This design comes from an exercise in tuning for small area, a short achievable clock period and few clock cycles per item on the open sky130 flow, not from production work. At most, simulation tests tie the RTL to the original design; equivalence was not proved. Some runs may be left out. An edit can pass the tests and still lose a function that they never use. The RTL of runs 2 to 6 was laid out without a check of its function.

==> run_1/placement.png <==
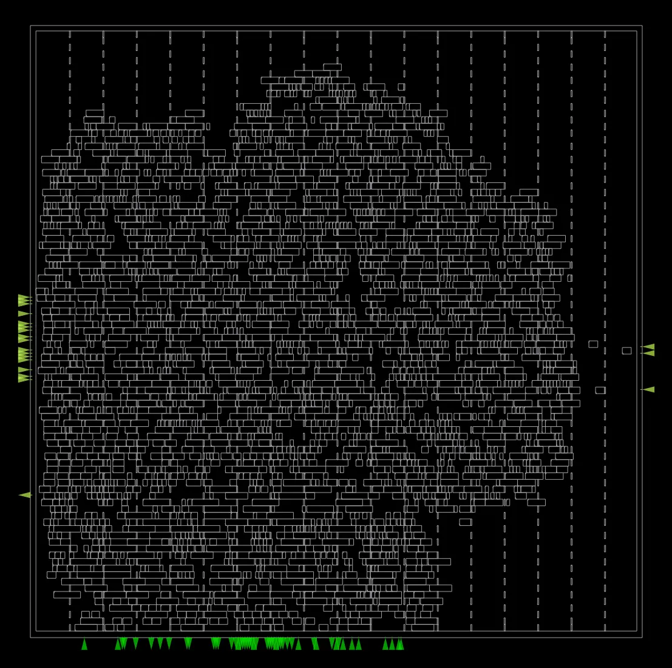
==> run_1/cell_density.png <==
The bar under the picture is 100 um long. The die is cut into 25 by 25 equal tiles; dark purple is low, yellow is high, 0 to 100% covered.
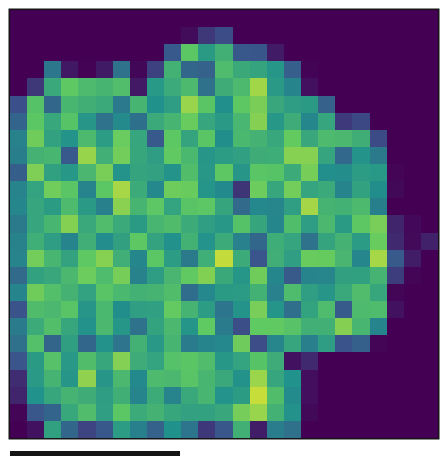
==> run_1/logic_types.png <==
The bar under the picture is 100 um long.
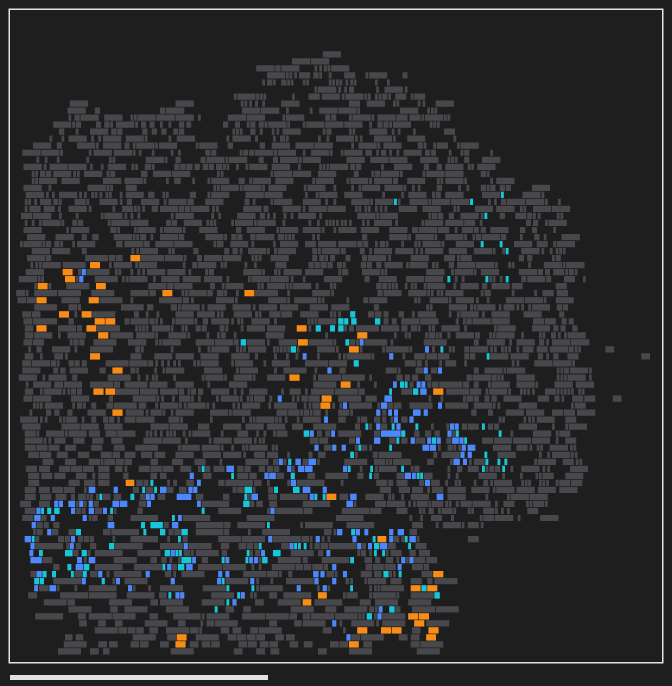
==> run_1/clocks.png <==
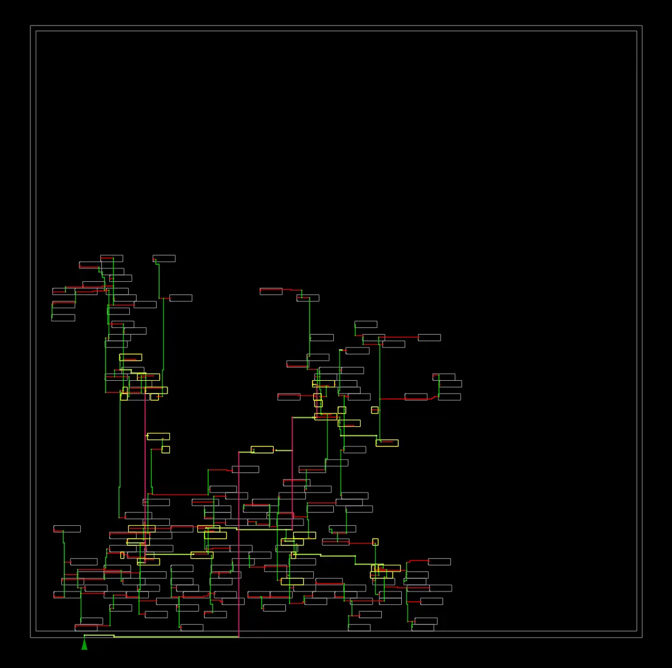
[config.mk]
export PLATFORM = sky130hd
export DESIGN_NAME = fpmultiplier
export DESIGN_NICKNAME = fpmultiplier
export VERILOG_FILES = /design/flow/design.v
export SDC_FILE = /design/flow/constraint.sdc
export NUM_CORES = 4
export LEC_CHECK = 0
export CAP_MARGIN = 20
export CORE_MARGIN = 2
export CORE_UTILIZATION = 40
export PLACE_DENSITY = 0.6
export SLEW_MARGIN = 20
[constraint.sdc]
create_clock -name core_clock -period 9.0 [get_ports {clock}]
set_input_delay 1.8000 -clock core_clock [delete_from_list [all_inputs] [get_ports {clock}]]
set_output_delay 1.8000 -clock core_clock [all_outputs]
set_load 0.01 [all_outputs]
[design.v]
module fpmultiplier (output logic [31:0] product, output logic ready,
		input logic [31:0] a, input logic clock, nreset);
enum {activation, start, loada, loadb, check, special, regularcalculation,carries, final_output}state;
logic [31:0] multi_a, multi_b;
logic [47:0] manti_48bit;
logic [22:0] manti_23bit; 
logic [9:0] expon; 
logic sign;
logic infinite_a,NaN_a,zero_a,infinite_b,NaN_b,zero_b; 
assign  infinite_a = (multi_a[30:23]==8'b11111111)&&(multi_a[22:0]==0);
assign  NaN_a = (multi_a[30:23]==8'b11111111)&&(multi_a[22:0]!=0);
assign  zero_a = (multi_a[30:23]==0);
assign  infinite_b = (multi_b[30:23]==8'b11111111)&&(multi_b[22:0]==0);
assign  NaN_b = (multi_b[30:23]==8'b11111111)&&(multi_b[22:0]!=0);
assign  zero_b = (multi_b[30:23]==0); 
always_ff @(posedge clock, negedge nreset)
if (~nreset)
  begin 
  product <=0;
  multi_a <= 0;
  multi_b <= 0;
  state <= start;
  ready <= 0;
  end
else
begin 
  case (state)
    activation:
           begin
           ready <=1;
           end
    start: 
           begin
           ready <= 0;
           state <= loada;
           end
    loada: 
           begin 
           multi_a <= a;
           state <= loadb;
           end
    loadb: 
           begin
           multi_b <= a;
           state <= check;        
           end
    check:
           begin
           sign <= multi_a[31]^multi_b[31];
           if(NaN_a||infinite_a||zero_a||NaN_b||infinite_b||zero_b)
           state <= special;
           else
           state <= regularcalculation;
           end
    special:
           begin
            state <= final_output;
            if (NaN_a||NaN_b) 
              begin
              expon <= 10'b0011111111;
              manti_23bit <= 1;
              end
            else if (infinite_a||infinite_b) 
              begin
              if (zero_a|zero_b)  
                begin
                expon <= 10'b0011111111;
                manti_23bit <= 1;  
                end
              else 
                begin
                expon <= 10'b0011111111;
                manti_23bit <= 0;
                end
              end
            else 
              begin 
              expon <= 10'b0000000000;
              manti_23bit <= 0;
              end
           end
    regularcalculation:
           begin
           state <= carries;
           sign <= multi_a[31]^multi_b[31];
           manti_48bit <= {1'b1, {multi_a[22:0]}}*{1'b1, {multi_b[22:0]}};
           expon <= {2'b00,multi_a[30:23]}+{2'b00,multi_b[30:23]}-10'd127; 
           end 
    carries:
           begin 
           state <= final_output;
           if (manti_48bit[47]==1)  
             begin
             expon <= expon + 1'b1; 
             manti_48bit <= manti_48bit>>1|{{25{1'b0}},1'b1,{22{1'b0}}}; 
             end
           else
             begin  
             manti_48bit <= manti_48bit|{{25{1'b0}},1'b1,{22{1'b0}}}; 
             end
           end
    final_output:
           begin 
           ready <= 1;
           state <= start;        
           if (NaN_a||infinite_a||zero_a||NaN_b||infinite_b||zero_b)
             product <= {sign,expon[7:0],manti_23bit};
           else if ($signed(expon) >= 255)
             product <= {sign,8'b11111111,23'd0};
           else if ($signed(expon) <= 0)
             product <= {sign,31'd0};
           else 
             product <= {sign,expon[7:0],manti_48bit[45:23]};
           end 
  endcase
end
endmodule
[run.sh]
#!/bin/bash
# synth_recipe.tcl (not shown) runs the flow's synth.tcl, then flattens the netlist and writes it again
# the make line also repeats each setting of config.mk as NAME=value (left out here)
make -C /OpenROAD-flow-scripts/flow DESIGN_CONFIG=/design/flow/config.mk WORK_HOME=/design/flow/orfs CLKGATE_MAP_FILE= SYNTH_SCRIPT=/design/flow/synth_recipe.tcl finish
==> results.yml, run 1 <==
logic_synthesis:
  synth_cell_types: 66
  async_flop_share_pct: 73.2
  synth_area_um2: 24700
  syn_inst: 2661
  yosysWarnings: 1
  synth-seq-cells: 138
  synthesis.nets: 3363
  synth_edf_count: 37
  syn_avg_cell_area_um2: 9.28
  yosysSeqAreaShare_pct: 14.7
  synth-main-ff-cell: "dfrtp_1"
run_status:
  status: "finished clean"
timing:
  finalSetupViolCount: 0
  period_minus_slack_ns: 7.96
  slew_headroom_pct: 23.5
  hold_violations: 0
  report.final.slew_viol_count: 0
  max_freq_mhz: 126
  tns_ns: 0
  fin_crit_sh_pct: 88.5
  worst_slew_pin_slew_ns: 1.15
  rsz0062_at_grt: "no"
global_route:
  groute.usage.overall_pct: 23.4
  grt_pass1_wl_um: 113000
  antenna_found_initial: 0
  grt_overflow_total: 0
  grt_pass1_vias: 20018
  grt_max_degree: 72
place:
  gp_congestion: 0.949
  placed_area_um2: 26200
  port_buffers: 66
  dpl.hpwl_um: 55900
  placedCellCount: 3433
clock_network:
  cts_made_buffers: 17
  clk_pin_slew_ns: 0.06
  cts_sinks: 138
  clockBufferDepth: 2
  hold_buffers: 0
  clk-insertion-delay-late_ns: 0.44
  postCtsSetupRepairBufs: 0
  root_buffer: "clkbuf_16"
  postCtsResizedCells: 0
  htreeDepth: 4
  tritoncts: "built"
finish:
  syn2layout_area_growth_pct: 8.61
  fin_nets: 3364
  diodes: 0
  fin_area_um2: 26800
  drive_above_1_share_pct: 5.50
die:
  ios: 67
  die_w_um: 252
  dieArea_um2: 63700
  rows: 91
  die_height_um: 252
worst_setup_path:
  cp_common_cell: "fa_1"
  start_kind: "flop"
  crit_slowest_cell: "dfrtp_1"
  crit_chain: "buf_4 > and2_1 > fa_1 > fa_1 > inv_1 > fa_1 > fa_1 > inv_1 > fa_1 > fa_1 > inv_1 > fa_1 > inv_1 > ha_1 > a21o_1 > or4_4 > o31ai_4 > o311ai_2 > and3_1 > o31a_1 > o31ai_1"
  cp-end-kind: "flop"
  cp.required_ns: 9.25
  worstSetupPathType: "flop to flop"
  crit_path_max_incr_delay_ns: 0.97
  worstPathArrival_ns: 8.21
  cp_max_fo: 18
hold_path:
  hp-class: "flop to flop"
route:
  first_iter_violations: 1224
  drc: 0
  firstDrtPassIters: 5
  ant_nets: 0
  vias: 18418
  wl_per_cell_um: 20.6
  viasPerCell: 5.32
  wirelength_um: 71300
run:
  max_cap_violations: 0
Testbench counts for the RTL of run 1, summed over its fixed seeds: cycles 28,000, items 4,000.
-- placement.png (at the start) --
Core Util, Final: 43.7%
final cell count without fillers: 3465
Tap Count: 790

-- cell_density.png (at the start) --
tiles over 75% full: 8.3%
nearly empty tiles: 26%
mean over tiles: 41%
fullest tile: 91%
Initial Util: 40.2%
CORE AREA: 61400 um2

-- logic_types.png (at the start) --
| colour | family | cells |
|---|---|---|
| orange | multiplexers | 50 |
| blue | inverting AOI/OAI gates | 170 |
| cyan | NOR gates | 135 |

-- clocks.png (at the start) --
Layout Skew: 0.0175 ns
clock buffer count: 21

run 1: kinds of logic (layout without fill, tap and decap cells):
family,count (synthesis),in the layout,synth area share (%)
xor+xnor,26,26,0.922
mux,50,50,2.26
simple gates,809,809,16.1
fa+ha+maj,668,668,48.5
buf+inv,735,749,11.2
flops,138,138,14.7
compound gates,235,235,6.25
run 1: stage by stage:
step	util, %	hold WS (ns)	setup slack, ns
6_report	43.7	0.443	1.04
3_3_place_gp	42.7	0.428	1.18
3_5_place_dp	42.7	0.434	1.13
2_1_floorplan	-	0.415	2.05
5_1_grt	43.7	0.466	0.830
4_1_cts	43.7	0.444	1.08
run 1: final timing paths:
path | slack [ns] | end | start | cells after the start
max | 1.04 | manti_48bit[44]$_DFFE_PP_ | multi_b[7]$_DFFE_PN0P_ | 21
min reg2reg | 0.44 | product[31]$_DFFE_PN0P_ | sign$_DFFE_PP_ | 2
min in group asynchronous | 1.30 | product[18]$_DFFE_PN0P_ | nreset | 1
min | 0.44 | product[31]$_DFFE_PN0P_ | sign$_DFFE_PP_ | 2
max in group asynchronous | 6.26 | multi_a[10]$_DFFE_PN0P_ | nreset | 2
max reg2reg | 1.04 | manti_48bit[44]$_DFFE_PP_ | multi_b[7]$_DFFE_PN0P_ | 21
run 1: flip-flops by register name, summed over array words and instances, names as in the netlist:
register     cells
sign             1
state            4
manti_48bit     25
manti_23bit      1
expon           10
multi_a         32
product         32
multi_b         32
ready            1
run 1: area by class of cell:
type	instances	area, um2
Fill cell	5906	34500
Multi-Input combinational cell	1788	18300
Sequential cell	138	3640
Inverter	598	2240
Timing Repair Buffer	119	1060
Tap cell	790	988
Clock buffer	21	483
Clock inverter	11	105
run 1: cells in the final DEF (no fill, tap or decap), drive strengths merged, types with 5 or more instances in the layout:
cell             n
o21bai           7
fa             482
nor2b            9
ha             186
nor4            19
clkbuf          21
clkdlybuf4s50   65
a211oi           7
mux2            46
a21oi           66
o211ai           5
and2           241
inv            601
nand4           19
dfrtp          100
and3            16
a22o            22
o21ai           56
xnor2           20
o31ai            7
a31oi            7
nor3            19
nand2          353
edfxtp          37
buf             54
nor2            81
nand2b           6
o21a             6
or2              5
a21o            25
and4             7
nand3           17
clkinv           5
xor2             6
run 1: worst max-delay path: cells and delay by family (launching register included):
kind,cells,cell delay (ns)
adder cells (fa/ha/maj),8,3.87
AO/OA/AOI/OAI,5,1.46
flip-flops,1,0.97
AND/OR/NAND/NOR,3,0.93
buffers and inverters,5,0.54
run 1: per-layer routing:
metal	routed length, um	global-route usage (%)
met5	0	0
met4	3310	9.99
met3	4210	3.05
met2	34600	39.3
met1	29100	30.4
run 1: cell usage after synthesis, drive strengths merged, types with 3 or more instances:
cell type	n	area, um2
buf	6	37.5
fa	482	9650
and3	16	100
nor2b	9	56.3
edfxtp	37	1110
a22o	22	193
and2	241	1510
nor4b	3	26.3
ha	186	2330
a31oi	7	43.8
nor3	19	95.1
clkbuf	131	492
mux2i	4	40.0
and4	7	61.3
nand3	17	85.1
o211ai	5	37.5
dfrtp	100	2500
mux2	46	518
o21ai	56	280
nand2b	6	37.5
xor2	6	52.6
or3	4	25.0
a21boi	3	22.5
or2	5	31.3
o21a	6	45.0
a21oi	66	330
nand2	353	1330
inv	596	2240
o21bai	7	52.6
o31ai	7	66.3
nor3b	4	30.0
nor2	81	304
nand4	19	119
nor4	19	119
a211oi	7	57.6
a21o	25	188
xnor2	20	175
==> run_1/wires.png <==
Only two layers are drawn.
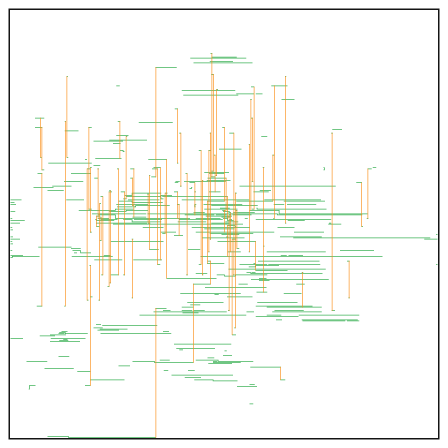

## Run 2: files that changed since run 1, shown whole
==> design.v <==
module fpmultiplier (output logic [31:0] product, output logic ready,
		input logic [31:0] a, input logic clock, nreset);
logic s_a, s_b, s_x1, s_x2, s_x3;
always_ff @(posedge clock, negedge nreset)
  if (~nreset) begin
    s_a <= 1'b0; s_b <= 1'b0; s_x1 <= 1'b0; s_x2 <= 1'b0; s_x3 <= 1'b0; ready <= 1'b0;
  end else begin
    s_a <= ~(s_a | s_b | s_x1 | s_x2 | s_x3);
    s_b <= s_a;
    s_x1 <= s_b;
    s_x2 <= s_x1;
    s_x3 <= s_x2;
    ready <= s_x3;
  end
logic [8:0] ra_se;
logic [22:0] ra_f;
always_ff @(posedge clock) begin
  ra_se <= a[31:23];
  if (s_a) ra_f <= a[22:0];
end
logic [22:0] rb;
logic rb_p;
always_ff @(posedge clock) begin
  rb <= s_b ? a[22:0] : {8'd0, rb[22:8]};
  rb_p <= ~s_b & rb[7];
end
logic [7:0] ea, eb;
logic za, zb, fa, fb, nana, nanb, infa, infb;
assign ea = ra_se[7:0];
assign eb = a[30:23];
assign za = (ea == 8'd0);
assign zb = (eb == 8'd0);
assign fa = (ea == 8'hff);
assign fb = (eb == 8'hff);
assign nana = fa & (ra_f != 23'd0);
assign nanb = fb & (a[22:0] != 23'd0);
assign infa = fa & (ra_f == 23'd0);
assign infb = fb & (a[22:0] == 23'd0);
logic sp_nan, sp_inf, sp_zero, special;
assign sp_nan = nana | nanb | ((infa | infb) & (za | zb));
assign sp_inf = (infa | infb) & ~sp_nan;
assign sp_zero = (za | zb) & ~fa & ~fb;
assign special = fa | fb | za | zb;
logic [8:0] esum;
assign esum = {1'b0, ea} + {1'b0, eb};
logic [7:0] r_e;
logic r_sign, r_nan, r_i0, r_i1, r_z0, r_z1;
always_ff @(posedge clock)
  if (s_b) begin
    r_e <= esum[7:0] + 8'd129;
    r_sign <= ra_se[8] ^ a[31];
    r_nan <= sp_nan;
    r_i0 <= sp_nan | sp_inf | (~special & (esum >= 9'd382));
    r_i1 <= sp_nan | sp_inf | (~special & (esum >= 9'd381));
    r_z0 <= sp_zero | (~special & (esum <= 9'd127));
    r_z1 <= sp_zero | (~special & (esum <= 9'd126));
  end
logic [8:0] bw;
assign bw = {rb[7:0], rb_p};
logic [24:0] ma, ma2;
assign ma = {2'b01, ra_f};
assign ma2 = {1'b1, ra_f, 1'b0};
logic [3:0] bone, btwo, bneg;
assign bone[0] = bw[1] ^ bw[0];
assign btwo[0] = (bw[2] & ~bw[1] & ~bw[0]) | (~bw[2] & bw[1] & bw[0]);
assign bneg[0] = bw[2];
assign bone[1] = bw[3] ^ bw[2];
assign btwo[1] = (bw[4] & ~bw[3] & ~bw[2]) | (~bw[4] & bw[3] & bw[2]);
assign bneg[1] = bw[4];
assign bone[2] = bw[5] ^ bw[4];
assign btwo[2] = (bw[6] & ~bw[5] & ~bw[4]) | (~bw[6] & bw[5] & bw[4]);
assign bneg[2] = bw[6];
assign bone[3] = bw[7] ^ bw[6];
assign btwo[3] = (bw[8] & ~bw[7] & ~bw[6]) | (~bw[8] & bw[7] & bw[6]);
assign bneg[3] = bw[8];
logic [24:0] pp0, pp1, pp2, pp3;
assign pp0 = (({25{bone[0]}} & ma) | ({25{btwo[0]}} & ma2)) ^ {25{bneg[0]}};
assign pp1 = (({25{bone[1]}} & ma) | ({25{btwo[1]}} & ma2)) ^ {25{bneg[1]}};
assign pp2 = (({25{bone[2]}} & ma) | ({25{btwo[2]}} & ma2)) ^ {25{bneg[2]}};
assign pp3 = (({25{bone[3]}} & ma) | ({25{btwo[3]}} & ma2)) ^ {25{bneg[3]}};
logic [25:0] acc;
logic [24:0] acc_in;
assign acc_in = s_x1 ? 25'd0 : acc[25:1];
logic [23:0] ma_last;
assign ma_last = s_x3 ? {1'b1, ra_f} : 24'd0;
logic ts1, tc1, ts2, tc2, ts3, tc3, ts4, tc4, ts5, tc5, ts6, tc6, ts7, tc7, ts8, tc8, ts9, tc9, ts10, tc10, ts11, tc11, ts12, tc12, ts13, tc13, ts14, tc14, ts15, tc15, ts16, tc16, ts17, tc17, ts18, tc18, ts19, tc19, ts20, tc20, ts21, tc21, ts22, tc22, ts23, tc23, ts24, tc24, ts25, tc25, ts26, tc26, ts27, tc27, ts28, tc28, ts29, tc29, ts30, tc30, ts31, tc31, ts32, tc32, ts33, tc33, ts34, tc34, ts35, tc35, ts36, tc36, ts37, tc37, ts38, tc38, ts39, tc39, ts40, tc40, ts41, tc41, ts42, tc42, ts43, tc43, ts44, tc44, ts45, tc45, ts46, tc46, ts47, tc47, ts48, tc48, ts49, tc49, ts50, tc50, ts51, tc51, ts52, tc52, ts53, tc53, ts54, tc54, ts55, tc55, ts56, tc56, ts57, tc57, ts58, tc58, ts59, tc59, ts60, tc60, ts61, tc61, ts62, tc62, ts63, tc63, ts64, tc64, ts65, tc65, ts66, tc66, ts67, tc67, ts68, tc68, ts69, tc69, ts70, tc70, ts71, tc71, ts72, tc72, ts73, tc73, ts74, tc74, ts75, tc75, ts76, tc76, ts77, tc77, ts78, tc78, ts79, tc79, ts80, tc80, ts81, tc81, ts82, tc82, ts83, tc83, ts84, tc84, ts85, tc85, ts86, tc86, ts87, tc87, ts88, tc88, ts89, tc89, ts90, tc90, ts91, tc91, ts92, tc92, ts93, tc93, ts94, tc94, ts95, tc95, ts96, tc96, ts97, tc97, ts98, tc98, ts99, tc99, ts100, tc100, ts101, tc101, ts102, tc102, ts103, tc103, ts104, tc104, ts105, tc105, ts106, tc106, ts107, tc107;
assign ts1 = acc_in[4] ^ pp0[4];
assign tc1 = acc_in[4] & pp0[4];
assign ts2 = acc_in[5] ^ pp0[5];
assign tc2 = acc_in[5] & pp0[5];
assign ts3 = acc_in[6] ^ pp0[6] ^ pp1[4];
assign tc3 = (acc_in[6] & pp0[6]) | (acc_in[6] & pp1[4]) | (pp0[6] & pp1[4]);
assign ts4 = pp2[2] ^ pp3[0];
assign tc4 = pp2[2] & pp3[0];
assign ts5 = acc_in[7] ^ pp0[7] ^ pp1[5];
assign tc5 = (acc_in[7] & pp0[7]) | (acc_in[7] & pp1[5]) | (pp0[7] & pp1[5]);
assign ts6 = pp2[3] ^ pp3[1] ^ ma_last[0];
assign tc6 = (pp2[3] & pp3[1]) | (pp2[3] & ma_last[0]) | (pp3[1] & ma_last[0]);
assign ts7 = acc_in[8] ^ pp0[8] ^ pp1[6];
assign tc7 = (acc_in[8] & pp0[8]) | (acc_in[8] & pp1[6]) | (pp0[8] & pp1[6]);
assign ts8 = pp2[4] ^ pp3[2] ^ ma_last[1];
assign tc8 = (pp2[4] & pp3[2]) | (pp2[4] & ma_last[1]) | (pp3[2] & ma_last[1]);
assign ts9 = acc_in[9] ^ pp0[9] ^ pp1[7];
assign tc9 = (acc_in[9] & pp0[9]) | (acc_in[9] & pp1[7]) | (pp0[9] & pp1[7]);
assign ts10 = pp2[5] ^ pp3[3] ^ ma_last[2];
assign tc10 = (pp2[5] & pp3[3]) | (pp2[5] & ma_last[2]) | (pp3[3] & ma_last[2]);
assign ts11 = acc_in[10] ^ pp0[10] ^ pp1[8];
assign tc11 = (acc_in[10] & pp0[10]) | (acc_in[10] & pp1[8]) | (pp0[10] & pp1[8]);
assign ts12 = pp2[6] ^ pp3[4] ^ ma_last[3];
assign tc12 = (pp2[6] & pp3[4]) | (pp2[6] & ma_last[3]) | (pp3[4] & ma_last[3]);
assign ts13 = acc_in[11] ^ pp0[11] ^ pp1[9];
assign tc13 = (acc_in[11] & pp0[11]) | (acc_in[11] & pp1[9]) | (pp0[11] & pp1[9]);
assign ts14 = pp2[7] ^ pp3[5] ^ ma_last[4];
assign tc14 = (pp2[7] & pp3[5]) | (pp2[7] & ma_last[4]) | (pp3[5] & ma_last[4]);
assign ts15 = acc_in[12] ^ pp0[12] ^ pp1[10];
assign tc15 = (acc_in[12] & pp0[12]) | (acc_in[12] & pp1[10]) | (pp0[12] & pp1[10]);
assign ts16 = pp2[8] ^ pp3[6] ^ ma_last[5];
assign tc16 = (pp2[8] & pp3[6]) | (pp2[8] & ma_last[5]) | (pp3[6] & ma_last[5]);
assign ts17 = acc_in[13] ^ pp0[13] ^ pp1[11];
assign tc17 = (acc_in[13] & pp0[13]) | (acc_in[13] & pp1[11]) | (pp0[13] & pp1[11]);
assign ts18 = pp2[9] ^ pp3[7] ^ ma_last[6];
assign tc18 = (pp2[9] & pp3[7]) | (pp2[9] & ma_last[6]) | (pp3[7] & ma_last[6]);
assign ts19 = acc_in[14] ^ pp0[14] ^ pp1[12];
assign tc19 = (acc_in[14] & pp0[14]) | (acc_in[14] & pp1[12]) | (pp0[14] & pp1[12]);
assign ts20 = pp2[10] ^ pp3[8] ^ ma_last[7];
assign tc20 = (pp2[10] & pp3[8]) | (pp2[10] & ma_last[7]) | (pp3[8] & ma_last[7]);
assign ts21 = acc_in[15] ^ pp0[15] ^ pp1[13];
assign tc21 = (acc_in[15] & pp0[15]) | (acc_in[15] & pp1[13]) | (pp0[15] & pp1[13]);
assign ts22 = pp2[11] ^ pp3[9] ^ ma_last[8];
assign tc22 = (pp2[11] & pp3[9]) | (pp2[11] & ma_last[8]) | (pp3[9] & ma_last[8]);
assign ts23 = acc_in[16] ^ pp0[16] ^ pp1[14];
assign tc23 = (acc_in[16] & pp0[16]) | (acc_in[16] & pp1[14]) | (pp0[16] & pp1[14]);
assign ts24 = pp2[12] ^ pp3[10] ^ ma_last[9];
assign tc24 = (pp2[12] & pp3[10]) | (pp2[12] & ma_last[9]) | (pp3[10] & ma_last[9]);
assign ts25 = acc_in[17] ^ pp0[17] ^ pp1[15];
assign tc25 = (acc_in[17] & pp0[17]) | (acc_in[17] & pp1[15]) | (pp0[17] & pp1[15]);
assign ts26 = pp2[13] ^ pp3[11] ^ ma_last[10];
assign tc26 = (pp2[13] & pp3[11]) | (pp2[13] & ma_last[10]) | (pp3[11] & ma_last[10]);
assign ts27 = acc_in[18] ^ pp0[18] ^ pp1[16];
assign tc27 = (acc_in[18] & pp0[18]) | (acc_in[18] & pp1[16]) | (pp0[18] & pp1[16]);
assign ts28 = pp2[14] ^ pp3[12] ^ ma_last[11];
assign tc28 = (pp2[14] & pp3[12]) | (pp2[14] & ma_last[11]) | (pp3[12] & ma_last[11]);
assign ts29 = acc_in[19] ^ pp0[19] ^ pp1[17];
assign tc29 = (acc_in[19] & pp0[19]) | (acc_in[19] & pp1[17]) | (pp0[19] & pp1[17]);
assign ts30 = pp2[15] ^ pp3[13] ^ ma_last[12];
assign tc30 = (pp2[15] & pp3[13]) | (pp2[15] & ma_last[12]) | (pp3[13] & ma_last[12]);
assign ts31 = acc_in[20] ^ pp0[20] ^ pp1[18];
assign tc31 = (acc_in[20] & pp0[20]) | (acc_in[20] & pp1[18]) | (pp0[20] & pp1[18]);
assign ts32 = pp2[16] ^ pp3[14] ^ ma_last[13];
assign tc32 = (pp2[16] & pp3[14]) | (pp2[16] & ma_last[13]) | (pp3[14] & ma_last[13]);
assign ts33 = acc_in[21] ^ pp0[21] ^ pp1[19];
assign tc33 = (acc_in[21] & pp0[21]) | (acc_in[21] & pp1[19]) | (pp0[21] & pp1[19]);
assign ts34 = pp2[17] ^ pp3[15] ^ ma_last[14];
assign tc34 = (pp2[17] & pp3[15]) | (pp2[17] & ma_last[14]) | (pp3[15] & ma_last[14]);
assign ts35 = acc_in[22] ^ pp0[22] ^ pp1[20];
assign tc35 = (acc_in[22] & pp0[22]) | (acc_in[22] & pp1[20]) | (pp0[22] & pp1[20]);
assign ts36 = pp2[18] ^ pp3[16] ^ ma_last[15];
assign tc36 = (pp2[18] & pp3[16]) | (pp2[18] & ma_last[15]) | (pp3[16] & ma_last[15]);
assign ts37 = acc_in[23] ^ pp0[23] ^ pp1[21];
assign tc37 = (acc_in[23] & pp0[23]) | (acc_in[23] & pp1[21]) | (pp0[23] & pp1[21]);
assign ts38 = pp2[19] ^ pp3[17] ^ ma_last[16];
assign tc38 = (pp2[19] & pp3[17]) | (pp2[19] & ma_last[16]) | (pp3[17] & ma_last[16]);
assign ts39 = acc_in[24] ^ pp0[24] ^ pp1[22];
assign tc39 = (acc_in[24] & pp0[24]) | (acc_in[24] & pp1[22]) | (pp0[24] & pp1[22]);
assign ts40 = pp2[20] ^ pp3[18] ^ ma_last[17];
assign tc40 = (pp2[20] & pp3[18]) | (pp2[20] & ma_last[17]) | (pp3[18] & ma_last[17]);
assign ts41 = ~acc_in[24] ^ ~bneg[0] ^ pp1[23];
assign tc41 = (~acc_in[24] & ~bneg[0]) | (~acc_in[24] & pp1[23]) | (~bneg[0] & pp1[23]);
assign ts42 = pp2[21] ^ pp3[19] ^ ma_last[18];
assign tc42 = (pp2[21] & pp3[19]) | (pp2[21] & ma_last[18]) | (pp3[19] & ma_last[18]);
assign ts43 = pp1[24] ^ pp2[22] ^ pp3[20];
assign tc43 = (pp1[24] & pp2[22]) | (pp1[24] & pp3[20]) | (pp2[22] & pp3[20]);
assign ts44 = ma_last[19] ^ 1'b1;
assign tc44 = ma_last[19] & 1'b1;
assign ts45 = ~bneg[1] ^ pp2[23] ^ pp3[21];
assign tc45 = (~bneg[1] & pp2[23]) | (~bneg[1] & pp3[21]) | (pp2[23] & pp3[21]);
assign ts46 = pp2[24] ^ pp3[22];
assign tc46 = pp2[24] & pp3[22];
assign ts47 = acc_in[2] ^ pp0[2];
assign tc47 = acc_in[2] & pp0[2];
assign ts48 = acc_in[3] ^ pp0[3];
assign tc48 = acc_in[3] & pp0[3];
assign ts49 = ts1 ^ pp1[2] ^ pp2[0];
assign tc49 = (ts1 & pp1[2]) | (ts1 & pp2[0]) | (pp1[2] & pp2[0]);
assign ts50 = ts2 ^ pp1[3] ^ pp2[1];
assign tc50 = (ts2 & pp1[3]) | (ts2 & pp2[1]) | (pp1[3] & pp2[1]);
assign ts51 = ts3 ^ ts4 ^ bneg[3];
assign tc51 = (ts3 & ts4) | (ts3 & bneg[3]) | (ts4 & bneg[3]);
assign ts52 = ts5 ^ ts6 ^ tc3;
assign tc52 = (ts5 & ts6) | (ts5 & tc3) | (ts6 & tc3);
assign ts53 = ts7 ^ ts8 ^ tc5;
assign tc53 = (ts7 & ts8) | (ts7 & tc5) | (ts8 & tc5);
assign ts54 = ts9 ^ ts10 ^ tc7;
assign tc54 = (ts9 & ts10) | (ts9 & tc7) | (ts10 & tc7);
assign ts55 = ts11 ^ ts12 ^ tc9;
assign tc55 = (ts11 & ts12) | (ts11 & tc9) | (ts12 & tc9);
assign ts56 = ts13 ^ ts14 ^ tc11;
assign tc56 = (ts13 & ts14) | (ts13 & tc11) | (ts14 & tc11);
assign ts57 = ts15 ^ ts16 ^ tc13;
assign tc57 = (ts15 & ts16) | (ts15 & tc13) | (ts16 & tc13);
assign ts58 = ts17 ^ ts18 ^ tc15;
assign tc58 = (ts17 & ts18) | (ts17 & tc15) | (ts18 & tc15);
assign ts59 = ts19 ^ ts20 ^ tc17;
assign tc59 = (ts19 & ts20) | (ts19 & tc17) | (ts20 & tc17);
assign ts60 = ts21 ^ ts22 ^ tc19;
assign tc60 = (ts21 & ts22) | (ts21 & tc19) | (ts22 & tc19);
assign ts61 = ts23 ^ ts24 ^ tc21;
assign tc61 = (ts23 & ts24) | (ts23 & tc21) | (ts24 & tc21);
assign ts62 = ts25 ^ ts26 ^ tc23;
assign tc62 = (ts25 & ts26) | (ts25 & tc23) | (ts26 & tc23);
assign ts63 = ts27 ^ ts28 ^ tc25;
assign tc63 = (ts27 & ts28) | (ts27 & tc25) | (ts28 & tc25);
assign ts64 = ts29 ^ ts30 ^ tc27;
assign tc64 = (ts29 & ts30) | (ts29 & tc27) | (ts30 & tc27);
assign ts65 = ts31 ^ ts32 ^ tc29;
assign tc65 = (ts31 & ts32) | (ts31 & tc29) | (ts32 & tc29);
assign ts66 = ts33 ^ ts34 ^ tc31;
assign tc66 = (ts33 & ts34) | (ts33 & tc31) | (ts34 & tc31);
assign ts67 = ts35 ^ ts36 ^ tc33;
assign tc67 = (ts35 & ts36) | (ts35 & tc33) | (ts36 & tc33);
assign ts68 = ts37 ^ ts38 ^ tc35;
assign tc68 = (ts37 & ts38) | (ts37 & tc35) | (ts38 & tc35);
assign ts69 = ts39 ^ ts40 ^ tc37;
assign tc69 = (ts39 & ts40) | (ts39 & tc37) | (ts40 & tc37);
assign ts70 = ts41 ^ ts42 ^ tc39;
assign tc70 = (ts41 & ts42) | (ts41 & tc39) | (ts42 & tc39);
assign ts71 = ts43 ^ ts44 ^ tc41;
assign tc71 = (ts43 & ts44) | (ts43 & tc41) | (ts44 & tc41);
assign ts72 = ts45 ^ ma_last[20] ^ tc43;
assign tc72 = (ts45 & ma_last[20]) | (ts45 & tc43) | (ma_last[20] & tc43);
assign ts73 = ts46 ^ ma_last[21] ^ 1'b1;
assign tc73 = (ts46 & ma_last[21]) | (ts46 & 1'b1) | (ma_last[21] & 1'b1);
assign ts74 = ~bneg[2] ^ pp3[23] ^ ma_last[22];
assign tc74 = (~bneg[2] & pp3[23]) | (~bneg[2] & ma_last[22]) | (pp3[23] & ma_last[22]);
assign ts75 = pp3[24] ^ ma_last[23];
assign tc75 = pp3[24] & ma_last[23];
assign ts76 = acc_in[0] ^ pp0[0];
assign tc76 = acc_in[0] & pp0[0];
assign ts77 = acc_in[1] ^ pp0[1];
assign tc77 = acc_in[1] & pp0[1];
assign ts78 = ts47 ^ pp1[0] ^ bneg[1];
assign tc78 = (ts47 & pp1[0]) | (ts47 & bneg[1]) | (pp1[0] & bneg[1]);
assign ts79 = ts48 ^ pp1[1] ^ tc47;
assign tc79 = (ts48 & pp1[1]) | (ts48 & tc47) | (pp1[1] & tc47);
assign ts80 = ts49 ^ bneg[2] ^ tc48;
assign tc80 = (ts49 & bneg[2]) | (ts49 & tc48) | (bneg[2] & tc48);
assign ts81 = ts50 ^ tc1 ^ tc49;
assign tc81 = (ts50 & tc1) | (ts50 & tc49) | (tc1 & tc49);
assign ts82 = ts51 ^ tc2 ^ tc50;
assign tc82 = (ts51 & tc2) | (ts51 & tc50) | (tc2 & tc50);
assign ts83 = ts52 ^ tc4 ^ tc51;
assign tc83 = (ts52 & tc4) | (ts52 & tc51) | (tc4 & tc51);
assign ts84 = ts53 ^ tc6 ^ tc52;
assign tc84 = (ts53 & tc6) | (ts53 & tc52) | (tc6 & tc52);
assign ts85 = ts54 ^ tc8 ^ tc53;
assign tc85 = (ts54 & tc8) | (ts54 & tc53) | (tc8 & tc53);
assign ts86 = ts55 ^ tc10 ^ tc54;
assign tc86 = (ts55 & tc10) | (ts55 & tc54) | (tc10 & tc54);
assign ts87 = ts56 ^ tc12 ^ tc55;
assign tc87 = (ts56 & tc12) | (ts56 & tc55) | (tc12 & tc55);
assign ts88 = ts57 ^ tc14 ^ tc56;
assign tc88 = (ts57 & tc14) | (ts57 & tc56) | (tc14 & tc56);
assign ts89 = ts58 ^ tc16 ^ tc57;
assign tc89 = (ts58 & tc16) | (ts58 & tc57) | (tc16 & tc57);
assign ts90 = ts59 ^ tc18 ^ tc58;
assign tc90 = (ts59 & tc18) | (ts59 & tc58) | (tc18 & tc58);
assign ts91 = ts60 ^ tc20 ^ tc59;
assign tc91 = (ts60 & tc20) | (ts60 & tc59) | (tc20 & tc59);
assign ts92 = ts61 ^ tc22 ^ tc60;
assign tc92 = (ts61 & tc22) | (ts61 & tc60) | (tc22 & tc60);
assign ts93 = ts62 ^ tc24 ^ tc61;
assign tc93 = (ts62 & tc24) | (ts62 & tc61) | (tc24 & tc61);
assign ts94 = ts63 ^ tc26 ^ tc62;
assign tc94 = (ts63 & tc26) | (ts63 & tc62) | (tc26 & tc62);
assign ts95 = ts64 ^ tc28 ^ tc63;
assign tc95 = (ts64 & tc28) | (ts64 & tc63) | (tc28 & tc63);
assign ts96 = ts65 ^ tc30 ^ tc64;
assign tc96 = (ts65 & tc30) | (ts65 & tc64) | (tc30 & tc64);
assign ts97 = ts66 ^ tc32 ^ tc65;
assign tc97 = (ts66 & tc32) | (ts66 & tc65) | (tc32 & tc65);
assign ts98 = ts67 ^ tc34 ^ tc66;
assign tc98 = (ts67 & tc34) | (ts67 & tc66) | (tc34 & tc66);
assign ts99 = ts68 ^ tc36 ^ tc67;
assign tc99 = (ts68 & tc36) | (ts68 & tc67) | (tc36 & tc67);
assign ts100 = ts69 ^ tc38 ^ tc68;
assign tc100 = (ts69 & tc38) | (ts69 & tc68) | (tc38 & tc68);
assign ts101 = ts70 ^ tc40 ^ tc69;
assign tc101 = (ts70 & tc40) | (ts70 & tc69) | (tc40 & tc69);
assign ts102 = ts71 ^ tc42 ^ tc70;
assign tc102 = (ts71 & tc42) | (ts71 & tc70) | (tc42 & tc70);
assign ts103 = ts72 ^ tc44 ^ tc71;
assign tc103 = (ts72 & tc44) | (ts72 & tc71) | (tc44 & tc71);
assign ts104 = ts73 ^ tc45 ^ tc72;
assign tc104 = (ts73 & tc45) | (ts73 & tc72) | (tc45 & tc72);
assign ts105 = ts74 ^ tc46 ^ tc73;
assign tc105 = (ts74 & tc46) | (ts74 & tc73) | (tc46 & tc73);
assign ts106 = ts75 ^ 1'b1 ^ tc74;
assign tc106 = (ts75 & 1'b1) | (ts75 & tc74) | (1'b1 & tc74);
assign ts107 = ~bneg[3] ^ tc75;
assign tc107 = ~bneg[3] & tc75;
logic [32:0] z;
assign z = {1'b1, ts107, ts106, ts105, ts104, ts103, ts102, ts101, ts100, ts99, ts98, ts97, ts96, ts95, ts94, ts93, ts92, ts91, ts90, ts89, ts88, ts87, ts86, ts85, ts84, ts83, ts82, ts81, ts80, ts79, ts78, ts77, ts76} + {tc107, tc106, tc105, tc104, tc103, tc102, tc101, tc100, tc99, tc98, tc97, tc96, tc95, tc94, tc93, tc92, tc91, tc90, tc89, tc88, tc87, tc86, tc85, tc84, tc83, tc82, tc81, tc80, tc79, tc78, tc77, tc76, bneg[0]};
always_ff @(posedge clock) acc <= z[32:7];
logic hi, zr, ir;
assign hi = acc[24];
assign zr = hi ? r_z1 : r_z0;
assign ir = hi ? r_i1 : r_i0;
logic [7:0] e1;
assign e1 = r_e + 8'd1;
logic [7:0] pe;
logic [22:0] pf;
assign pe = zr ? 8'd0 : ir ? 8'hff : (hi ? e1 : r_e);
assign pf = (zr | ir) ? {22'd0, r_nan} : (hi ? acc[23:1] : acc[22:0]);
assign product = {r_sign, pe, pf};
endmodule
==> config.mk <==
export PLATFORM = sky130hd
export DESIGN_NAME = fpmultiplier
export DESIGN_NICKNAME = fpmultiplier
export VERILOG_FILES = /design/flow/design.v
export SDC_FILE = /design/flow/constraint.sdc
export NUM_CORES = 4
export LEC_CHECK = 0
export ABC_CLOCK_PERIOD_IN_PS = 4500
export CAP_MARGIN = 20
export CORE_MARGIN = 2
export CORE_UTILIZATION = 40
export PLACE_DENSITY = 0.6
export SETUP_SLACK_MARGIN = 4.5
export SLEW_MARGIN = 20
==> run_2/wires.png <==
Only two layers are drawn.
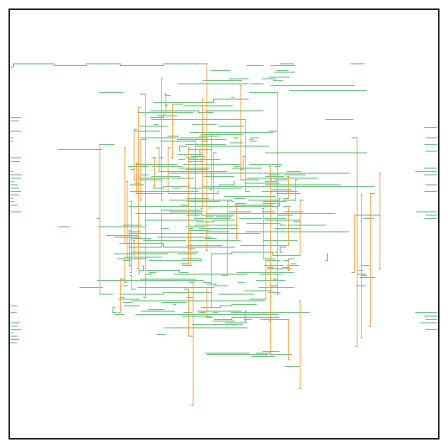
| colour | layer | wire length |
|---|---|---|
| green | metal 3 | 3580 um |
| orange | metal 4 | 1590 um |

==> run_2/placement.png <==
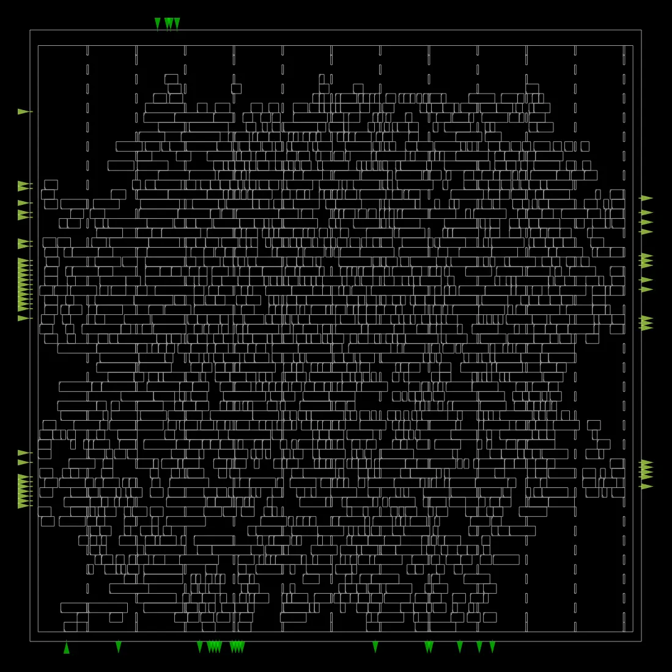
Fill cells: 2506
CORE AREA: 27900 um2
Std-Cell Rows: 61
Core Util, Final: 54.5%

==> run 2 against run 1 <==
Against the previous run:
- still clean
- worst hold slack lost 0.079 ns
- area after synthesis is 54% lower
- sequential share of layout area rose by 2.7 points
==> results.yml, run 2 <==
run_status:
  status: "finished clean"
clock_network:
  clockBufferDepth: 2
  clk_pin_slew_ns: 0.09
  cts_sinks: 102
  tritoncts: "built"
  cts_made_buffers: 9
  hold_buffers: 0
  root_buffer: "clkbuf_16"
logic_synthesis:
  synthAdderAreaFrac_pct: 24.0
  synth_cell_types: 66
  synthesis.nets: 1599
  synth-seq-cells: 102
  post-synth-top-count-cell: "nor2_1"
  syn_avg_cell_area_um2: 8.07
  synth_top_family_by_area: "adder cells"
  yosysWarnings: 1
  synth_top_cell_area_share_pct: 16.5
  syn_inst: 1416
  synth_area_leaders: "fa_1 16%, dfxtp_1 10%, edfxtp_1 9.7%"
  yosysSeqAreaShare_pct: 21.4
  synth-main-ff-cell: "dfxtp_1"
  synth_xor_area_share_pct: 3.91
  synth_compound_area_share_pct: 21.7
  synth_area_um2: 11400
  yosysTopAreaCell: "fa_1"
  async_flop_share_pct: 5.88
  yosys.area_share.simple_pct: 16.5
  synth_common_cells: "182 x nor2_1, 134 x inv_1, 108 x clkbuf_1"
finish:
  diodes: 0
  finalNonFillerCells: 1931
  final_cell_mix: "172 x nor2_1, 129 x buf_4, 124 x inv_1, 92 x fa_1, 82 x nand2_1"
  fin_nets: 1731
  drive_above_1_share_pct: 24.5
  top_register: "acc"
  syn2layout_area_growth_pct: 33.2
  reg_top3: "acc x26, ra_f x23, rb x23"
timing:
  period_minus_slack_ns: 4.92
  finalWorstSetupSlack_ns: 4.08
  worst_slew_pin_slew_ns: 0.976
  slew_headroom_pct: 34.9
  rsz0062_at_grt: "yes"
  tns_ns: 0
  worst_hold_slack_ns: 0.364
  hold_violations: 0
  report.final.slew_viol_count: 0
  skew_ns: 0.0154
  max_freq_mhz: 203
  finalSetupViolCount: 0
hold_path:
  hold_path_end: "s_x1$_DFF_PN0_"
  hold_depth: 0
  hp-class: "flop to flop"
worst_setup_path:
  worstSetupPathType: "flop to flop"
  cp.required_ns: 9.30
  reg2reg_to: "acc[22]$_DFF_P_"
  cp-end-kind: "flop"
  worstPathArrival_ns: 5.23
  cp_max_fo: 8
  r2r_setup_slack_ns: 4.08
  r2r_cells: 20
  timing.rr.start: "rb[5]$_DFF_P_"
place:
  dpl_worst_slack_ns: 2.74
  placedCellCount: 1745
  dpl.hpwl_um: 24100
  gp_congestion: 0.859
  port_buffers: 66
route:
  wirelength_um: 39200
  firstDrtPassIters: 8
  vias: 11320
  wl_per_cell_um: 20.3
  ant_nets: 0
  drc: 0
  first_iter_violations: 1392
  viasPerCell: 5.86
global_route:
  grt_pass1_wl_um: 59700
  groute.usage.overall_pct: 25.2
  antenna_found_initial: 0
  grt_pass1_vias: 10444
  grt_max_degree: 40
run:
  max_cap_violations: 0
die:
  ios: 67
  die_w_um: 173
  die_height_um: 173
==> run_2/cell_density.png <==
The bar under the picture is 50 um long. The die is cut into 17 by 17 equal tiles; dark purple is low, yellow is high, 0 to 100% covered.
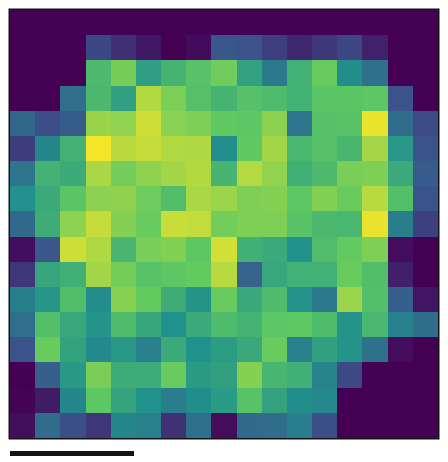
nearly empty tiles: 16%
fullest tile: 99%
tiles over 75% full: 25%
densest ninth of the die: middle
mean over tiles: 49%
Initial Util: 40.9%

-- run 2: per-layer routing --
layer / up-vias / share of wire, % / GRT usage (%)
met5: - / 0 / 0
met4: 0 / 4.0 / 8.86
met3: 130 / 9.1 / 4.55
met2: 656 / 46 / 40.3
met1: 5367 / 41 / 34.2
li1: 5167 / - / -
-- run 2: layout make-up --
cell class              count  area [um2]
well taps                 378         473
repair buffers            244        2510
clock buffers               9         225
multi-input cells        1056        8930
clock inverters             7        85.1
flip-flops and latches    102        2470
fillers                  2506       12700
inverters                 135         523
-- run 2: worst max-delay path, cell delays in order, from the launching register on --
cell and delay [ns]:
dfxtp_4 0.46, clkinvlp_4 0.21, buf_6 0.17, nor2_4 0.15, nand2_1 0.07, o21ai_1 0.09
a21oi_2 0.08, fa_1 0.57, inv_2 0.06, fa_1 0.48, inv_1 0.05, fa_1 0.48
ha_4 0.27, a21o_1 0.19, a21o_1 0.18, a21o_1 0.24, a2bb2oi_2 0.19, o31ai_4 0.10
a311o_2 0.45, a31oi_1 0.22, xnor2_1 0.13
-- run 2: timing repair --
| action | CTS | global route |
|---|---|---|
| endpoints found under the setup margin | 49 | 26 |
| pin swaps | 49 | 57 |
| gates cloned | 12 | 3 |
| setup buffers | 113 | 42 |
| gates resized for setup | 142 | 76 |
-- run 2: logic make-up (layout without fill, tap and decap cells) --
family                   after synthesis  in the layout
buffers and inverters                263            395
multiplexers                          42             42
AO/OA/AOI/OAI                        380            380
XOR/XNOR                              51             51
flip-flops                           102            102
AND/OR/NAND/NOR                      412            417
adder cells (fa/ha/maj)              166            166
-- run 2: how the worst max path moves through the flow --
| stage | start | end | slack (ns) |
|---|---|---|---|
| 5_1_grt | rb[3]$_DFF_P_ | acc[22]$_DFF_P_ | 3.90 |
| 2_1_floorplan | rb_p$_DFF_P_ | acc[24]$_DFF_P_ | 4.40 |
| 3_3_place_gp | rb[6]$_DFF_P_ | acc[25]$_DFF_P_ | 2.76 |
| 4_1_cts | rb[1]$_DFF_P_ | acc[24]$_DFF_P_ | 4.21 |
| 3_5_place_dp | rb[6]$_DFF_P_ | acc[25]$_DFF_P_ | 2.74 |
| 6_report | rb[5]$_DFF_P_ | acc[22]$_DFF_P_ | 4.08 |
-- run 2: per-stage QoR --
step | cell area (um2)
3_3_place_gp | 12300
6_report | 15200
2_1_floorplan | 11800
5_1_grt | 15200
4_1_cts | 14500
3_5_place_dp | 12300
==> run_2/io_fan.png <==
The bar under the picture is 50 um long.
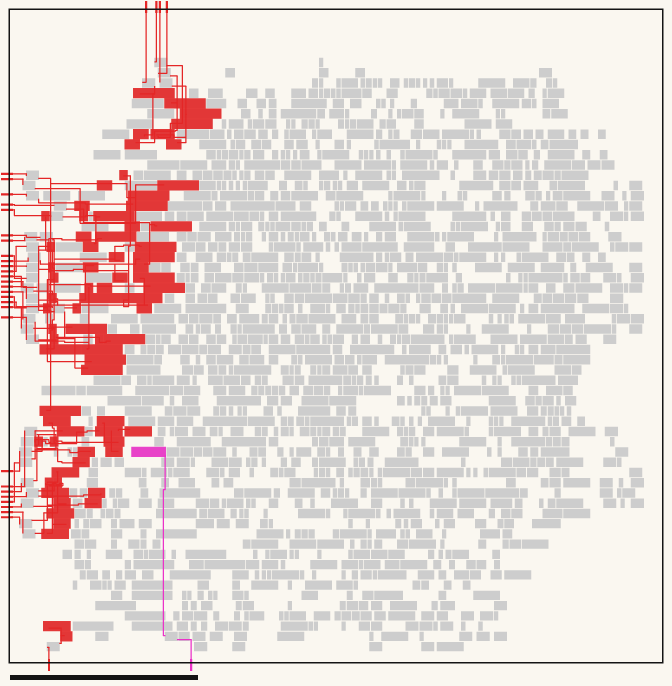

==> run 3: a larger rewrite; changed files in full <==
removed: run.sh
==> design.v <==
module fpmultiplier (output logic [31:0] product, output logic ready,
		input logic [31:0] a, input logic clock, nreset);
logic s_a, s_b, s_x1, s_x2, s_x3, s_x4, s_f;
always_ff @(posedge clock, negedge nreset)
  if (~nreset) begin
    s_a <= 1'b0; s_b <= 1'b0; s_x1 <= 1'b0; s_x2 <= 1'b0; s_x3 <= 1'b0; s_x4 <= 1'b0; s_f <= 1'b0;
    ready <= 1'b0;
  end else begin
    s_a <= ~(s_a | s_b | s_x1 | s_x2 | s_x3 | s_x4 | s_f);
    s_b <= s_a;
    s_x1 <= s_b;
    s_x2 <= s_x1;
    s_x3 <= s_x2;
    s_x4 <= s_x3;
    s_f <= s_x4;
    ready <= s_f;
  end
logic [8:0] rse1, rse2;
logic [22:0] ra_f;
always_ff @(posedge clock) begin
  rse1 <= a[31:23];
  rse2 <= rse1;
  if (s_a) ra_f <= a[22:0];
end
logic [35:0] enc;
logic [34:0] dg;
logic [23:0] fb_ext;
assign fb_ext = {a[22:0], 1'b0};
assign enc[0] = fb_ext[1] ^ fb_ext[0];
assign enc[1] = (fb_ext[2] & ~fb_ext[1] & ~fb_ext[0]) | (~fb_ext[2] & fb_ext[1] & fb_ext[0]);
assign enc[2] = fb_ext[2];
assign enc[3] = fb_ext[3] ^ fb_ext[2];
assign enc[4] = (fb_ext[4] & ~fb_ext[3] & ~fb_ext[2]) | (~fb_ext[4] & fb_ext[3] & fb_ext[2]);
assign enc[5] = fb_ext[4];
assign enc[6] = fb_ext[5] ^ fb_ext[4];
assign enc[7] = (fb_ext[6] & ~fb_ext[5] & ~fb_ext[4]) | (~fb_ext[6] & fb_ext[5] & fb_ext[4]);
assign enc[8] = fb_ext[6];
assign enc[9] = fb_ext[7] ^ fb_ext[6];
assign enc[10] = (fb_ext[8] & ~fb_ext[7] & ~fb_ext[6]) | (~fb_ext[8] & fb_ext[7] & fb_ext[6]);
assign enc[11] = fb_ext[8];
assign enc[12] = fb_ext[9] ^ fb_ext[8];
assign enc[13] = (fb_ext[10] & ~fb_ext[9] & ~fb_ext[8]) | (~fb_ext[10] & fb_ext[9] & fb_ext[8]);
assign enc[14] = fb_ext[10];
assign enc[15] = fb_ext[11] ^ fb_ext[10];
assign enc[16] = (fb_ext[12] & ~fb_ext[11] & ~fb_ext[10]) | (~fb_ext[12] & fb_ext[11] & fb_ext[10]);
assign enc[17] = fb_ext[12];
assign enc[18] = fb_ext[13] ^ fb_ext[12];
assign enc[19] = (fb_ext[14] & ~fb_ext[13] & ~fb_ext[12]) | (~fb_ext[14] & fb_ext[13] & fb_ext[12]);
assign enc[20] = fb_ext[14];
assign enc[21] = fb_ext[15] ^ fb_ext[14];
assign enc[22] = (fb_ext[16] & ~fb_ext[15] & ~fb_ext[14]) | (~fb_ext[16] & fb_ext[15] & fb_ext[14]);
assign enc[23] = fb_ext[16];
assign enc[24] = fb_ext[17] ^ fb_ext[16];
assign enc[25] = (fb_ext[18] & ~fb_ext[17] & ~fb_ext[16]) | (~fb_ext[18] & fb_ext[17] & fb_ext[16]);
assign enc[26] = fb_ext[18];
assign enc[27] = fb_ext[19] ^ fb_ext[18];
assign enc[28] = (fb_ext[20] & ~fb_ext[19] & ~fb_ext[18]) | (~fb_ext[20] & fb_ext[19] & fb_ext[18]);
assign enc[29] = fb_ext[20];
assign enc[30] = fb_ext[21] ^ fb_ext[20];
assign enc[31] = (fb_ext[22] & ~fb_ext[21] & ~fb_ext[20]) | (~fb_ext[22] & fb_ext[21] & fb_ext[20]);
assign enc[32] = fb_ext[22];
assign enc[33] = fb_ext[23] ^ fb_ext[22];
assign enc[34] = fb_ext[23] & fb_ext[22];
assign enc[35] = 1'b0;
logic [22:0] pf;
always_ff @(posedge clock) begin
  dg[0] <= s_f ? pf[0] : s_b ? enc[0] : dg[9];
  dg[1] <= s_f ? pf[1] : s_b ? enc[1] : dg[10];
  dg[2] <= s_f ? pf[2] : s_b ? enc[2] : dg[11];
  dg[3] <= s_f ? pf[3] : s_b ? enc[3] : dg[12];
  dg[4] <= s_f ? pf[4] : s_b ? enc[4] : dg[13];
  dg[5] <= s_f ? pf[5] : s_b ? enc[5] : dg[14];
  dg[6] <= s_f ? pf[6] : s_b ? enc[6] : dg[15];
  dg[7] <= s_f ? pf[7] : s_b ? enc[7] : dg[16];
  dg[8] <= s_f ? pf[8] : s_b ? enc[8] : dg[17];
  dg[9] <= s_f ? pf[9] : s_b ? enc[9] : dg[18];
  dg[10] <= s_f ? pf[10] : s_b ? enc[10] : dg[19];
  dg[11] <= s_f ? pf[11] : s_b ? enc[11] : dg[20];
  dg[12] <= s_f ? pf[12] : s_b ? enc[12] : dg[21];
  dg[13] <= s_f ? pf[13] : s_b ? enc[13] : dg[22];
  dg[14] <= s_f ? pf[14] : s_b ? enc[14] : dg[23];
  dg[15] <= s_f ? pf[15] : s_b ? enc[15] : dg[24];
  dg[16] <= s_f ? pf[16] : s_b ? enc[16] : dg[25];
  dg[17] <= s_f ? pf[17] : s_b ? enc[17] : dg[26];
  dg[18] <= s_f ? pf[18] : s_b ? enc[18] : dg[27];
  dg[19] <= s_f ? pf[19] : s_b ? enc[19] : dg[28];
  dg[20] <= s_f ? pf[20] : s_b ? enc[20] : dg[29];
  dg[21] <= s_f ? pf[21] : s_b ? enc[21] : dg[30];
  dg[22] <= s_f ? pf[22] : s_b ? enc[22] : dg[31];
  dg[23] <= s_b ? enc[23] : dg[32];
  dg[24] <= s_b ? enc[24] : dg[33];
  dg[25] <= s_b ? enc[25] : dg[34];
  dg[26] <= s_b ? enc[26] : 1'b0;
  dg[27] <= enc[27];
  dg[28] <= enc[28];
  dg[29] <= enc[29];
  dg[30] <= enc[30];
  dg[31] <= enc[31];
  dg[32] <= enc[32];
  dg[33] <= enc[33];
  dg[34] <= enc[34];
end
logic bnz;
assign bnz = |(dg & 35'o33333333333);
logic [7:0] ea, eb;
logic za, zb, fa, fb, nana, nanb, infa, infb;
assign ea = rse2[7:0];
assign eb = rse1[7:0];
assign za = (ea == 8'd0);
assign zb = (eb == 8'd0);
assign fa = (ea == 8'hff);
assign fb = (eb == 8'hff);
assign nana = fa & (ra_f != 23'd0);
assign nanb = fb & bnz;
assign infa = fa & (ra_f == 23'd0);
assign infb = fb & ~bnz;
logic sp_nan, sp_inf, sp_zero, special;
assign sp_nan = nana | nanb | ((infa | infb) & (za | zb));
assign sp_inf = (infa | infb) & ~sp_nan;
assign sp_zero = (za | zb) & ~fa & ~fb;
assign special = fa | fb | za | zb;
logic [8:0] esum;
assign esum = {1'b0, ea} + {1'b0, eb};
logic [7:0] r_e, pe;
logic r_sign, r_nan, r_i0, r_i1, r_z0, r_z1;
always_ff @(posedge clock)
  if (s_x1 | s_f) r_e <= s_f ? pe : esum[7:0] + 8'd129;
always_ff @(posedge clock)
  if (s_x1) begin
    r_sign <= rse2[8] ^ rse1[8];
    r_nan <= sp_nan;
    r_i0 <= sp_nan | sp_inf | (~special & (esum >= 9'd382));
    r_i1 <= sp_nan | sp_inf | (~special & (esum >= 9'd381));
    r_z0 <= sp_zero | (~special & (esum <= 9'd127));
    r_z1 <= sp_zero | (~special & (esum <= 9'd126));
  end
logic [24:0] ma, ma2;
assign ma = {2'b01, ra_f};
assign ma2 = {1'b1, ra_f, 1'b0};
logic [2:0] bone, btwo, bneg, nneg;
assign bone[0] = dg[0];
assign btwo[0] = dg[1];
assign bneg[0] = dg[2];
assign nneg[0] = ~dg[2];
assign bone[1] = dg[3];
assign btwo[1] = dg[4];
assign bneg[1] = dg[5];
assign nneg[1] = ~dg[5];
assign bone[2] = dg[6];
assign btwo[2] = dg[7];
assign bneg[2] = dg[8];
assign nneg[2] = ~dg[8];
logic [24:0] pp0, pp1, pp2;
assign pp0 = (({25{bone[0]}} & ma) | ({25{btwo[0]}} & ma2)) ^ {25{bneg[0]}};
assign pp1 = (({25{bone[1]}} & ma) | ({25{btwo[1]}} & ma2)) ^ {25{bneg[1]}};
assign pp2 = (({25{bone[2]}} & ma) | ({25{btwo[2]}} & ma2)) ^ {25{bneg[2]}};
logic [30:0] acc_s, acc_c;
logic [24:0] as_in, ac_in;
logic [6:0] low;
assign low = {1'b0, acc_s[5:0]} + {1'b0, acc_c[5:0]};
logic cl_in;
assign cl_in = ~s_x1 & low[6];
assign as_in = s_x1 ? 25'd0 : acc_s[30:6];
assign ac_in = s_x1 ? 25'd0 : acc_c[30:6];
logic [23:0] ma_last;
assign ma_last = s_x4 ? {1'b1, ra_f} : 24'd0;
logic ts1, tc1, ts2, tc2, ts3, tc3, ts4, tc4, ts5, tc5, ts6, tc6, ts7, tc7, ts8, tc8, ts9, tc9, ts10, tc10, ts11, tc11, ts12, tc12, ts13, tc13, ts14, tc14, ts15, tc15, ts16, tc16, ts17, tc17, ts18, tc18, ts19, tc19, ts20, tc20, ts21, tc21, ts22, tc22, ts23, tc23, ts24, tc24, ts25, tc25, ts26, tc26, ts27, tc27, ts28, tc28, ts29, tc29, ts30, tc30, ts31, tc31, ts32, tc32, ts33, tc33, ts34, tc34, ts35, tc35, ts36, tc36, ts37, tc37, ts38, tc38, ts39, tc39, ts40, tc40, ts41, tc41, ts42, tc42, ts43, tc43, ts44, tc44, ts45, tc45, ts46, tc46, ts47, tc47, ts48, tc48, ts49, tc49, ts50, tc50, ts51, tc51, ts52, tc52, ts53, tc53, ts54, tc54, ts55, tc55, ts56, tc56, ts57, tc57, ts58, tc58, ts59, tc59, ts60, tc60, ts61, tc61, ts62, tc62, ts63, tc63, ts64, tc64, ts65, tc65, ts66, tc66, ts67, tc67, ts68, tc68, ts69, tc69, ts70, tc70, ts71, tc71, ts72, tc72, ts73, tc73, ts74, tc74, ts75, tc75, ts76, tc76, ts77, tc77, ts78, tc78, ts79, tc79, ts80, tc80, ts81, tc81, ts82, tc82, ts83, tc83, ts84, tc84, ts85, tc85, ts86, tc86, ts87, tc87, ts88, tc88, ts89, tc89, ts90, tc90, ts91, tc91, ts92, tc92, ts93, tc93, ts94, tc94, ts95, tc95, ts96, tc96, ts97, tc97, ts98, tc98, ts99, tc99, ts100, tc100, ts101, tc101, ts102, tc102, ts103, tc103, ts104, tc104, ts105, tc105, ts106, tc106, ts107, tc107;
fpmul_ha u_ts1 (.a(as_in[0]), .b(ac_in[0]), .s(ts1), .co(tc1));
fpmul_ha u_ts2 (.a(as_in[2]), .b(ac_in[2]), .s(ts2), .co(tc2));
fpmul_ha u_ts3 (.a(as_in[3]), .b(ac_in[3]), .s(ts3), .co(tc3));
fpmul_fa u_ts4 (.a(as_in[4]), .b(ac_in[4]), .c(bneg[2]), .s(ts4), .co(tc4));
fpmul_ha u_ts5 (.a(pp0[4]), .b(pp1[2]), .s(ts5), .co(tc5));
fpmul_fa u_ts6 (.a(as_in[5]), .b(ac_in[5]), .c(ma_last[0]), .s(ts6), .co(tc6));
fpmul_fa u_ts7 (.a(pp0[5]), .b(pp1[3]), .c(pp2[1]), .s(ts7), .co(tc7));
fpmul_fa u_ts8 (.a(as_in[6]), .b(ac_in[6]), .c(ma_last[1]), .s(ts8), .co(tc8));
fpmul_fa u_ts9 (.a(pp0[6]), .b(pp1[4]), .c(pp2[2]), .s(ts9), .co(tc9));
fpmul_fa u_ts10 (.a(as_in[7]), .b(ac_in[7]), .c(ma_last[2]), .s(ts10), .co(tc10));
fpmul_fa u_ts11 (.a(pp0[7]), .b(pp1[5]), .c(pp2[3]), .s(ts11), .co(tc11));
fpmul_fa u_ts12 (.a(as_in[8]), .b(ac_in[8]), .c(ma_last[3]), .s(ts12), .co(tc12));
fpmul_fa u_ts13 (.a(pp0[8]), .b(pp1[6]), .c(pp2[4]), .s(ts13), .co(tc13));
fpmul_fa u_ts14 (.a(as_in[9]), .b(ac_in[9]), .c(ma_last[4]), .s(ts14), .co(tc14));
fpmul_fa u_ts15 (.a(pp0[9]), .b(pp1[7]), .c(pp2[5]), .s(ts15), .co(tc15));
fpmul_fa u_ts16 (.a(as_in[10]), .b(ac_in[10]), .c(ma_last[5]), .s(ts16), .co(tc16));
fpmul_fa u_ts17 (.a(pp0[10]), .b(pp1[8]), .c(pp2[6]), .s(ts17), .co(tc17));
fpmul_fa u_ts18 (.a(as_in[11]), .b(ac_in[11]), .c(ma_last[6]), .s(ts18), .co(tc18));
fpmul_fa u_ts19 (.a(pp0[11]), .b(pp1[9]), .c(pp2[7]), .s(ts19), .co(tc19));
fpmul_fa u_ts20 (.a(as_in[12]), .b(ac_in[12]), .c(ma_last[7]), .s(ts20), .co(tc20));
fpmul_fa u_ts21 (.a(pp0[12]), .b(pp1[10]), .c(pp2[8]), .s(ts21), .co(tc21));
fpmul_fa u_ts22 (.a(as_in[13]), .b(ac_in[13]), .c(ma_last[8]), .s(ts22), .co(tc22));
fpmul_fa u_ts23 (.a(pp0[13]), .b(pp1[11]), .c(pp2[9]), .s(ts23), .co(tc23));
fpmul_fa u_ts24 (.a(as_in[14]), .b(ac_in[14]), .c(ma_last[9]), .s(ts24), .co(tc24));
fpmul_fa u_ts25 (.a(pp0[14]), .b(pp1[12]), .c(pp2[10]), .s(ts25), .co(tc25));
fpmul_fa u_ts26 (.a(as_in[15]), .b(ac_in[15]), .c(ma_last[10]), .s(ts26), .co(tc26));
fpmul_fa u_ts27 (.a(pp0[15]), .b(pp1[13]), .c(pp2[11]), .s(ts27), .co(tc27));
fpmul_fa u_ts28 (.a(as_in[16]), .b(ac_in[16]), .c(ma_last[11]), .s(ts28), .co(tc28));
fpmul_fa u_ts29 (.a(pp0[16]), .b(pp1[14]), .c(pp2[12]), .s(ts29), .co(tc29));
fpmul_fa u_ts30 (.a(as_in[17]), .b(ac_in[17]), .c(ma_last[12]), .s(ts30), .co(tc30));
fpmul_fa u_ts31 (.a(pp0[17]), .b(pp1[15]), .c(pp2[13]), .s(ts31), .co(tc31));
fpmul_fa u_ts32 (.a(as_in[18]), .b(ac_in[18]), .c(ma_last[13]), .s(ts32), .co(tc32));
fpmul_fa u_ts33 (.a(pp0[18]), .b(pp1[16]), .c(pp2[14]), .s(ts33), .co(tc33));
fpmul_fa u_ts34 (.a(as_in[19]), .b(ac_in[19]), .c(ma_last[14]), .s(ts34), .co(tc34));
fpmul_fa u_ts35 (.a(pp0[19]), .b(pp1[17]), .c(pp2[15]), .s(ts35), .co(tc35));
fpmul_fa u_ts36 (.a(as_in[20]), .b(ac_in[20]), .c(ma_last[15]), .s(ts36), .co(tc36));
fpmul_fa u_ts37 (.a(pp0[20]), .b(pp1[18]), .c(pp2[16]), .s(ts37), .co(tc37));
fpmul_fa u_ts38 (.a(as_in[21]), .b(ac_in[21]), .c(ma_last[16]), .s(ts38), .co(tc38));
fpmul_fa u_ts39 (.a(pp0[21]), .b(pp1[19]), .c(pp2[17]), .s(ts39), .co(tc39));
fpmul_fa u_ts40 (.a(as_in[22]), .b(ac_in[22]), .c(ma_last[17]), .s(ts40), .co(tc40));
fpmul_fa u_ts41 (.a(pp0[22]), .b(pp1[20]), .c(pp2[18]), .s(ts41), .co(tc41));
fpmul_fa u_ts42 (.a(as_in[23]), .b(ac_in[23]), .c(ma_last[18]), .s(ts42), .co(tc42));
fpmul_fa u_ts43 (.a(pp0[23]), .b(pp1[21]), .c(pp2[19]), .s(ts43), .co(tc43));
fpmul_fa u_ts44 (.a(as_in[24]), .b(ac_in[24]), .c(ma_last[19]), .s(ts44), .co(tc44));
fpmul_fa u_ts45 (.a(pp0[24]), .b(pp1[22]), .c(pp2[20]), .s(ts45), .co(tc45));
fpmul_fa u_ts46 (.a(s_x1), .b(ma_last[20]), .c(nneg[0]), .s(ts46), .co(tc46));
fpmul_ha u_ts47 (.a(pp1[23]), .b(pp2[21]), .s(ts47), .co(tc47));
assign ts48 = 1'b1 ^ ma_last[21] ^ pp1[24];
assign tc48 = (1'b1 & ma_last[21]) | (1'b1 & pp1[24]) | (ma_last[21] & pp1[24]);
fpmul_ha u_ts49 (.a(ts1), .b(bneg[0]), .s(ts49), .co(tc49));
fpmul_fa u_ts50 (.a(as_in[1]), .b(ac_in[1]), .c(tc1), .s(ts50), .co(tc50));
fpmul_fa u_ts51 (.a(ts2), .b(bneg[1]), .c(pp0[2]), .s(ts51), .co(tc51));
fpmul_fa u_ts52 (.a(ts3), .b(tc2), .c(pp0[3]), .s(ts52), .co(tc52));
fpmul_fa u_ts53 (.a(tc3), .b(ts4), .c(pp2[0]), .s(ts53), .co(tc53));
fpmul_fa u_ts54 (.a(ts6), .b(tc4), .c(tc5), .s(ts54), .co(tc54));
fpmul_fa u_ts55 (.a(ts8), .b(tc6), .c(ts9), .s(ts55), .co(tc55));
fpmul_fa u_ts56 (.a(ts10), .b(tc8), .c(ts11), .s(ts56), .co(tc56));
fpmul_fa u_ts57 (.a(ts12), .b(tc10), .c(ts13), .s(ts57), .co(tc57));
fpmul_fa u_ts58 (.a(ts14), .b(tc12), .c(ts15), .s(ts58), .co(tc58));
fpmul_fa u_ts59 (.a(ts16), .b(tc14), .c(ts17), .s(ts59), .co(tc59));
fpmul_fa u_ts60 (.a(ts18), .b(tc16), .c(ts19), .s(ts60), .co(tc60));
fpmul_fa u_ts61 (.a(ts20), .b(tc18), .c(ts21), .s(ts61), .co(tc61));
fpmul_fa u_ts62 (.a(ts22), .b(tc20), .c(ts23), .s(ts62), .co(tc62));
fpmul_fa u_ts63 (.a(ts24), .b(tc22), .c(ts25), .s(ts63), .co(tc63));
fpmul_fa u_ts64 (.a(ts26), .b(tc24), .c(ts27), .s(ts64), .co(tc64));
fpmul_fa u_ts65 (.a(ts28), .b(tc26), .c(ts29), .s(ts65), .co(tc65));
fpmul_fa u_ts66 (.a(ts30), .b(tc28), .c(ts31), .s(ts66), .co(tc66));
fpmul_fa u_ts67 (.a(ts32), .b(tc30), .c(ts33), .s(ts67), .co(tc67));
fpmul_fa u_ts68 (.a(ts34), .b(tc32), .c(ts35), .s(ts68), .co(tc68));
fpmul_fa u_ts69 (.a(ts36), .b(tc34), .c(ts37), .s(ts69), .co(tc69));
fpmul_fa u_ts70 (.a(ts38), .b(tc36), .c(ts39), .s(ts70), .co(tc70));
fpmul_fa u_ts71 (.a(ts40), .b(tc38), .c(ts41), .s(ts71), .co(tc71));
fpmul_fa u_ts72 (.a(ts42), .b(tc40), .c(ts43), .s(ts72), .co(tc72));
fpmul_fa u_ts73 (.a(ts44), .b(tc42), .c(ts45), .s(ts73), .co(tc73));
fpmul_fa u_ts74 (.a(tc44), .b(ts46), .c(ts47), .s(ts74), .co(tc74));
fpmul_fa u_ts75 (.a(pp2[22]), .b(tc46), .c(tc47), .s(ts75), .co(tc75));
fpmul_fa u_ts76 (.a(ma_last[22]), .b(nneg[1]), .c(pp2[23]), .s(ts76), .co(tc76));
assign ts77 = 1'b1 ^ ma_last[23];
assign tc77 = 1'b1 & ma_last[23];
fpmul_ha u_ts78 (.a(cl_in), .b(ts49), .s(ts78), .co(tc78));
fpmul_fa u_ts79 (.a(tc49), .b(ts50), .c(pp0[1]), .s(ts79), .co(tc79));
fpmul_fa u_ts80 (.a(tc50), .b(pp1[0]), .c(ts51), .s(ts80), .co(tc80));
fpmul_fa u_ts81 (.a(pp1[1]), .b(ts52), .c(tc51), .s(ts81), .co(tc81));
fpmul_fa u_ts82 (.a(ts5), .b(ts53), .c(tc52), .s(ts82), .co(tc82));
fpmul_fa u_ts83 (.a(ts7), .b(tc53), .c(ts54), .s(ts83), .co(tc83));
fpmul_fa u_ts84 (.a(tc7), .b(tc54), .c(ts55), .s(ts84), .co(tc84));
fpmul_fa u_ts85 (.a(tc9), .b(ts56), .c(tc55), .s(ts85), .co(tc85));
fpmul_fa u_ts86 (.a(tc11), .b(ts57), .c(tc56), .s(ts86), .co(tc86));
fpmul_fa u_ts87 (.a(tc13), .b(ts58), .c(tc57), .s(ts87), .co(tc87));
fpmul_fa u_ts88 (.a(tc15), .b(ts59), .c(tc58), .s(ts88), .co(tc88));
fpmul_fa u_ts89 (.a(tc17), .b(ts60), .c(tc59), .s(ts89), .co(tc89));
fpmul_fa u_ts90 (.a(tc19), .b(ts61), .c(tc60), .s(ts90), .co(tc90));
fpmul_fa u_ts91 (.a(tc21), .b(ts62), .c(tc61), .s(ts91), .co(tc91));
fpmul_fa u_ts92 (.a(tc23), .b(ts63), .c(tc62), .s(ts92), .co(tc92));
fpmul_fa u_ts93 (.a(tc25), .b(ts64), .c(tc63), .s(ts93), .co(tc93));
fpmul_fa u_ts94 (.a(tc27), .b(ts65), .c(tc64), .s(ts94), .co(tc94));
fpmul_fa u_ts95 (.a(tc29), .b(ts66), .c(tc65), .s(ts95), .co(tc95));
fpmul_fa u_ts96 (.a(tc31), .b(ts67), .c(tc66), .s(ts96), .co(tc96));
fpmul_fa u_ts97 (.a(tc33), .b(ts68), .c(tc67), .s(ts97), .co(tc97));
fpmul_fa u_ts98 (.a(tc35), .b(ts69), .c(tc68), .s(ts98), .co(tc98));
fpmul_fa u_ts99 (.a(tc37), .b(ts70), .c(tc69), .s(ts99), .co(tc99));
fpmul_fa u_ts100 (.a(tc39), .b(ts71), .c(tc70), .s(ts100), .co(tc100));
fpmul_fa u_ts101 (.a(tc41), .b(ts72), .c(tc71), .s(ts101), .co(tc101));
fpmul_fa u_ts102 (.a(tc43), .b(ts73), .c(tc72), .s(ts102), .co(tc102));
fpmul_fa u_ts103 (.a(tc45), .b(ts74), .c(tc73), .s(ts103), .co(tc103));
fpmul_fa u_ts104 (.a(ts48), .b(ts75), .c(tc74), .s(ts104), .co(tc104));
fpmul_fa u_ts105 (.a(ts76), .b(tc48), .c(tc75), .s(ts105), .co(tc105));
fpmul_fa u_ts106 (.a(ts77), .b(pp2[24]), .c(tc76), .s(ts106), .co(tc106));
fpmul_ha u_ts107 (.a(tc77), .b(nneg[2]), .s(ts107), .co(tc107));
always_ff @(posedge clock) begin
  acc_s <= {1'b1, ts107, ts106, ts105, ts104, ts103, ts102, ts101, ts100, ts99, ts98, ts97, ts96, ts95, ts94, ts93, ts92, ts91, ts90, ts89, ts88, ts87, ts86, ts85, ts84, ts83, ts82, ts81, ts80, ts79, ts78};
  acc_c <= {tc107, tc106, tc105, tc104, tc103, tc102, tc101, tc100, tc99, tc98, tc97, tc96, tc95, tc94, tc93, tc92, tc91, tc90, tc89, tc88, tc87, tc86, tc85, tc84, tc83, tc82, tc81, tc80, tc79, tc78, pp0[0]};
end
logic [29:0] p;
assign p = acc_s[29:0] + acc_c[29:0];
logic hi, zr, ir;
assign hi = p[29];
assign zr = hi ? r_z1 : r_z0;
assign ir = hi ? r_i1 : r_i0;
assign pe = zr ? 8'd0 : ir ? 8'hff : (hi ? r_e + 8'd1 : r_e);
assign pf = (zr | ir) ? {22'd0, r_nan} : (hi ? p[28:6] : p[27:5]);
assign product = {r_sign, r_e, dg[22:0]};
endmodule
module fpmul_fa (input logic a, b, c, output logic s, co);
  assign s = a ^ b ^ c;
  assign co = (a & b) | (a & c) | (b & c);
endmodule
module fpmul_ha (input logic a, b, output logic s, co);
  assign s = a ^ b;
  assign co = a & b;
endmodule
==> flow/run.sh <==
#!/bin/bash
# The standard layout flow (standard.sh), run with a larger setup margin
# for the resizer's timing repair and a smaller cell for the port buffers
# (every port is still buffered). Clock, constraints and every step are
# otherwise unchanged.
set -euo pipefail
MARGIN=${MARGIN:-6.2}
sed -E "s/SETUP_SLACK_MARGIN=[-0-9.]+/SETUP_SLACK_MARGIN=$MARGIN/" standard.sh > standard_margin.sh
grep -q "SETUP_SLACK_MARGIN=$MARGIN" standard_margin.sh
bash standard_margin.sh "BUFFER_PORTS_ARGS=-buffer_cell sky130_fd_sc_hd__buf_2" finish > standard.log 2>&1
==> standard.sh <==
#!/bin/bash
# synth_recipe.tcl (not shown) runs the flow's synth.tcl, then flattens the netlist and writes it again
# the make line also repeats each setting of config.mk as NAME=value (left out here)
make -C /OpenROAD-flow-scripts/flow DESIGN_CONFIG=/design/flow/config.mk WORK_HOME=/design/flow/orfs CLKGATE_MAP_FILE= SYNTH_SCRIPT=/design/flow/synth_recipe.tcl "${@:-finish}"
==> config.mk <==
export PLATFORM = sky130hd
export DESIGN_NAME = fpmultiplier
export DESIGN_NICKNAME = fpmultiplier
export VERILOG_FILES = /design/flow/design.v
export SDC_FILE = /design/flow/constraint.sdc
export NUM_CORES = 4
export LEC_CHECK = 0
export ABC_CLOCK_PERIOD_IN_PS = 3500
export CAP_MARGIN = 20
export CORE_MARGIN = 2
export CORE_UTILIZATION = 40
export CTS_BUF_LIST = sky130_fd_sc_hd__clkbuf_4 sky130_fd_sc_hd__clkbuf_8
export PLACE_DENSITY = 0.6
export SETUP_SLACK_MARGIN = 5
export SLEW_MARGIN = 20
export SYNTH_HIERARCHICAL = 1
==> run_3/io_fan.png <==
The bar under the picture is 50 um long.
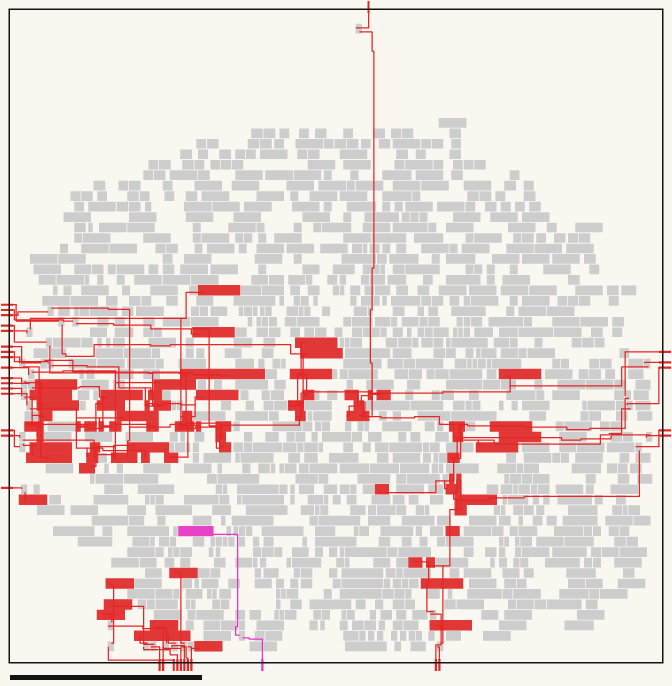
| colour | port | direction | edge | end cells | buffers | wire |
|---|---|---|---|---|---|---|
| magenta | ready | output | bottom | 1 | 1 | 45.0 um |
| red | a | input | 16 left, 10 bottom, 5 right, 1 top | 93 | 32 | 1960 um |

==> run_3/cell_density.png <==
The bar under the picture is 50 um long. The die is cut into 17 by 17 equal tiles; dark purple is low, yellow is high, 0 to 100% covered.
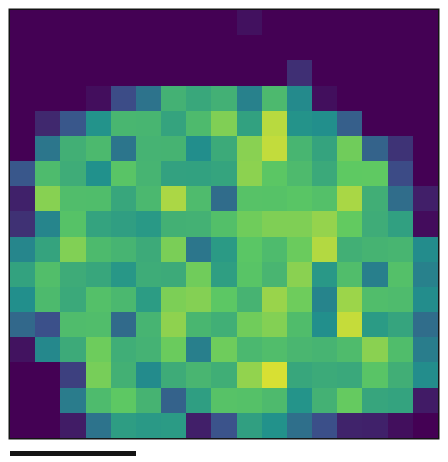
nearly empty tiles: 24%
fullest tile: 94%
emptiest ninth of the die: top right
tiles over 75% full: 13%
CORE AREA: 26900 um2
Initial Util: 40.7%
Core Util, Final: 48.4%

==> run_3/logic_types.png <==
The bar under the picture is 50 um long.
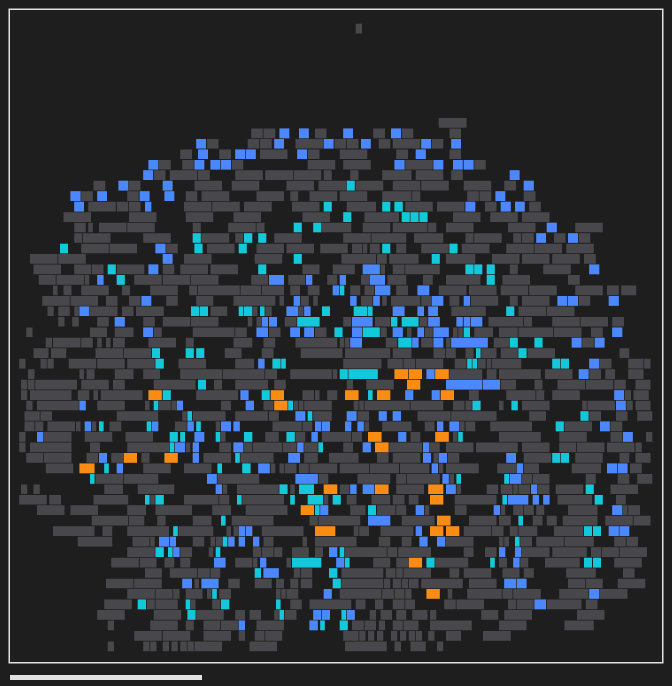
| colour | family | cells |
|---|---|---|
| orange | multiplexers | 27 |
| cyan | NOR gates | 135 |
| blue | inverting AOI/OAI gates | 195 |

==> run 3 against run 2 <==
Against the previous run:
- area after synthesis down 4.3%
- maximum frequency is 71% higher
- utilization decreased by 6.1 points
- critical path depth shrank 18
- clock skew fell by 0.0040 ns
- setup slack improved by 2.0 ns
- synthesized cell count fell by 26%
- register-to-register slack better by 2.1 ns
- wire length fell by 22%
- first-iteration DRC count decreased by 49%
- critical path type is now flop to primary output
==> results.yml, run 3 <==
logic_synthesis:
  synth_area_leaders: "dfxtp_1 21%, fa_1 18%, edfxtp_1 10%"
  synth_area_um2: 10900
  yosysTopAreaCell: "dfxtp_1"
  synth-main-ff-cell: "dfxtp_1"
  yosysSeqAreaShare_pct: 32.8
  syn_avg_cell_area_um2: 10.4
  synth_common_cells: "114 x dfxtp_1, 107 x xnor2_1, 98 x fa_1"
  syn_inst: 1048
  synth_top_cell_area_share_pct: 20.9
  async_flop_share_pct: 5.03
  yosysWarnings: 7
  synthesis.nets: 1230
  synth_edf_count: 37
finish:
  fin_nets: 1287
  reg_top3: "dg x35, acc_c x31, acc_s x30"
  syn2layout_area_growth_pct: 18.8
  layout_commonest_cell: "xnor2_1"
  largest_reg_flops: 35
  top_register: "dg"
  final_cell_mix: "104 x xnor2_1, 98 x fa_1, 75 x dfxtp_1, 66 x a22oi_1"
  drive_above_1_share_pct: 24.6
  diodes: 0
die:
  rows: 60
  dieArea_um2: 28700
  die_w_um: 169
  die_height_um: 169
  ios: 67
route:
  first_iter_violations: 704
  drc: 0
  vias: 8171
  wirelength_um: 30600
  ant_nets: 0
  firstDrtPassIters: 7
  viasPerCell: 5.60
run:
  max_cap_violations: 0
place:
  placed_area_um2: 11300
  dpl.hpwl_um: 21800
  placedCellCount: 1374
  port_buffers: 66
  gp_congestion: 0.875
timing:
  hold_violations: 0
  tns_ns: 0
  period_minus_slack_ns: 2.88
  worst_slew_pin_slew_ns: 0.842
  slew_headroom_pct: 43.3
  skew_ns: 0.0115
  rsz0062_at_grt: "yes"
  max_freq_mhz: 348
  finalSetupViolCount: 0
run_status:
  status: "finished clean"
worst_setup_path:
  cp_top_family: "flip-flops"
  start_kind: "flop"
  cp-end-kind: "primary output"
  cp_max_fo: 2
  worstSetupPathType: "flop to primary output"
  crit_slowest_cell: "dfxtp_4"
  cp.required_ns: 7.20
  worstPathArrival_ns: 1.08
  r2r_setup_slack_ns: 6.20
global_route:
  grt_pass1_vias: 8180
  groute.usage.overall_pct: 21.7
  grt_pass1_wl_um: 47100
  grt_overflow_total: 0
clock_network:
  tritoncts: "built"
  hold_buffers: 0
  clk-insertion-delay-late_ns: 0.47
  clk_pin_slew_ns: 0.09
  clockBufferDepth: 2
  htreeDepth: 4
  cts_made_buffers: 17
  root_buffer: "clkbuf_8"
  cts_sinks: 159
hold_path:
  hp-class: "flop to flop"
run 3: cell types whose count changed in the layout (fill, tap and decap cells not counted), sizes merged, moves of 25 or more:
cell	before	now
o22ai	48	23
dfxtp	59	114
o21ai	83	31
inv	136	31
clkdlybuf4s50	66	0
xnor2	31	108
a22oi	33	66
a21oi	89	36
buf	168	129
nor2	182	55
a221oi	49	1
nand2	93	54
run 3: path summary, 6_finish.rpt:
check / cells past startpoint / endpoint / start
max: 2 / product[6] / dg[6]$_DFF_P_
min: 0 / rse2[8]$_DFF_P_ / rse1[8]$_DFF_P_
max reg2reg: 11 / r_e[4]$_DFFE_PP_ / acc_s[11]$_DFF_P_
min reg2reg: 0 / rse2[8]$_DFF_P_ / rse1[8]$_DFF_P_
max in group asynchronous: 1 / s_x1$_DFF_PN0_ / nreset
min in group asynchronous: 1 / s_x2$_DFF_PN0_ / nreset
run 3: area by class of cell:
class                           instances  area (um2)
Clock inverter                         15         198
Fill cell                            2445       13900
Clock buffer                           17         234
Timing Repair Buffer                  132        1160
Sequential cell                       159        3680
Tap cell                              341         427
Inverter                               22        82.6
Multi-Input combinational cell        773        7220
run 3: per-stage QoR:
stage               setup WS [ns]  hold slack, ns
global route                 6.06           0.381
detailed placement           5.41           0.354
CTS                          6.11           0.368
floorplan                    6.20           0.349
global placement             5.48           0.354
finish                       6.12           0.367
run 3: repair_timing:
action | in CTS | in global routing
pin swaps | 28 | 17
endpoints found under the setup margin | 110 | 73
buffers inserted | 38 | 12
resized for setup | 121 | 54
cloned | 3 | 0
run 3: cell families (layout without fill, tap and decap cells):
| kind of cell | Yosys count | count (layout) | synth area share [%] |
|---|---|---|---|
| compound gates | 210 | 210 | 13.1 |
| xor+xnor | 129 | 129 | 10.4 |
| fa+ha+maj | 148 | 148 | 23.6 |
| buf+inv | 116 | 186 | 5.03 |
| flops | 159 | 159 | 32.8 |
| mux | 27 | 27 | 2.50 |
| simple gates | 259 | 259 | 12.5 |
run 3: modules after synthesis (local to each module, per instance):
module	cells inside	flops+latches
fpmul_ha	1	0
fpmultiplier	943	159
fpmul_fa	1	0
run 3: metal layers:
layer  routed length, um  track usage [%]  part of all wire, %
met1               13600             29.8                   45
met2               14100             34.1                   46
met3                2240             5.22                  7.3
met4                 641             6.69                  2.1
met5                   0                0                    0
==> run_3/placement.png <==
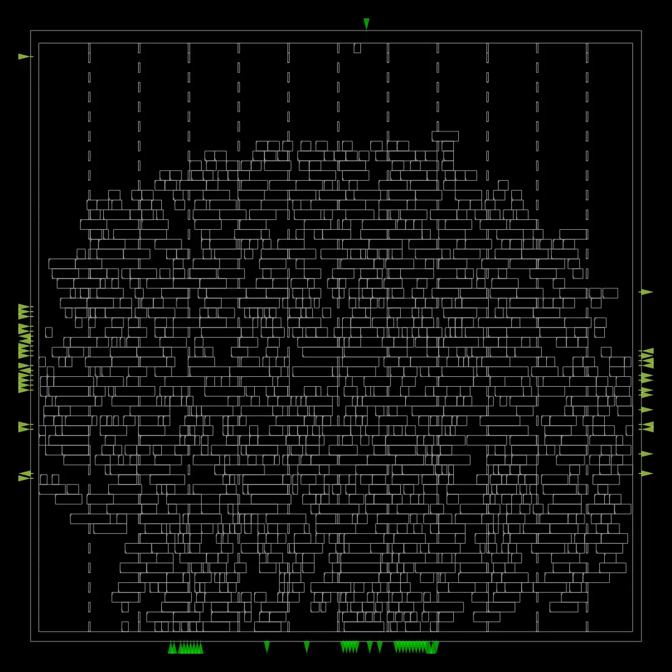

--- run 4 (diff from run 3) ---
--- a/flow/run.sh
+++ b/flow/run.sh
@@ -4,7 +4,7 @@
 # (every port is still buffered). Clock, constraints and every step are
 # otherwise unchanged.
 set -euo pipefail
-MARGIN=${MARGIN:-6.2}
+MARGIN=${MARGIN:-5.8}
 sed -E "s/SETUP_SLACK_MARGIN=[-0-9.]+/SETUP_SLACK_MARGIN=$MARGIN/" standard.sh > standard_margin.sh
 grep -q "SETUP_SLACK_MARGIN=$MARGIN" standard_margin.sh
 bash standard_margin.sh "BUFFER_PORTS_ARGS=-buffer_cell sky130_fd_sc_hd__buf_2" finish > standard.log 2>&1
==> run_4/placement.png <==
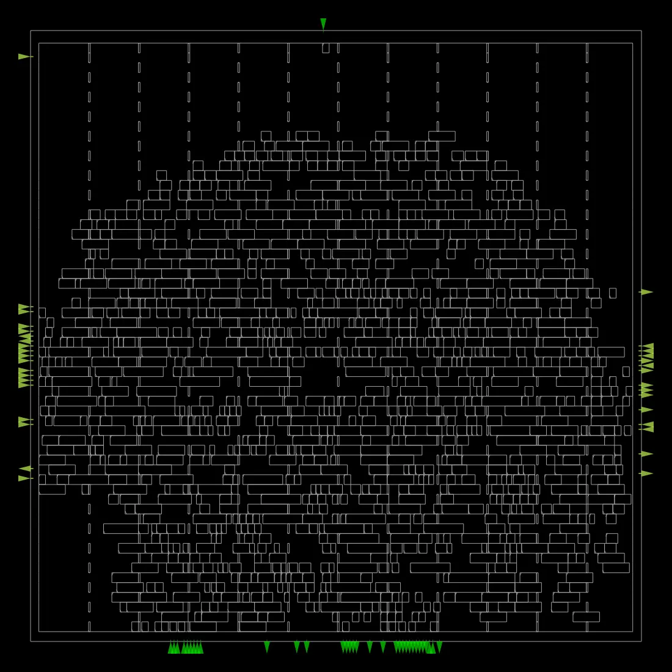
Tap Count: 341
Core Util, Final: 44.5%
fraction of area in registers: 30.3%
Std-Cell Rows: 60
final cell count without fillers: 1414

==> run_4/cell_density.png <==
The bar under the picture is 50 um long. The die is cut into 17 by 17 equal tiles; dark purple is low, yellow is high, 0 to 100% covered.
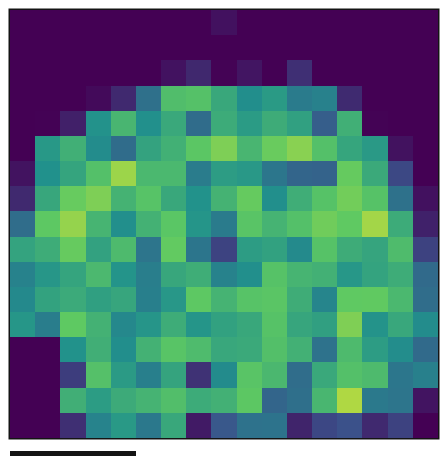
fullest tile: 88%
nearly empty tiles: 24%
mean over tiles: 40%
tiles over 75% full: 6.9%

==> run 4 against run 3 <==
Against the previous run:
- flip-flop and latch count unchanged
- first-iteration DRC count shrank 16%
- final area shrank 8.1%
- sequential share of layout area grew 1.9 points
- non-clock buffer count down 45
- utilization fell by 3.9 points
- critical endpoint is now product[3]
- highest routed layer unchanged
==> results.yml, run 4 <==
finish:
  fin_nets: 1242
  largest_reg_flops: 35
  drive_above_1_share_pct: 14.0
  diodes: 0
  final_cell_mix: "108 x dfxtp_1, 107 x xnor2_1, 98 x fa_1, 66 x a22oi_1, 66 x buf_2"
  nFillCells: 2554
  top_register: "dg"
  reg_top3: "dg x35, acc_c x31, acc_s x30"
  ff_latch_area_um2: 3610
  multi_input_area_um2: 6880
  syn2layout_area_growth_pct: 9.19
worst_setup_path:
  r2r_cells: 11
  crit_chain: "buf_6 > buf_2"
  worstPathArrival_ns: 1.34
  cp_max_fo: 18
  worstSetupPathType: "flop to primary output"
  reg2reg_to: "dg[9]$_DFF_P_"
  timing.rr.start: "acc_s[14]$_DFF_P_"
  crit_path_max_incr_delay_ns: 0.46
  cp-end-kind: "primary output"
  cp.required_ns: 7.20
  path_depth: 2
  cp_top_family: "flip-flops"
  start_kind: "flop"
  r2r_setup_slack_ns: 5.94
  crit_start: "dg[3]$_DFF_P_"
  crit_path_end: "product[3]"
  crit_buf_inv: 2
  crit_slowest_cell: "dfxtp_4"
logic_synthesis:
  synth_xor_area_share_pct: 10.4
  syn_avg_cell_area_um2: 10.4
  synth.area.mux_share_pct: 2.50
  synth_cell_types: 64
  synth-seq-cells: 159
  post-synth-top-count-cell: "dfxtp_1"
  synthAdderAreaFrac_pct: 23.6
  async_flop_share_pct: 5.03
  synth_area_leaders: "dfxtp_1 21%, fa_1 18%, edfxtp_1 10%"
  yosys.area_share.simple_pct: 12.5
  yosysWarnings: 7
  synth_compound_area_share_pct: 13.1
  synth_common_cells: "114 x dfxtp_1, 107 x xnor2_1, 98 x fa_1"
  synth_top_cell_area_share_pct: 20.9
  synth_top_family_by_area: "adder cells"
  yosysTopAreaCell: "dfxtp_1"
  synthesis.nets: 1230
  synth-main-ff-cell: "dfxtp_1"
  synth_edf_count: 37
  yosysSeqAreaShare_pct: 32.8
  synth_area_um2: 10900
  syn_inst: 1048
clock_network:
  clockBufferDepth: 2
  cts_made_buffers: 17
  clk_pin_slew_ns: 0.10
  hold_buffers: 0
  htreeDepth: 4
  cts_sinks: 159
  root_buffer: "clkbuf_8"
  tritoncts: "built"
  clk-insertion-delay-late_ns: 0.47
place:
  gp_congestion: 0.869
  dpl_worst_slack_ns: 5.39
  port_buffers: 66
  dpl.hpwl_um: 21700
timing:
  hold_violations: 0
  rsz0062_at_grt: "no"
  slew_headroom_pct: 41.1
  skew_ns: 0.0207
  finalSetupViolCount: 0
  report.final.slew_viol_count: 0
  tns_ns: 0
  worst_hold_slack_ns: 0.368
  worst_slew_pin_slew_ns: 0.883
  finalWorstSetupSlack_ns: 5.86
  fin_crit_sh_pct: 34.9
  max_freq_mhz: 319
  period_minus_slack_ns: 3.14
global_route:
  grt_overflow_total: 0
  top_usage_layer: "met2"
  antenna_found_initial: 0
  groute.usage.overall_pct: 20.3
  grt_use_met1_pct: 29.4
  use_met3_pct: 3.13
  grt_pass1_vias: 7648
  use_met2_pct: 31.9
  grt_max_degree: 61
  grt_pass1_wl_um: 44200
die:
  core-area_um2: 26900
  ios: 67
  initial_core_util_pct: 40.7
  dieArea_um2: 28700
  die_w_um: 169
  die_height_um: 169
route:
  wirelength_um: 28600
  first_iter_violations: 588
  ant_nets: 0
  drc: 0
  firstDrtPassIters: 5
  vias: 7764
  viasPerCell: 5.49
  wl_per_cell_um: 20.2
hold_path:
  hp-start: "s_x3$_DFF_PN0_"
  hp-class: "flop to flop"
run:
  max_cap_violations: 0
run_status:
  status: "finished clean"
==> run_4/logic_types.png <==
The bar under the picture is 50 um long.
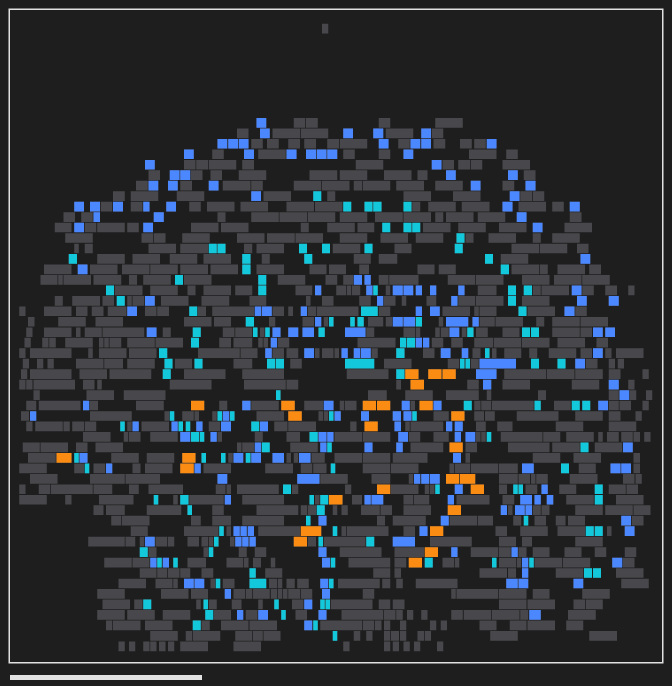
| colour | family | cells |
|---|---|---|
| orange | multiplexers | 27 |
| cyan | NOR gates | 135 |
| blue | inverting AOI/OAI gates | 195 |
fraction of area in multi-input gates: 57.5%
commonest non-fill, non-tap cell in the layout: dfxtp_1

-- run 4: cell counts after synthesis --
No cell type changed its count.
-- run 4: how the worst min path moves through the flow --
stage / endpoint / slack [ns] / depth (start not counted)
finish: s_x4$_DFF_PN0_ / 0.37 / 0
CTS: rse2[8]$_DFF_P_ / 0.37 / 0
floorplan: rse2[8]$_DFF_P_ / 0.35 / 0
detailed placement: rse2[8]$_DFF_P_ / 0.36 / 0
global placement: rse2[8]$_DFF_P_ / 0.35 / 0
global route: s_x4$_DFF_PN0_ / 0.37 / 0
-- run 4: per-module statistics from Yosys, one instance, submodules excluded --
| module | copies in the design | cell area (um2) | flip-flops and latches |
|---|---|---|---|
| fpmul_ha | 8 | 12.5 | 0 |
| fpmultiplier | 1 | 8900 | 159 |
| fpmul_fa | 97 | 20.0 | 0 |
-- run 4: cell type report --
class                           count  share of cell area (%)
Multi-Input combinational cell    773                    57.5
Sequential cell                   159                    30.3
Timing Repair Buffer               87                    4.73
Tap cell                          341                    3.57
Clock buffer                       18                    2.02
Clock inverter                     14                    1.19
Inverter                           22                   0.691
-- run 4: cells by family after synthesis --
kind of cell | count (synthesis)
multiplexers | 27
AO/OA/AOI/OAI | 210
buffers and inverters | 116
flip-flops | 159
XOR/XNOR | 129
AND/OR/NAND/NOR | 259
adder cells (fa/ha/maj) | 148
-- run 4: worst reg2reg max path, cell delays in order, from the launching register on --
cell and delay, ns:
dfxtp_1 0.32, ha_1 0.40, and3_1 0.23, nor3b_2 0.19, nand3_1 0.18, a311oi_4 0.38, nor4_4 0.10, xnor2_4 0.22
buf_12 0.21, nor2_2 0.11, a21oi_4 0.40, o22ai_1 0.18
-- run 4: stage by stage --
step                      cells  utilization, %  instance area, um2
final                      1414            44.5               11900
after floorplan            1048               -               10900
after global routing       1414            44.5               11900
after detailed placement   1375            42.2               11300
after CTS                  1409            44.0               11800
after global placement     1375            42.2               11300
-- run 4: repair_timing --
| item | in CTS | in global routing |
|---|---|---|
| setup endpoints to repair | 41 | 34 |
| gates resized for setup | 25 | 12 |
| cloned | 0 | 1 |
| setup buffers | 2 | 4 |
| pin swaps | 3 | 2 |
-- run 4: per-layer routing --
layer	vias to the layer above	share of wire (%)	wire length, um
li1	3649	-	-
met1	3857	47	13500
met2	234	46	13100
met3	24	5.8	1660
met4	0	1.0	290
met5	-	0	0
==> run_4/clocks.png <==
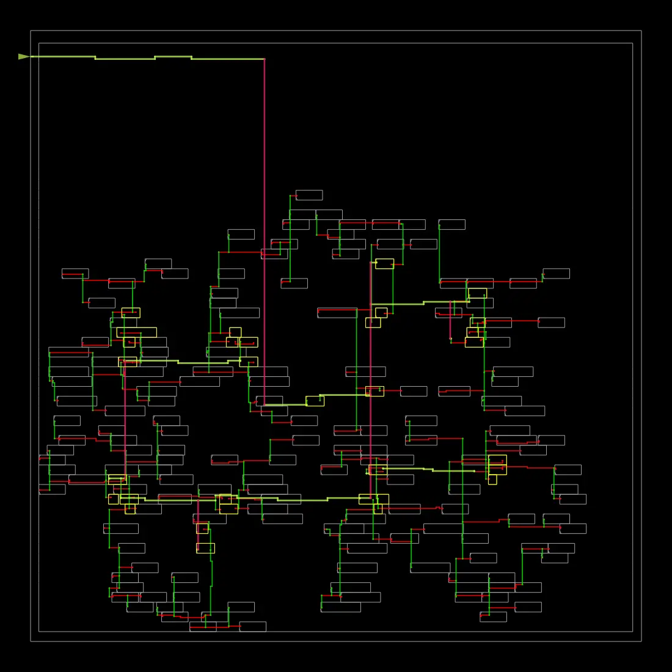

--- run 5 (diff from run 4) ---
--- a/flow/run.sh
+++ b/flow/run.sh
@@ -4,7 +4,7 @@
 # (every port is still buffered). Clock, constraints and every step are
 # otherwise unchanged.
 set -euo pipefail
-MARGIN=${MARGIN:-5.8}
+MARGIN=${MARGIN:-6.0}
 sed -E "s/SETUP_SLACK_MARGIN=[-0-9.]+/SETUP_SLACK_MARGIN=$MARGIN/" standard.sh > standard_margin.sh
 grep -q "SETUP_SLACK_MARGIN=$MARGIN" standard_margin.sh
 bash standard_margin.sh "BUFFER_PORTS_ARGS=-buffer_cell sky130_fd_sc_hd__buf_2" finish > standard.log 2>&1
==> run_5/clocks.png <==
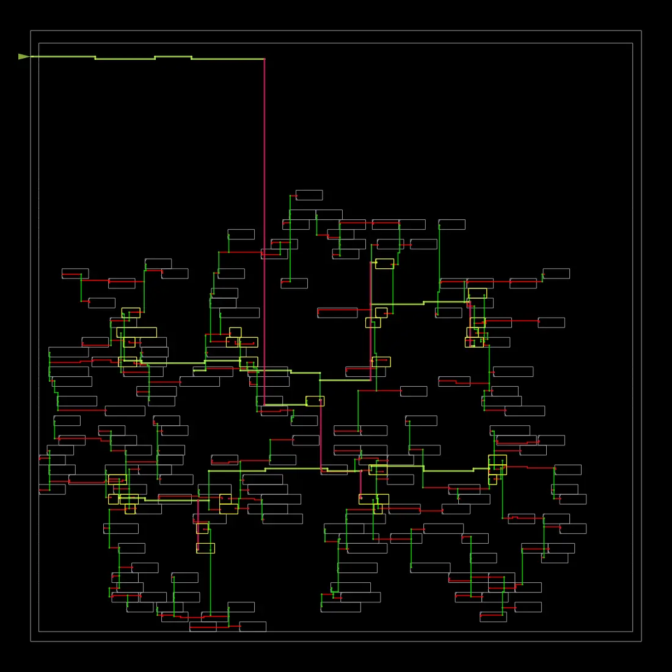
clock buffer count: 18
Layout Skew: 0.0130 ns

==> run_5/io_fan.png <==
The bar under the picture is 50 um long.
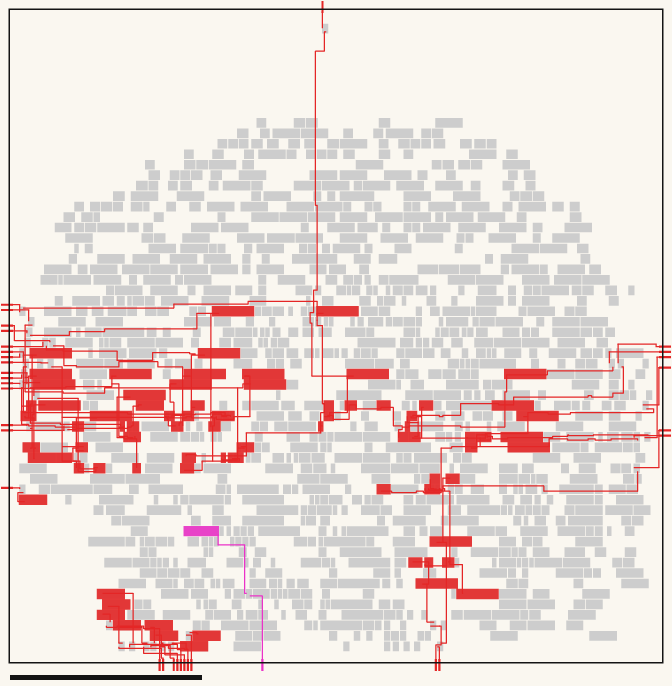
| colour | port | direction | edge | end cells | buffers | wire |
|---|---|---|---|---|---|---|
| magenta | ready | output | bottom | 1 | 1 | 42.7 um |
| red | a | input | 15 left, 10 bottom, 6 right, 1 top | 93 | 32 | 2110 um |
Port Buffer Count: 66
I/O pin total: 67

==> run_5/logic_types.png <==
The bar under the picture is 50 um long.
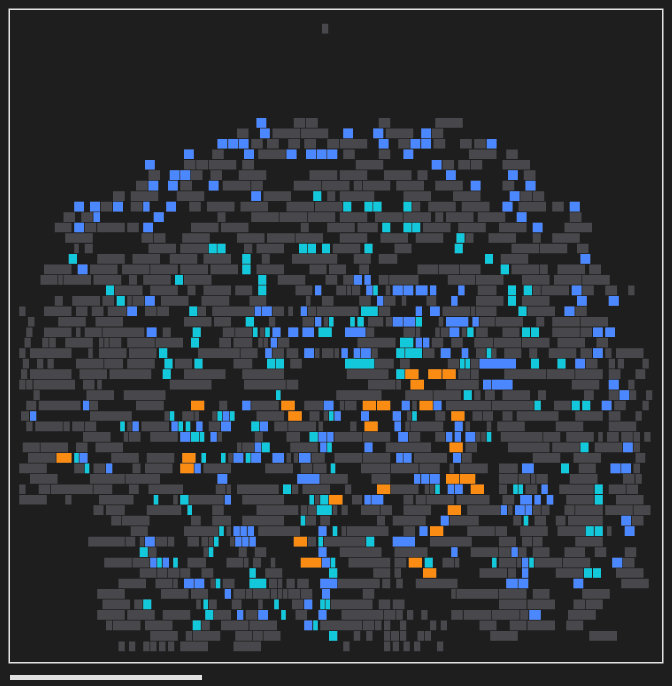
| colour | family | cells |
|---|---|---|
| orange | multiplexers | 27 |
| cyan | NOR gates | 135 |
| blue | inverting AOI/OAI gates | 195 |

==> run 5 against run 4 <==
Against the previous run:
- clock skew fell by 0.0077 ns
- sequential share of layout area is 0.86 points lower
- first-iteration DRC count is 7.7% higher
- flip-flop and latch count is the same
- synthesized cell count unchanged
- via count up 2.1%
- still clean on timing, DRC and antenna
==> results.yml, run 5 <==
finish:
  finalNonFillerCells: 1432
  largest_reg_flops: 35
  utilization_pct: 45.9
  fin_nets: 1260
  final_cell_mix: "107 x xnor2_1, 105 x dfxtp_1, 98 x fa_1, 66 x a22oi_1, 66 x buf_2"
  syn2layout_area_growth_pct: 12.7
  fin_area_um2: 12300
  diodes: 0
  drive_above_1_share_pct: 17.0
  top_register: "dg"
timing:
  max_freq_mhz: 340
  worst_hold_slack_ns: 0.369
  rsz0062_at_grt: "yes"
  worst_slew_pin_slew_ns: 0.909
  finalSetupViolCount: 0
  period_minus_slack_ns: 2.94
  finalWorstSetupSlack_ns: 6.06
  hold_violations: 0
  fin_crit_sh_pct: 32.7
worst_setup_path:
  crit_buf_inv: 2
  r2r_setup_slack_ns: 6.10
  cp_max_fo: 11
  crit_chain: "buf_12 > buf_2"
  cp_top_family: "flip-flops"
  worstPathArrival_ns: 1.14
  cp.required_ns: 7.20
  cp-end-kind: "primary output"
  start_kind: "flop"
  worstSetupPathType: "flop to primary output"
logic_synthesis:
  yosysTopAreaCell: "dfxtp_1"
  synth_cell_types: 64
  synth_common_cells: "114 x dfxtp_1, 107 x xnor2_1, 98 x fa_1"
  synth_area_leaders: "dfxtp_1 21%, fa_1 18%, edfxtp_1 10%"
  synth_top_cell_area_share_pct: 20.9
  synthesis.nets: 1230
  yosysSeqAreaShare_pct: 32.8
  synth_edf_count: 37
place:
  dpl.hpwl_um: 21700
  placedCellCount: 1375
  gp_congestion: 0.869
  dpl_worst_slack_ns: 5.39
clock_network:
  tritoncts: "built"
  hold_buffers: 0
  cts_sinks: 159
  root_buffer: "clkbuf_8"
  clockBufferDepth: 2
hold_path:
  hp-class: "flop to flop"
global_route:
  grt_pass1_vias: 7847
  grt_overflow_total: 0
  grt_max_degree: 61
  antenna_found_initial: 0
  groute.usage.overall_pct: 21.2
  grt_pass1_wl_um: 45800
die:
  dieArea_um2: 28700
  die_w_um: 169
  die_height_um: 169
  initial_core_util_pct: 40.7
run_status:
  status: "finished clean"
route:
  vias: 7927
  viasPerCell: 5.54
  first_iter_violations: 633
  wirelength_um: 30000
  firstDrtPassIters: 5
  ant_nets: 0
run:
  max_cap_violations: 0
-- run 5: changes by cell type in the layout (fill, tap and decap cells not counted), moves of 3 or more --
cell,before,now
buf_12,3,9
buf_4,11,24
buf_6,6,0
bufbuf_16,0,4
dfxtp_1,108,105
ha_1,50,42
ha_2,0,6
-- run 5: worst paths after layout --
check,start,end,depth (start not counted)
max,dg[8]$_DFF_P_,product[8],2
min,rse1[8]$_DFF_P_,rse2[8]$_DFF_P_,0
max reg2reg,acc_c[14]$_DFF_P_,r_e[0]$_DFFE_PP_,11
min reg2reg,rse1[8]$_DFF_P_,rse2[8]$_DFF_P_,0
max in group asynchronous,nreset,s_x1$_DFF_PN0_,1
min in group asynchronous,nreset,s_x4$_DFF_PN0_,1
-- run 5: final cells by class --
type | instances | area, um2
fill | 2514 | 14500
inverter | 22 | 82.6
clock buffer | 18 | 241
clock inverter | 14 | 143
tap | 341 | 427
sequential | 159 | 3620
timing repair buffer | 105 | 861
multi-input combinational | 773 | 6950
-- run 5: kinds of logic (layout without fill, tap and decap cells) --
logic type                 Yosys count  count (layout)  share of synthesized area [%]
buffers and inverters              116             159                           5.03
xor gates and xnor gates           129             129                           10.4
and+or+nand+nor                    259             259                           12.5
DFF                                159             159                           32.8
AOI/OAI and AO/OA                  210             210                           13.1
adders and majority gates          148             148                           23.6
muxes                               27              27                           2.50
-- run 5: metal layers --
layer / routed length [um] / GRT usage (%) / vias to the layer above
li1: - / - / 3698
met2: 13600 / 33.1 / 265
met1: 13800 / 29.8 / 3928
met4: 417 / 5.28 / 0
met3: 2100 / 4.83 / 36
met5: 0 / 0 / -
-- run 5: per-module statistics from Yosys, one instance, submodules excluded --
module,times used,cells
fpmul_fa,97,1
fpmultiplier,1,943
fpmul_ha,8,1
-- run 5: worst reg2reg max path: stages (launching register included) --
cell	delay [ns]
dfxtp_1	0.33
ha_2	0.40
and3_1	0.20
nor3b_2	0.19
nand3_1	0.19
a311oi_4	0.33
nor4_4	0.11
xnor2_4	0.22
buf_12	0.15
mux2_4	0.35
nor2_1	0.11
o22ai_1	0.07
-- run 5: what timing repair did --
action | CTS | global route
resized for setup | 48 | 22
buffers inserted | 14 | 6
endpoints found under the setup margin | 69 | 44
cloned | 4 | 1
pin swaps | 20 | 5
==> run_5/placement.png <==
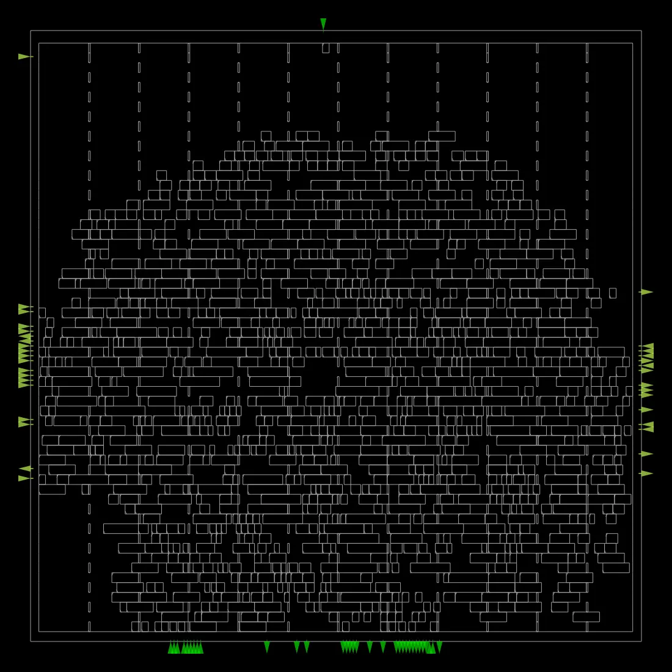

## Run 6: large edit since run 5, in outline
design.v: 298 -> 384 lines; modules unchanged: 0
  fpmultiplier: edited, 290 -> 384 lines
  removed: fpmul_fa, fpmul_ha
==> run.sh (new file) <==
#!/bin/bash
# synth_recipe.tcl (not shown) runs the flow's synth.tcl, then flattens the netlist and writes it again
# the make line also repeats each setting of config.mk as NAME=value (left out here)
make -C /OpenROAD-flow-scripts/flow DESIGN_CONFIG=/design/flow/config.mk WORK_HOME=/design/flow/orfs CLKGATE_MAP_FILE= SYNTH_SCRIPT=/design/flow/synth_recipe.tcl finish
--- a/config.mk
+++ b/config.mk
@@ -10,7 +10,5 @@
 export CORE_MARGIN = 2
 export CORE_UTILIZATION = 40
-export CTS_BUF_LIST = sky130_fd_sc_hd__clkbuf_4 sky130_fd_sc_hd__clkbuf_8
 export PLACE_DENSITY = 0.6
 export SETUP_SLACK_MARGIN = 5
 export SLEW_MARGIN = 20
-export SYNTH_HIERARCHICAL = 1
removed: flow/run.sh
removed: standard.sh
==> run_6/placement.png <==
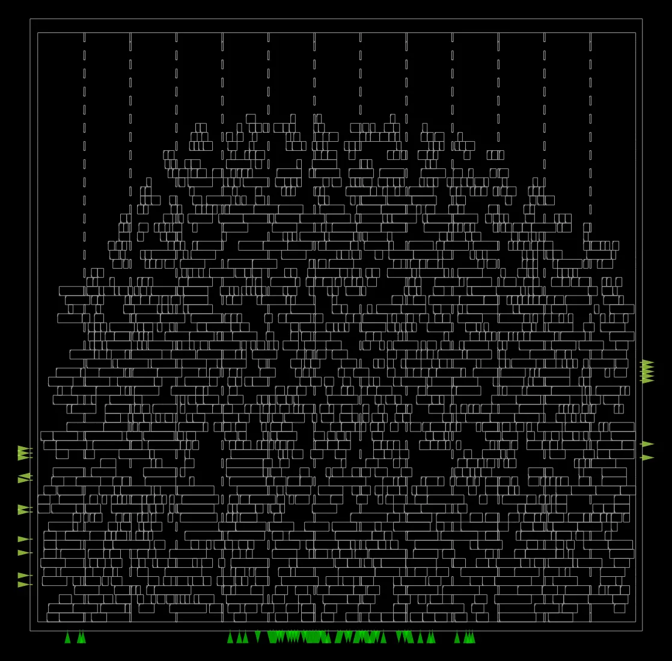
fraction of area in registers: 23.9%
Tap Count: 402
Std-Cell Rows: 65
Fill cells: 3068

==> run_6/wires.png <==
Only two layers are drawn.
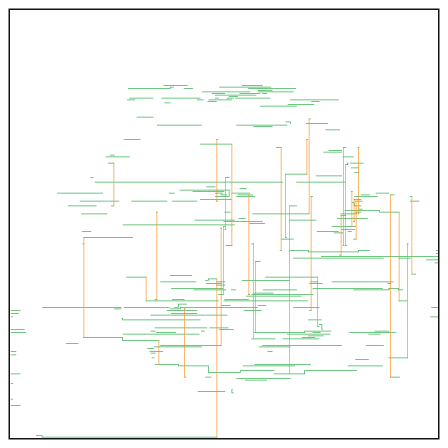
| colour | layer | wire length |
|---|---|---|
| orange | metal 4 | 1130 um |
| green | metal 3 | 2450 um |

==> run 6 against run 5 <==
Against the previous run:
- first-iteration DRC count up 63%
- synthesized cell count up 45%
- worst hold slack better by 0.0023 ns
- critical path depth up 6
- highest routed layer unchanged
- clock skew up 0.0020 ns
- flip-flop and latch count down 8
- still clean on timing, DRC and antenna
- via count up 38%
- wire length up 28%
==> results.yml, run 6 <==
timing:
  max_freq_mhz: 261
  report.final.slew_viol_count: 0
  finalSetupViolCount: 0
  period_minus_slack_ns: 3.84
  slew_headroom_pct: 29.5
  fin_crit_sh_pct: 42.6
  tns_ns: 0
  hold_violations: 0
  rsz0062_at_grt: "no"
  worst_slew_pin_slew_ns: 1.05
logic_synthesis:
  synth_common_cells: "212 x nand2_1, 139 x inv_1, 125 x a21oi_1"
  async_flop_share_pct: 4.64
  syn_avg_cell_area_um2: 8.51
  synth_cell_types: 69
  yosysWarnings: 1
  synth_area_um2: 12900
  syn_inst: 1518
  yosysTopAreaCell: "fa_1"
  post-synth-top-count-cell: "nand2_1"
  synth-main-ff-cell: "dfxtp_1"
  synth_top_cell_area_share_pct: 18.8
  synthesis.nets: 1726
  synth_edf_count: 37
  yosysSeqAreaShare_pct: 26.5
  synth_area_leaders: "fa_1 19%, dfxtp_1 17%, edfxtp_1 8.6%"
  synth-seq-cells: 151
clock_network:
  htreeDepth: 4
  tritoncts: "built"
  clk_pin_slew_ns: 0.06
  clockBufferDepth: 2
  root_buffer: "clkbuf_16"
  clk-insertion-delay-late_ns: 0.44
  hold_buffers: 0
finish:
  syn2layout_area_growth_pct: 11.0
  drive_above_1_share_pct: 4.93
  reg_top3: "acc_c x33, acc_s x32"
  largest_reg_flops: 33
  final_cell_mix: "210 x nand2_1, 139 x inv_1, 125 x a21oi_1, 121 x fa_1, 107 x dfxtp_1"
  multi_input_area_um2: 8470
  top_register: "acc_c"
  fin_nets: 1695
  ff_latch_area_um2: 3430
  layout_commonest_cell: "nand2_1"
  diodes: 0
route:
  drc: 0
  wl_per_cell_um: 20.2
  firstDrtPassIters: 6
  vias: 10927
  wirelength_um: 38400
  viasPerCell: 5.75
  first_iter_violations: 1030
  ant_nets: 0
die:
  initial_core_util_pct: 40.7
  core-area_um2: 31700
  dieArea_um2: 33700
  die_w_um: 184
  die_height_um: 184
  ios: 67
worst_setup_path:
  worstSetupPathType: "flop to flop"
  cp.required_ns: 9.31
  timing.rr.start: "rb[2]$_DFF_P_"
  worstPathArrival_ns: 4.15
  cp-end-kind: "flop"
  r2r_cells: 8
  cp_max_fo: 21
  r2r_setup_slack_ns: 5.16
  reg2reg_to: "acc_s[10]$_DFF_P_"
  start_kind: "flop"
global_route:
  antenna_found_initial: 0
  grt_pass1_vias: 10564
  groute.usage.overall_pct: 23.1
  grt_pass1_wl_um: 60100
  grt_overflow_total: 0
  grt_max_degree: 54
hold_path:
  hold_depth: 0
  hp-class: "flop to flop"
  hp-start: "s_x2$_DFF_PN0_"
  hold_path_end: "s_x3$_DFF_PN0_"
place:
  gp_congestion: 0.909
  port_buffers: 66
  dpl.hpwl_um: 28200
run_status:
  status: "finished clean"
run:
  max_cap_violations: 0
==> run_6/clocks.png <==
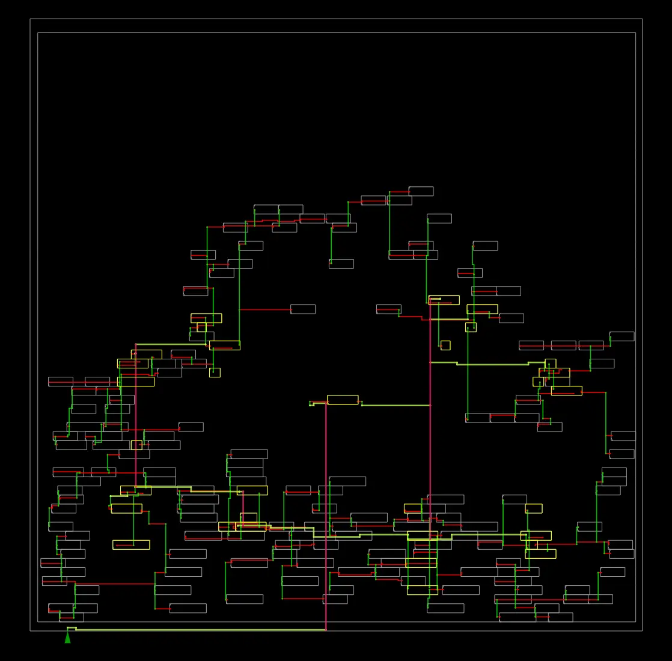
CTS sink count: 151
CTS Buf Count: 17
Layout Skew: 0.0150 ns

run 6: cell count changes in the layout (fill, tap and decap cells not counted), sizes merged, moves of 7 or more:
cell / change
o21ai: +67
a221oi: +11
xnor2: -84
a21oi: +93
inv: +111
buf: -85
fa: +23
clkdlybuf4s50: +66
a22oi: +12
nand2: +159
dfxtp: -7
run 6: worst max-delay path by stage:
stage | endpoint | start
after detailed placement | acc_s[10]$_DFF_P_ | rb[2]$_DFF_P_
final | acc_s[10]$_DFF_P_ | rb[2]$_DFF_P_
after global placement | acc_s[10]$_DFF_P_ | rb[2]$_DFF_P_
after CTS | acc_s[10]$_DFF_P_ | rb[2]$_DFF_P_
after floorplan | acc_s[10]$_DFF_P_ | s_x1$_DFF_PN0_
after global routing | acc_s[9]$_DFF_P_ | rb[2]$_DFF_P_
run 6: logic make-up (layout without fill, tap and decap cells):
group | after synthesis | count (layout) | share of synthesized area, %
buffers and inverters | 270 | 252 | 8.12
adder cells (fa/ha/maj) | 175 | 175 | 24.0
AO/OA/AOI/OAI | 408 | 408 | 19.9
AND/OR/NAND/NOR | 436 | 436 | 15.9
XOR/XNOR | 50 | 50 | 3.39
multiplexers | 28 | 28 | 2.21
flip-flops | 151 | 151 | 26.5
run 6: critical path, cell delays in order, from the launching register on:
cell,delay [ns]
dfxtp_1,0.79
and2_1,0.84
nand2_1,0.11
a21oi_1,0.15
o21ai_0,0.21
fa_1,0.56
fa_1,0.53
inv_1,0.06
fa_1,0.46
run 6: what timing repair did:
| item | 4_1_cts | 5_1_grt |
|---|---|---|
| buffers inserted | 0 | 0 |
| gates resized for setup | 0 | 2 |
| setup endpoints to repair | 0 | 5 |
run 6: metal layers:
metal | share of wire [%] | track usage (%) | vias to the layer above
li1 | - | - | 5089
met1 | 42 | 30.6 | 5332
met2 | 49 | 38.4 | 434
met3 | 6.4 | 3.68 | 72
met4 | 3.0 | 8.26 | 0
met5 | 0 | 0 | -
run 6: final cells by class:
type                    instances  share of cell area [%]
clock buffers                  22                    3.53
repair buffers                 81                    5.48
clock inverters                10                   0.890
inverters                     139                    3.64
flip-flops and latches        151                    23.9
well taps                     402                    3.51
multi-input cells            1097                    59.0
run 6: through the flow:
step | instances | setup WS, ns | hold slack (ns) | util [%] | area [um2]
global placement | 1869 | 5.18 | 0.356 | 43.1 | 13700
detailed placement | 1869 | 5.12 | 0.360 | 43.1 | 13700
floorplan | 1518 | 5.83 | 0.349 | - | 12900
global route | 1902 | 5.06 | 0.383 | 45.2 | 14300
finish | 1902 | 5.16 | 0.371 | 45.2 | 14300
CTS | 1901 | 5.10 | 0.374 | 45.1 | 14300

==> screenshots <==
I/O nets highlighted.
panel A
The bar under the picture is 50 um long.
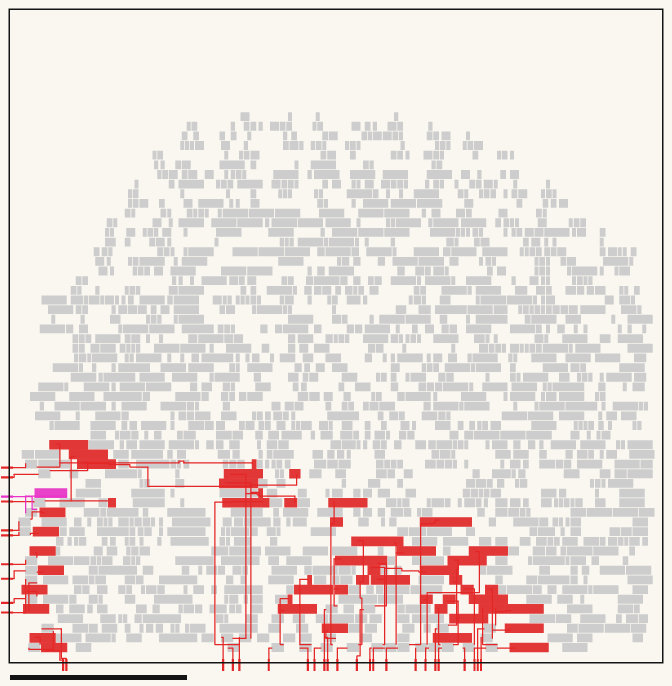
panel B
The bar under the picture is 50 um long.
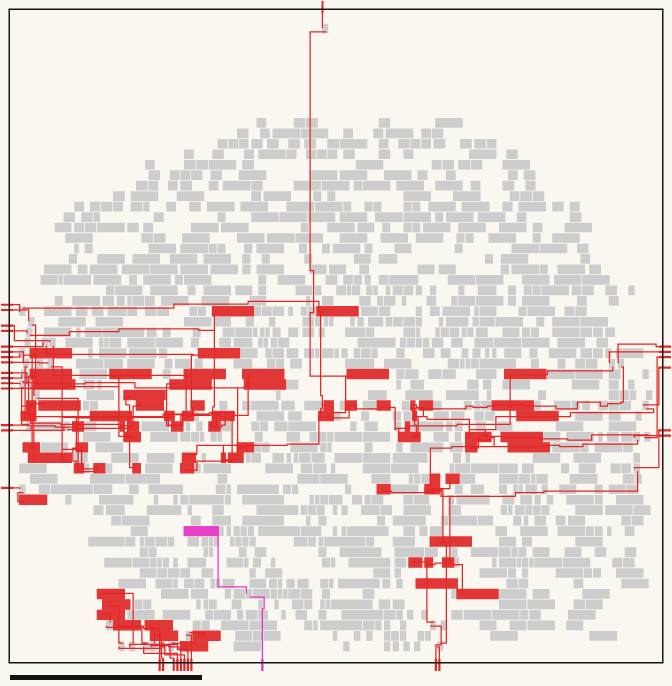
panel C
The bar under the picture is 100 um long.
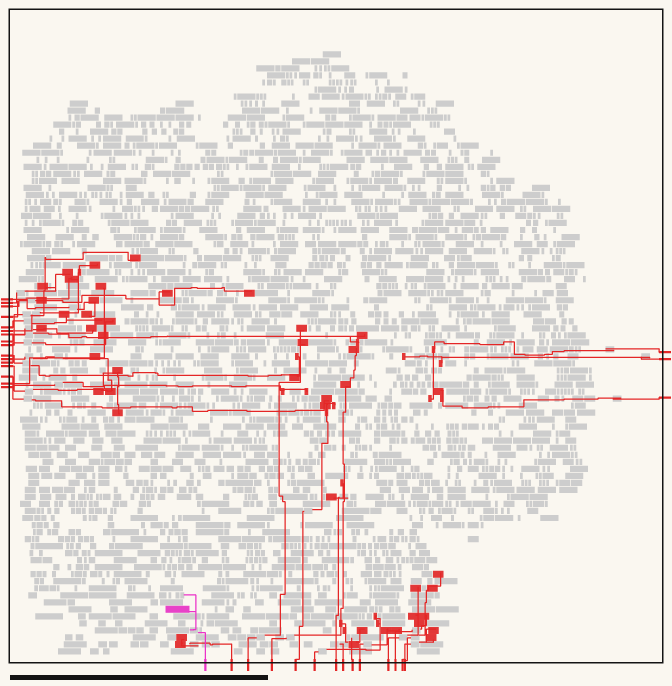
| from | picture |
|---|---|
| run 4 | panel B |
| run 6 | panel A |
| run 1 | panel C |

Key to panel B:
| colour | port | direction | edge | end cells | buffers | wire |
|---|---|---|---|---|---|---|
| red | a | input | 15 left, 10 bottom, 6 right, 1 top | 93 | 32 | 2100 um |
| magenta | ready | output | bottom | 1 | 1 | 43.3 um |

separate check: timing with driven ports:
No port has a modelled driver above. Below, the same layouts with a new extraction and two added sets of constraints. Step 1 assumes that a clkbuf_16 drives the clock port and a buf_2 every other input. Step 2, shift: input delay + t, output delay - t, t = (earliest + latest rising clock arrival at the registers) / 2. This alone moves slack from input paths to output paths. Slacks: ideal / step 1 / step 2; pairs: ideal / step 1.
| run | t (ns) | setup slack, ns | worst setup path at the end | worst slew at a driven data input, ns | pins driven straight from the clock port |
|---|---|---|---|---|---|
| run 1 | 0.478 | 1.039 / 1.039 / 1.039 | register to register | 0.07 | 1 |
| run 2 | 0.417 | 4.075 / 4.075 / 4.075 | register to register | 0.03 | 1 |
| run 3 | 0.506 | 6.124 / 6.077 / 6.200 | register to register | 0.04 | 1 |
| run 4 | 0.508 | 5.862 / 5.815 / 5.936 | register to register | 0.04 | 1 |
| run 5 | 0.508 | 6.058 / 6.011 / 6.097 | register to register | 0.04 | 1 |
| run 6 | 0.483 | 5.164 / 5.164 / 5.164 | register to register | 0.03 | 1 |
After both steps every run listed still meets setup and hold.
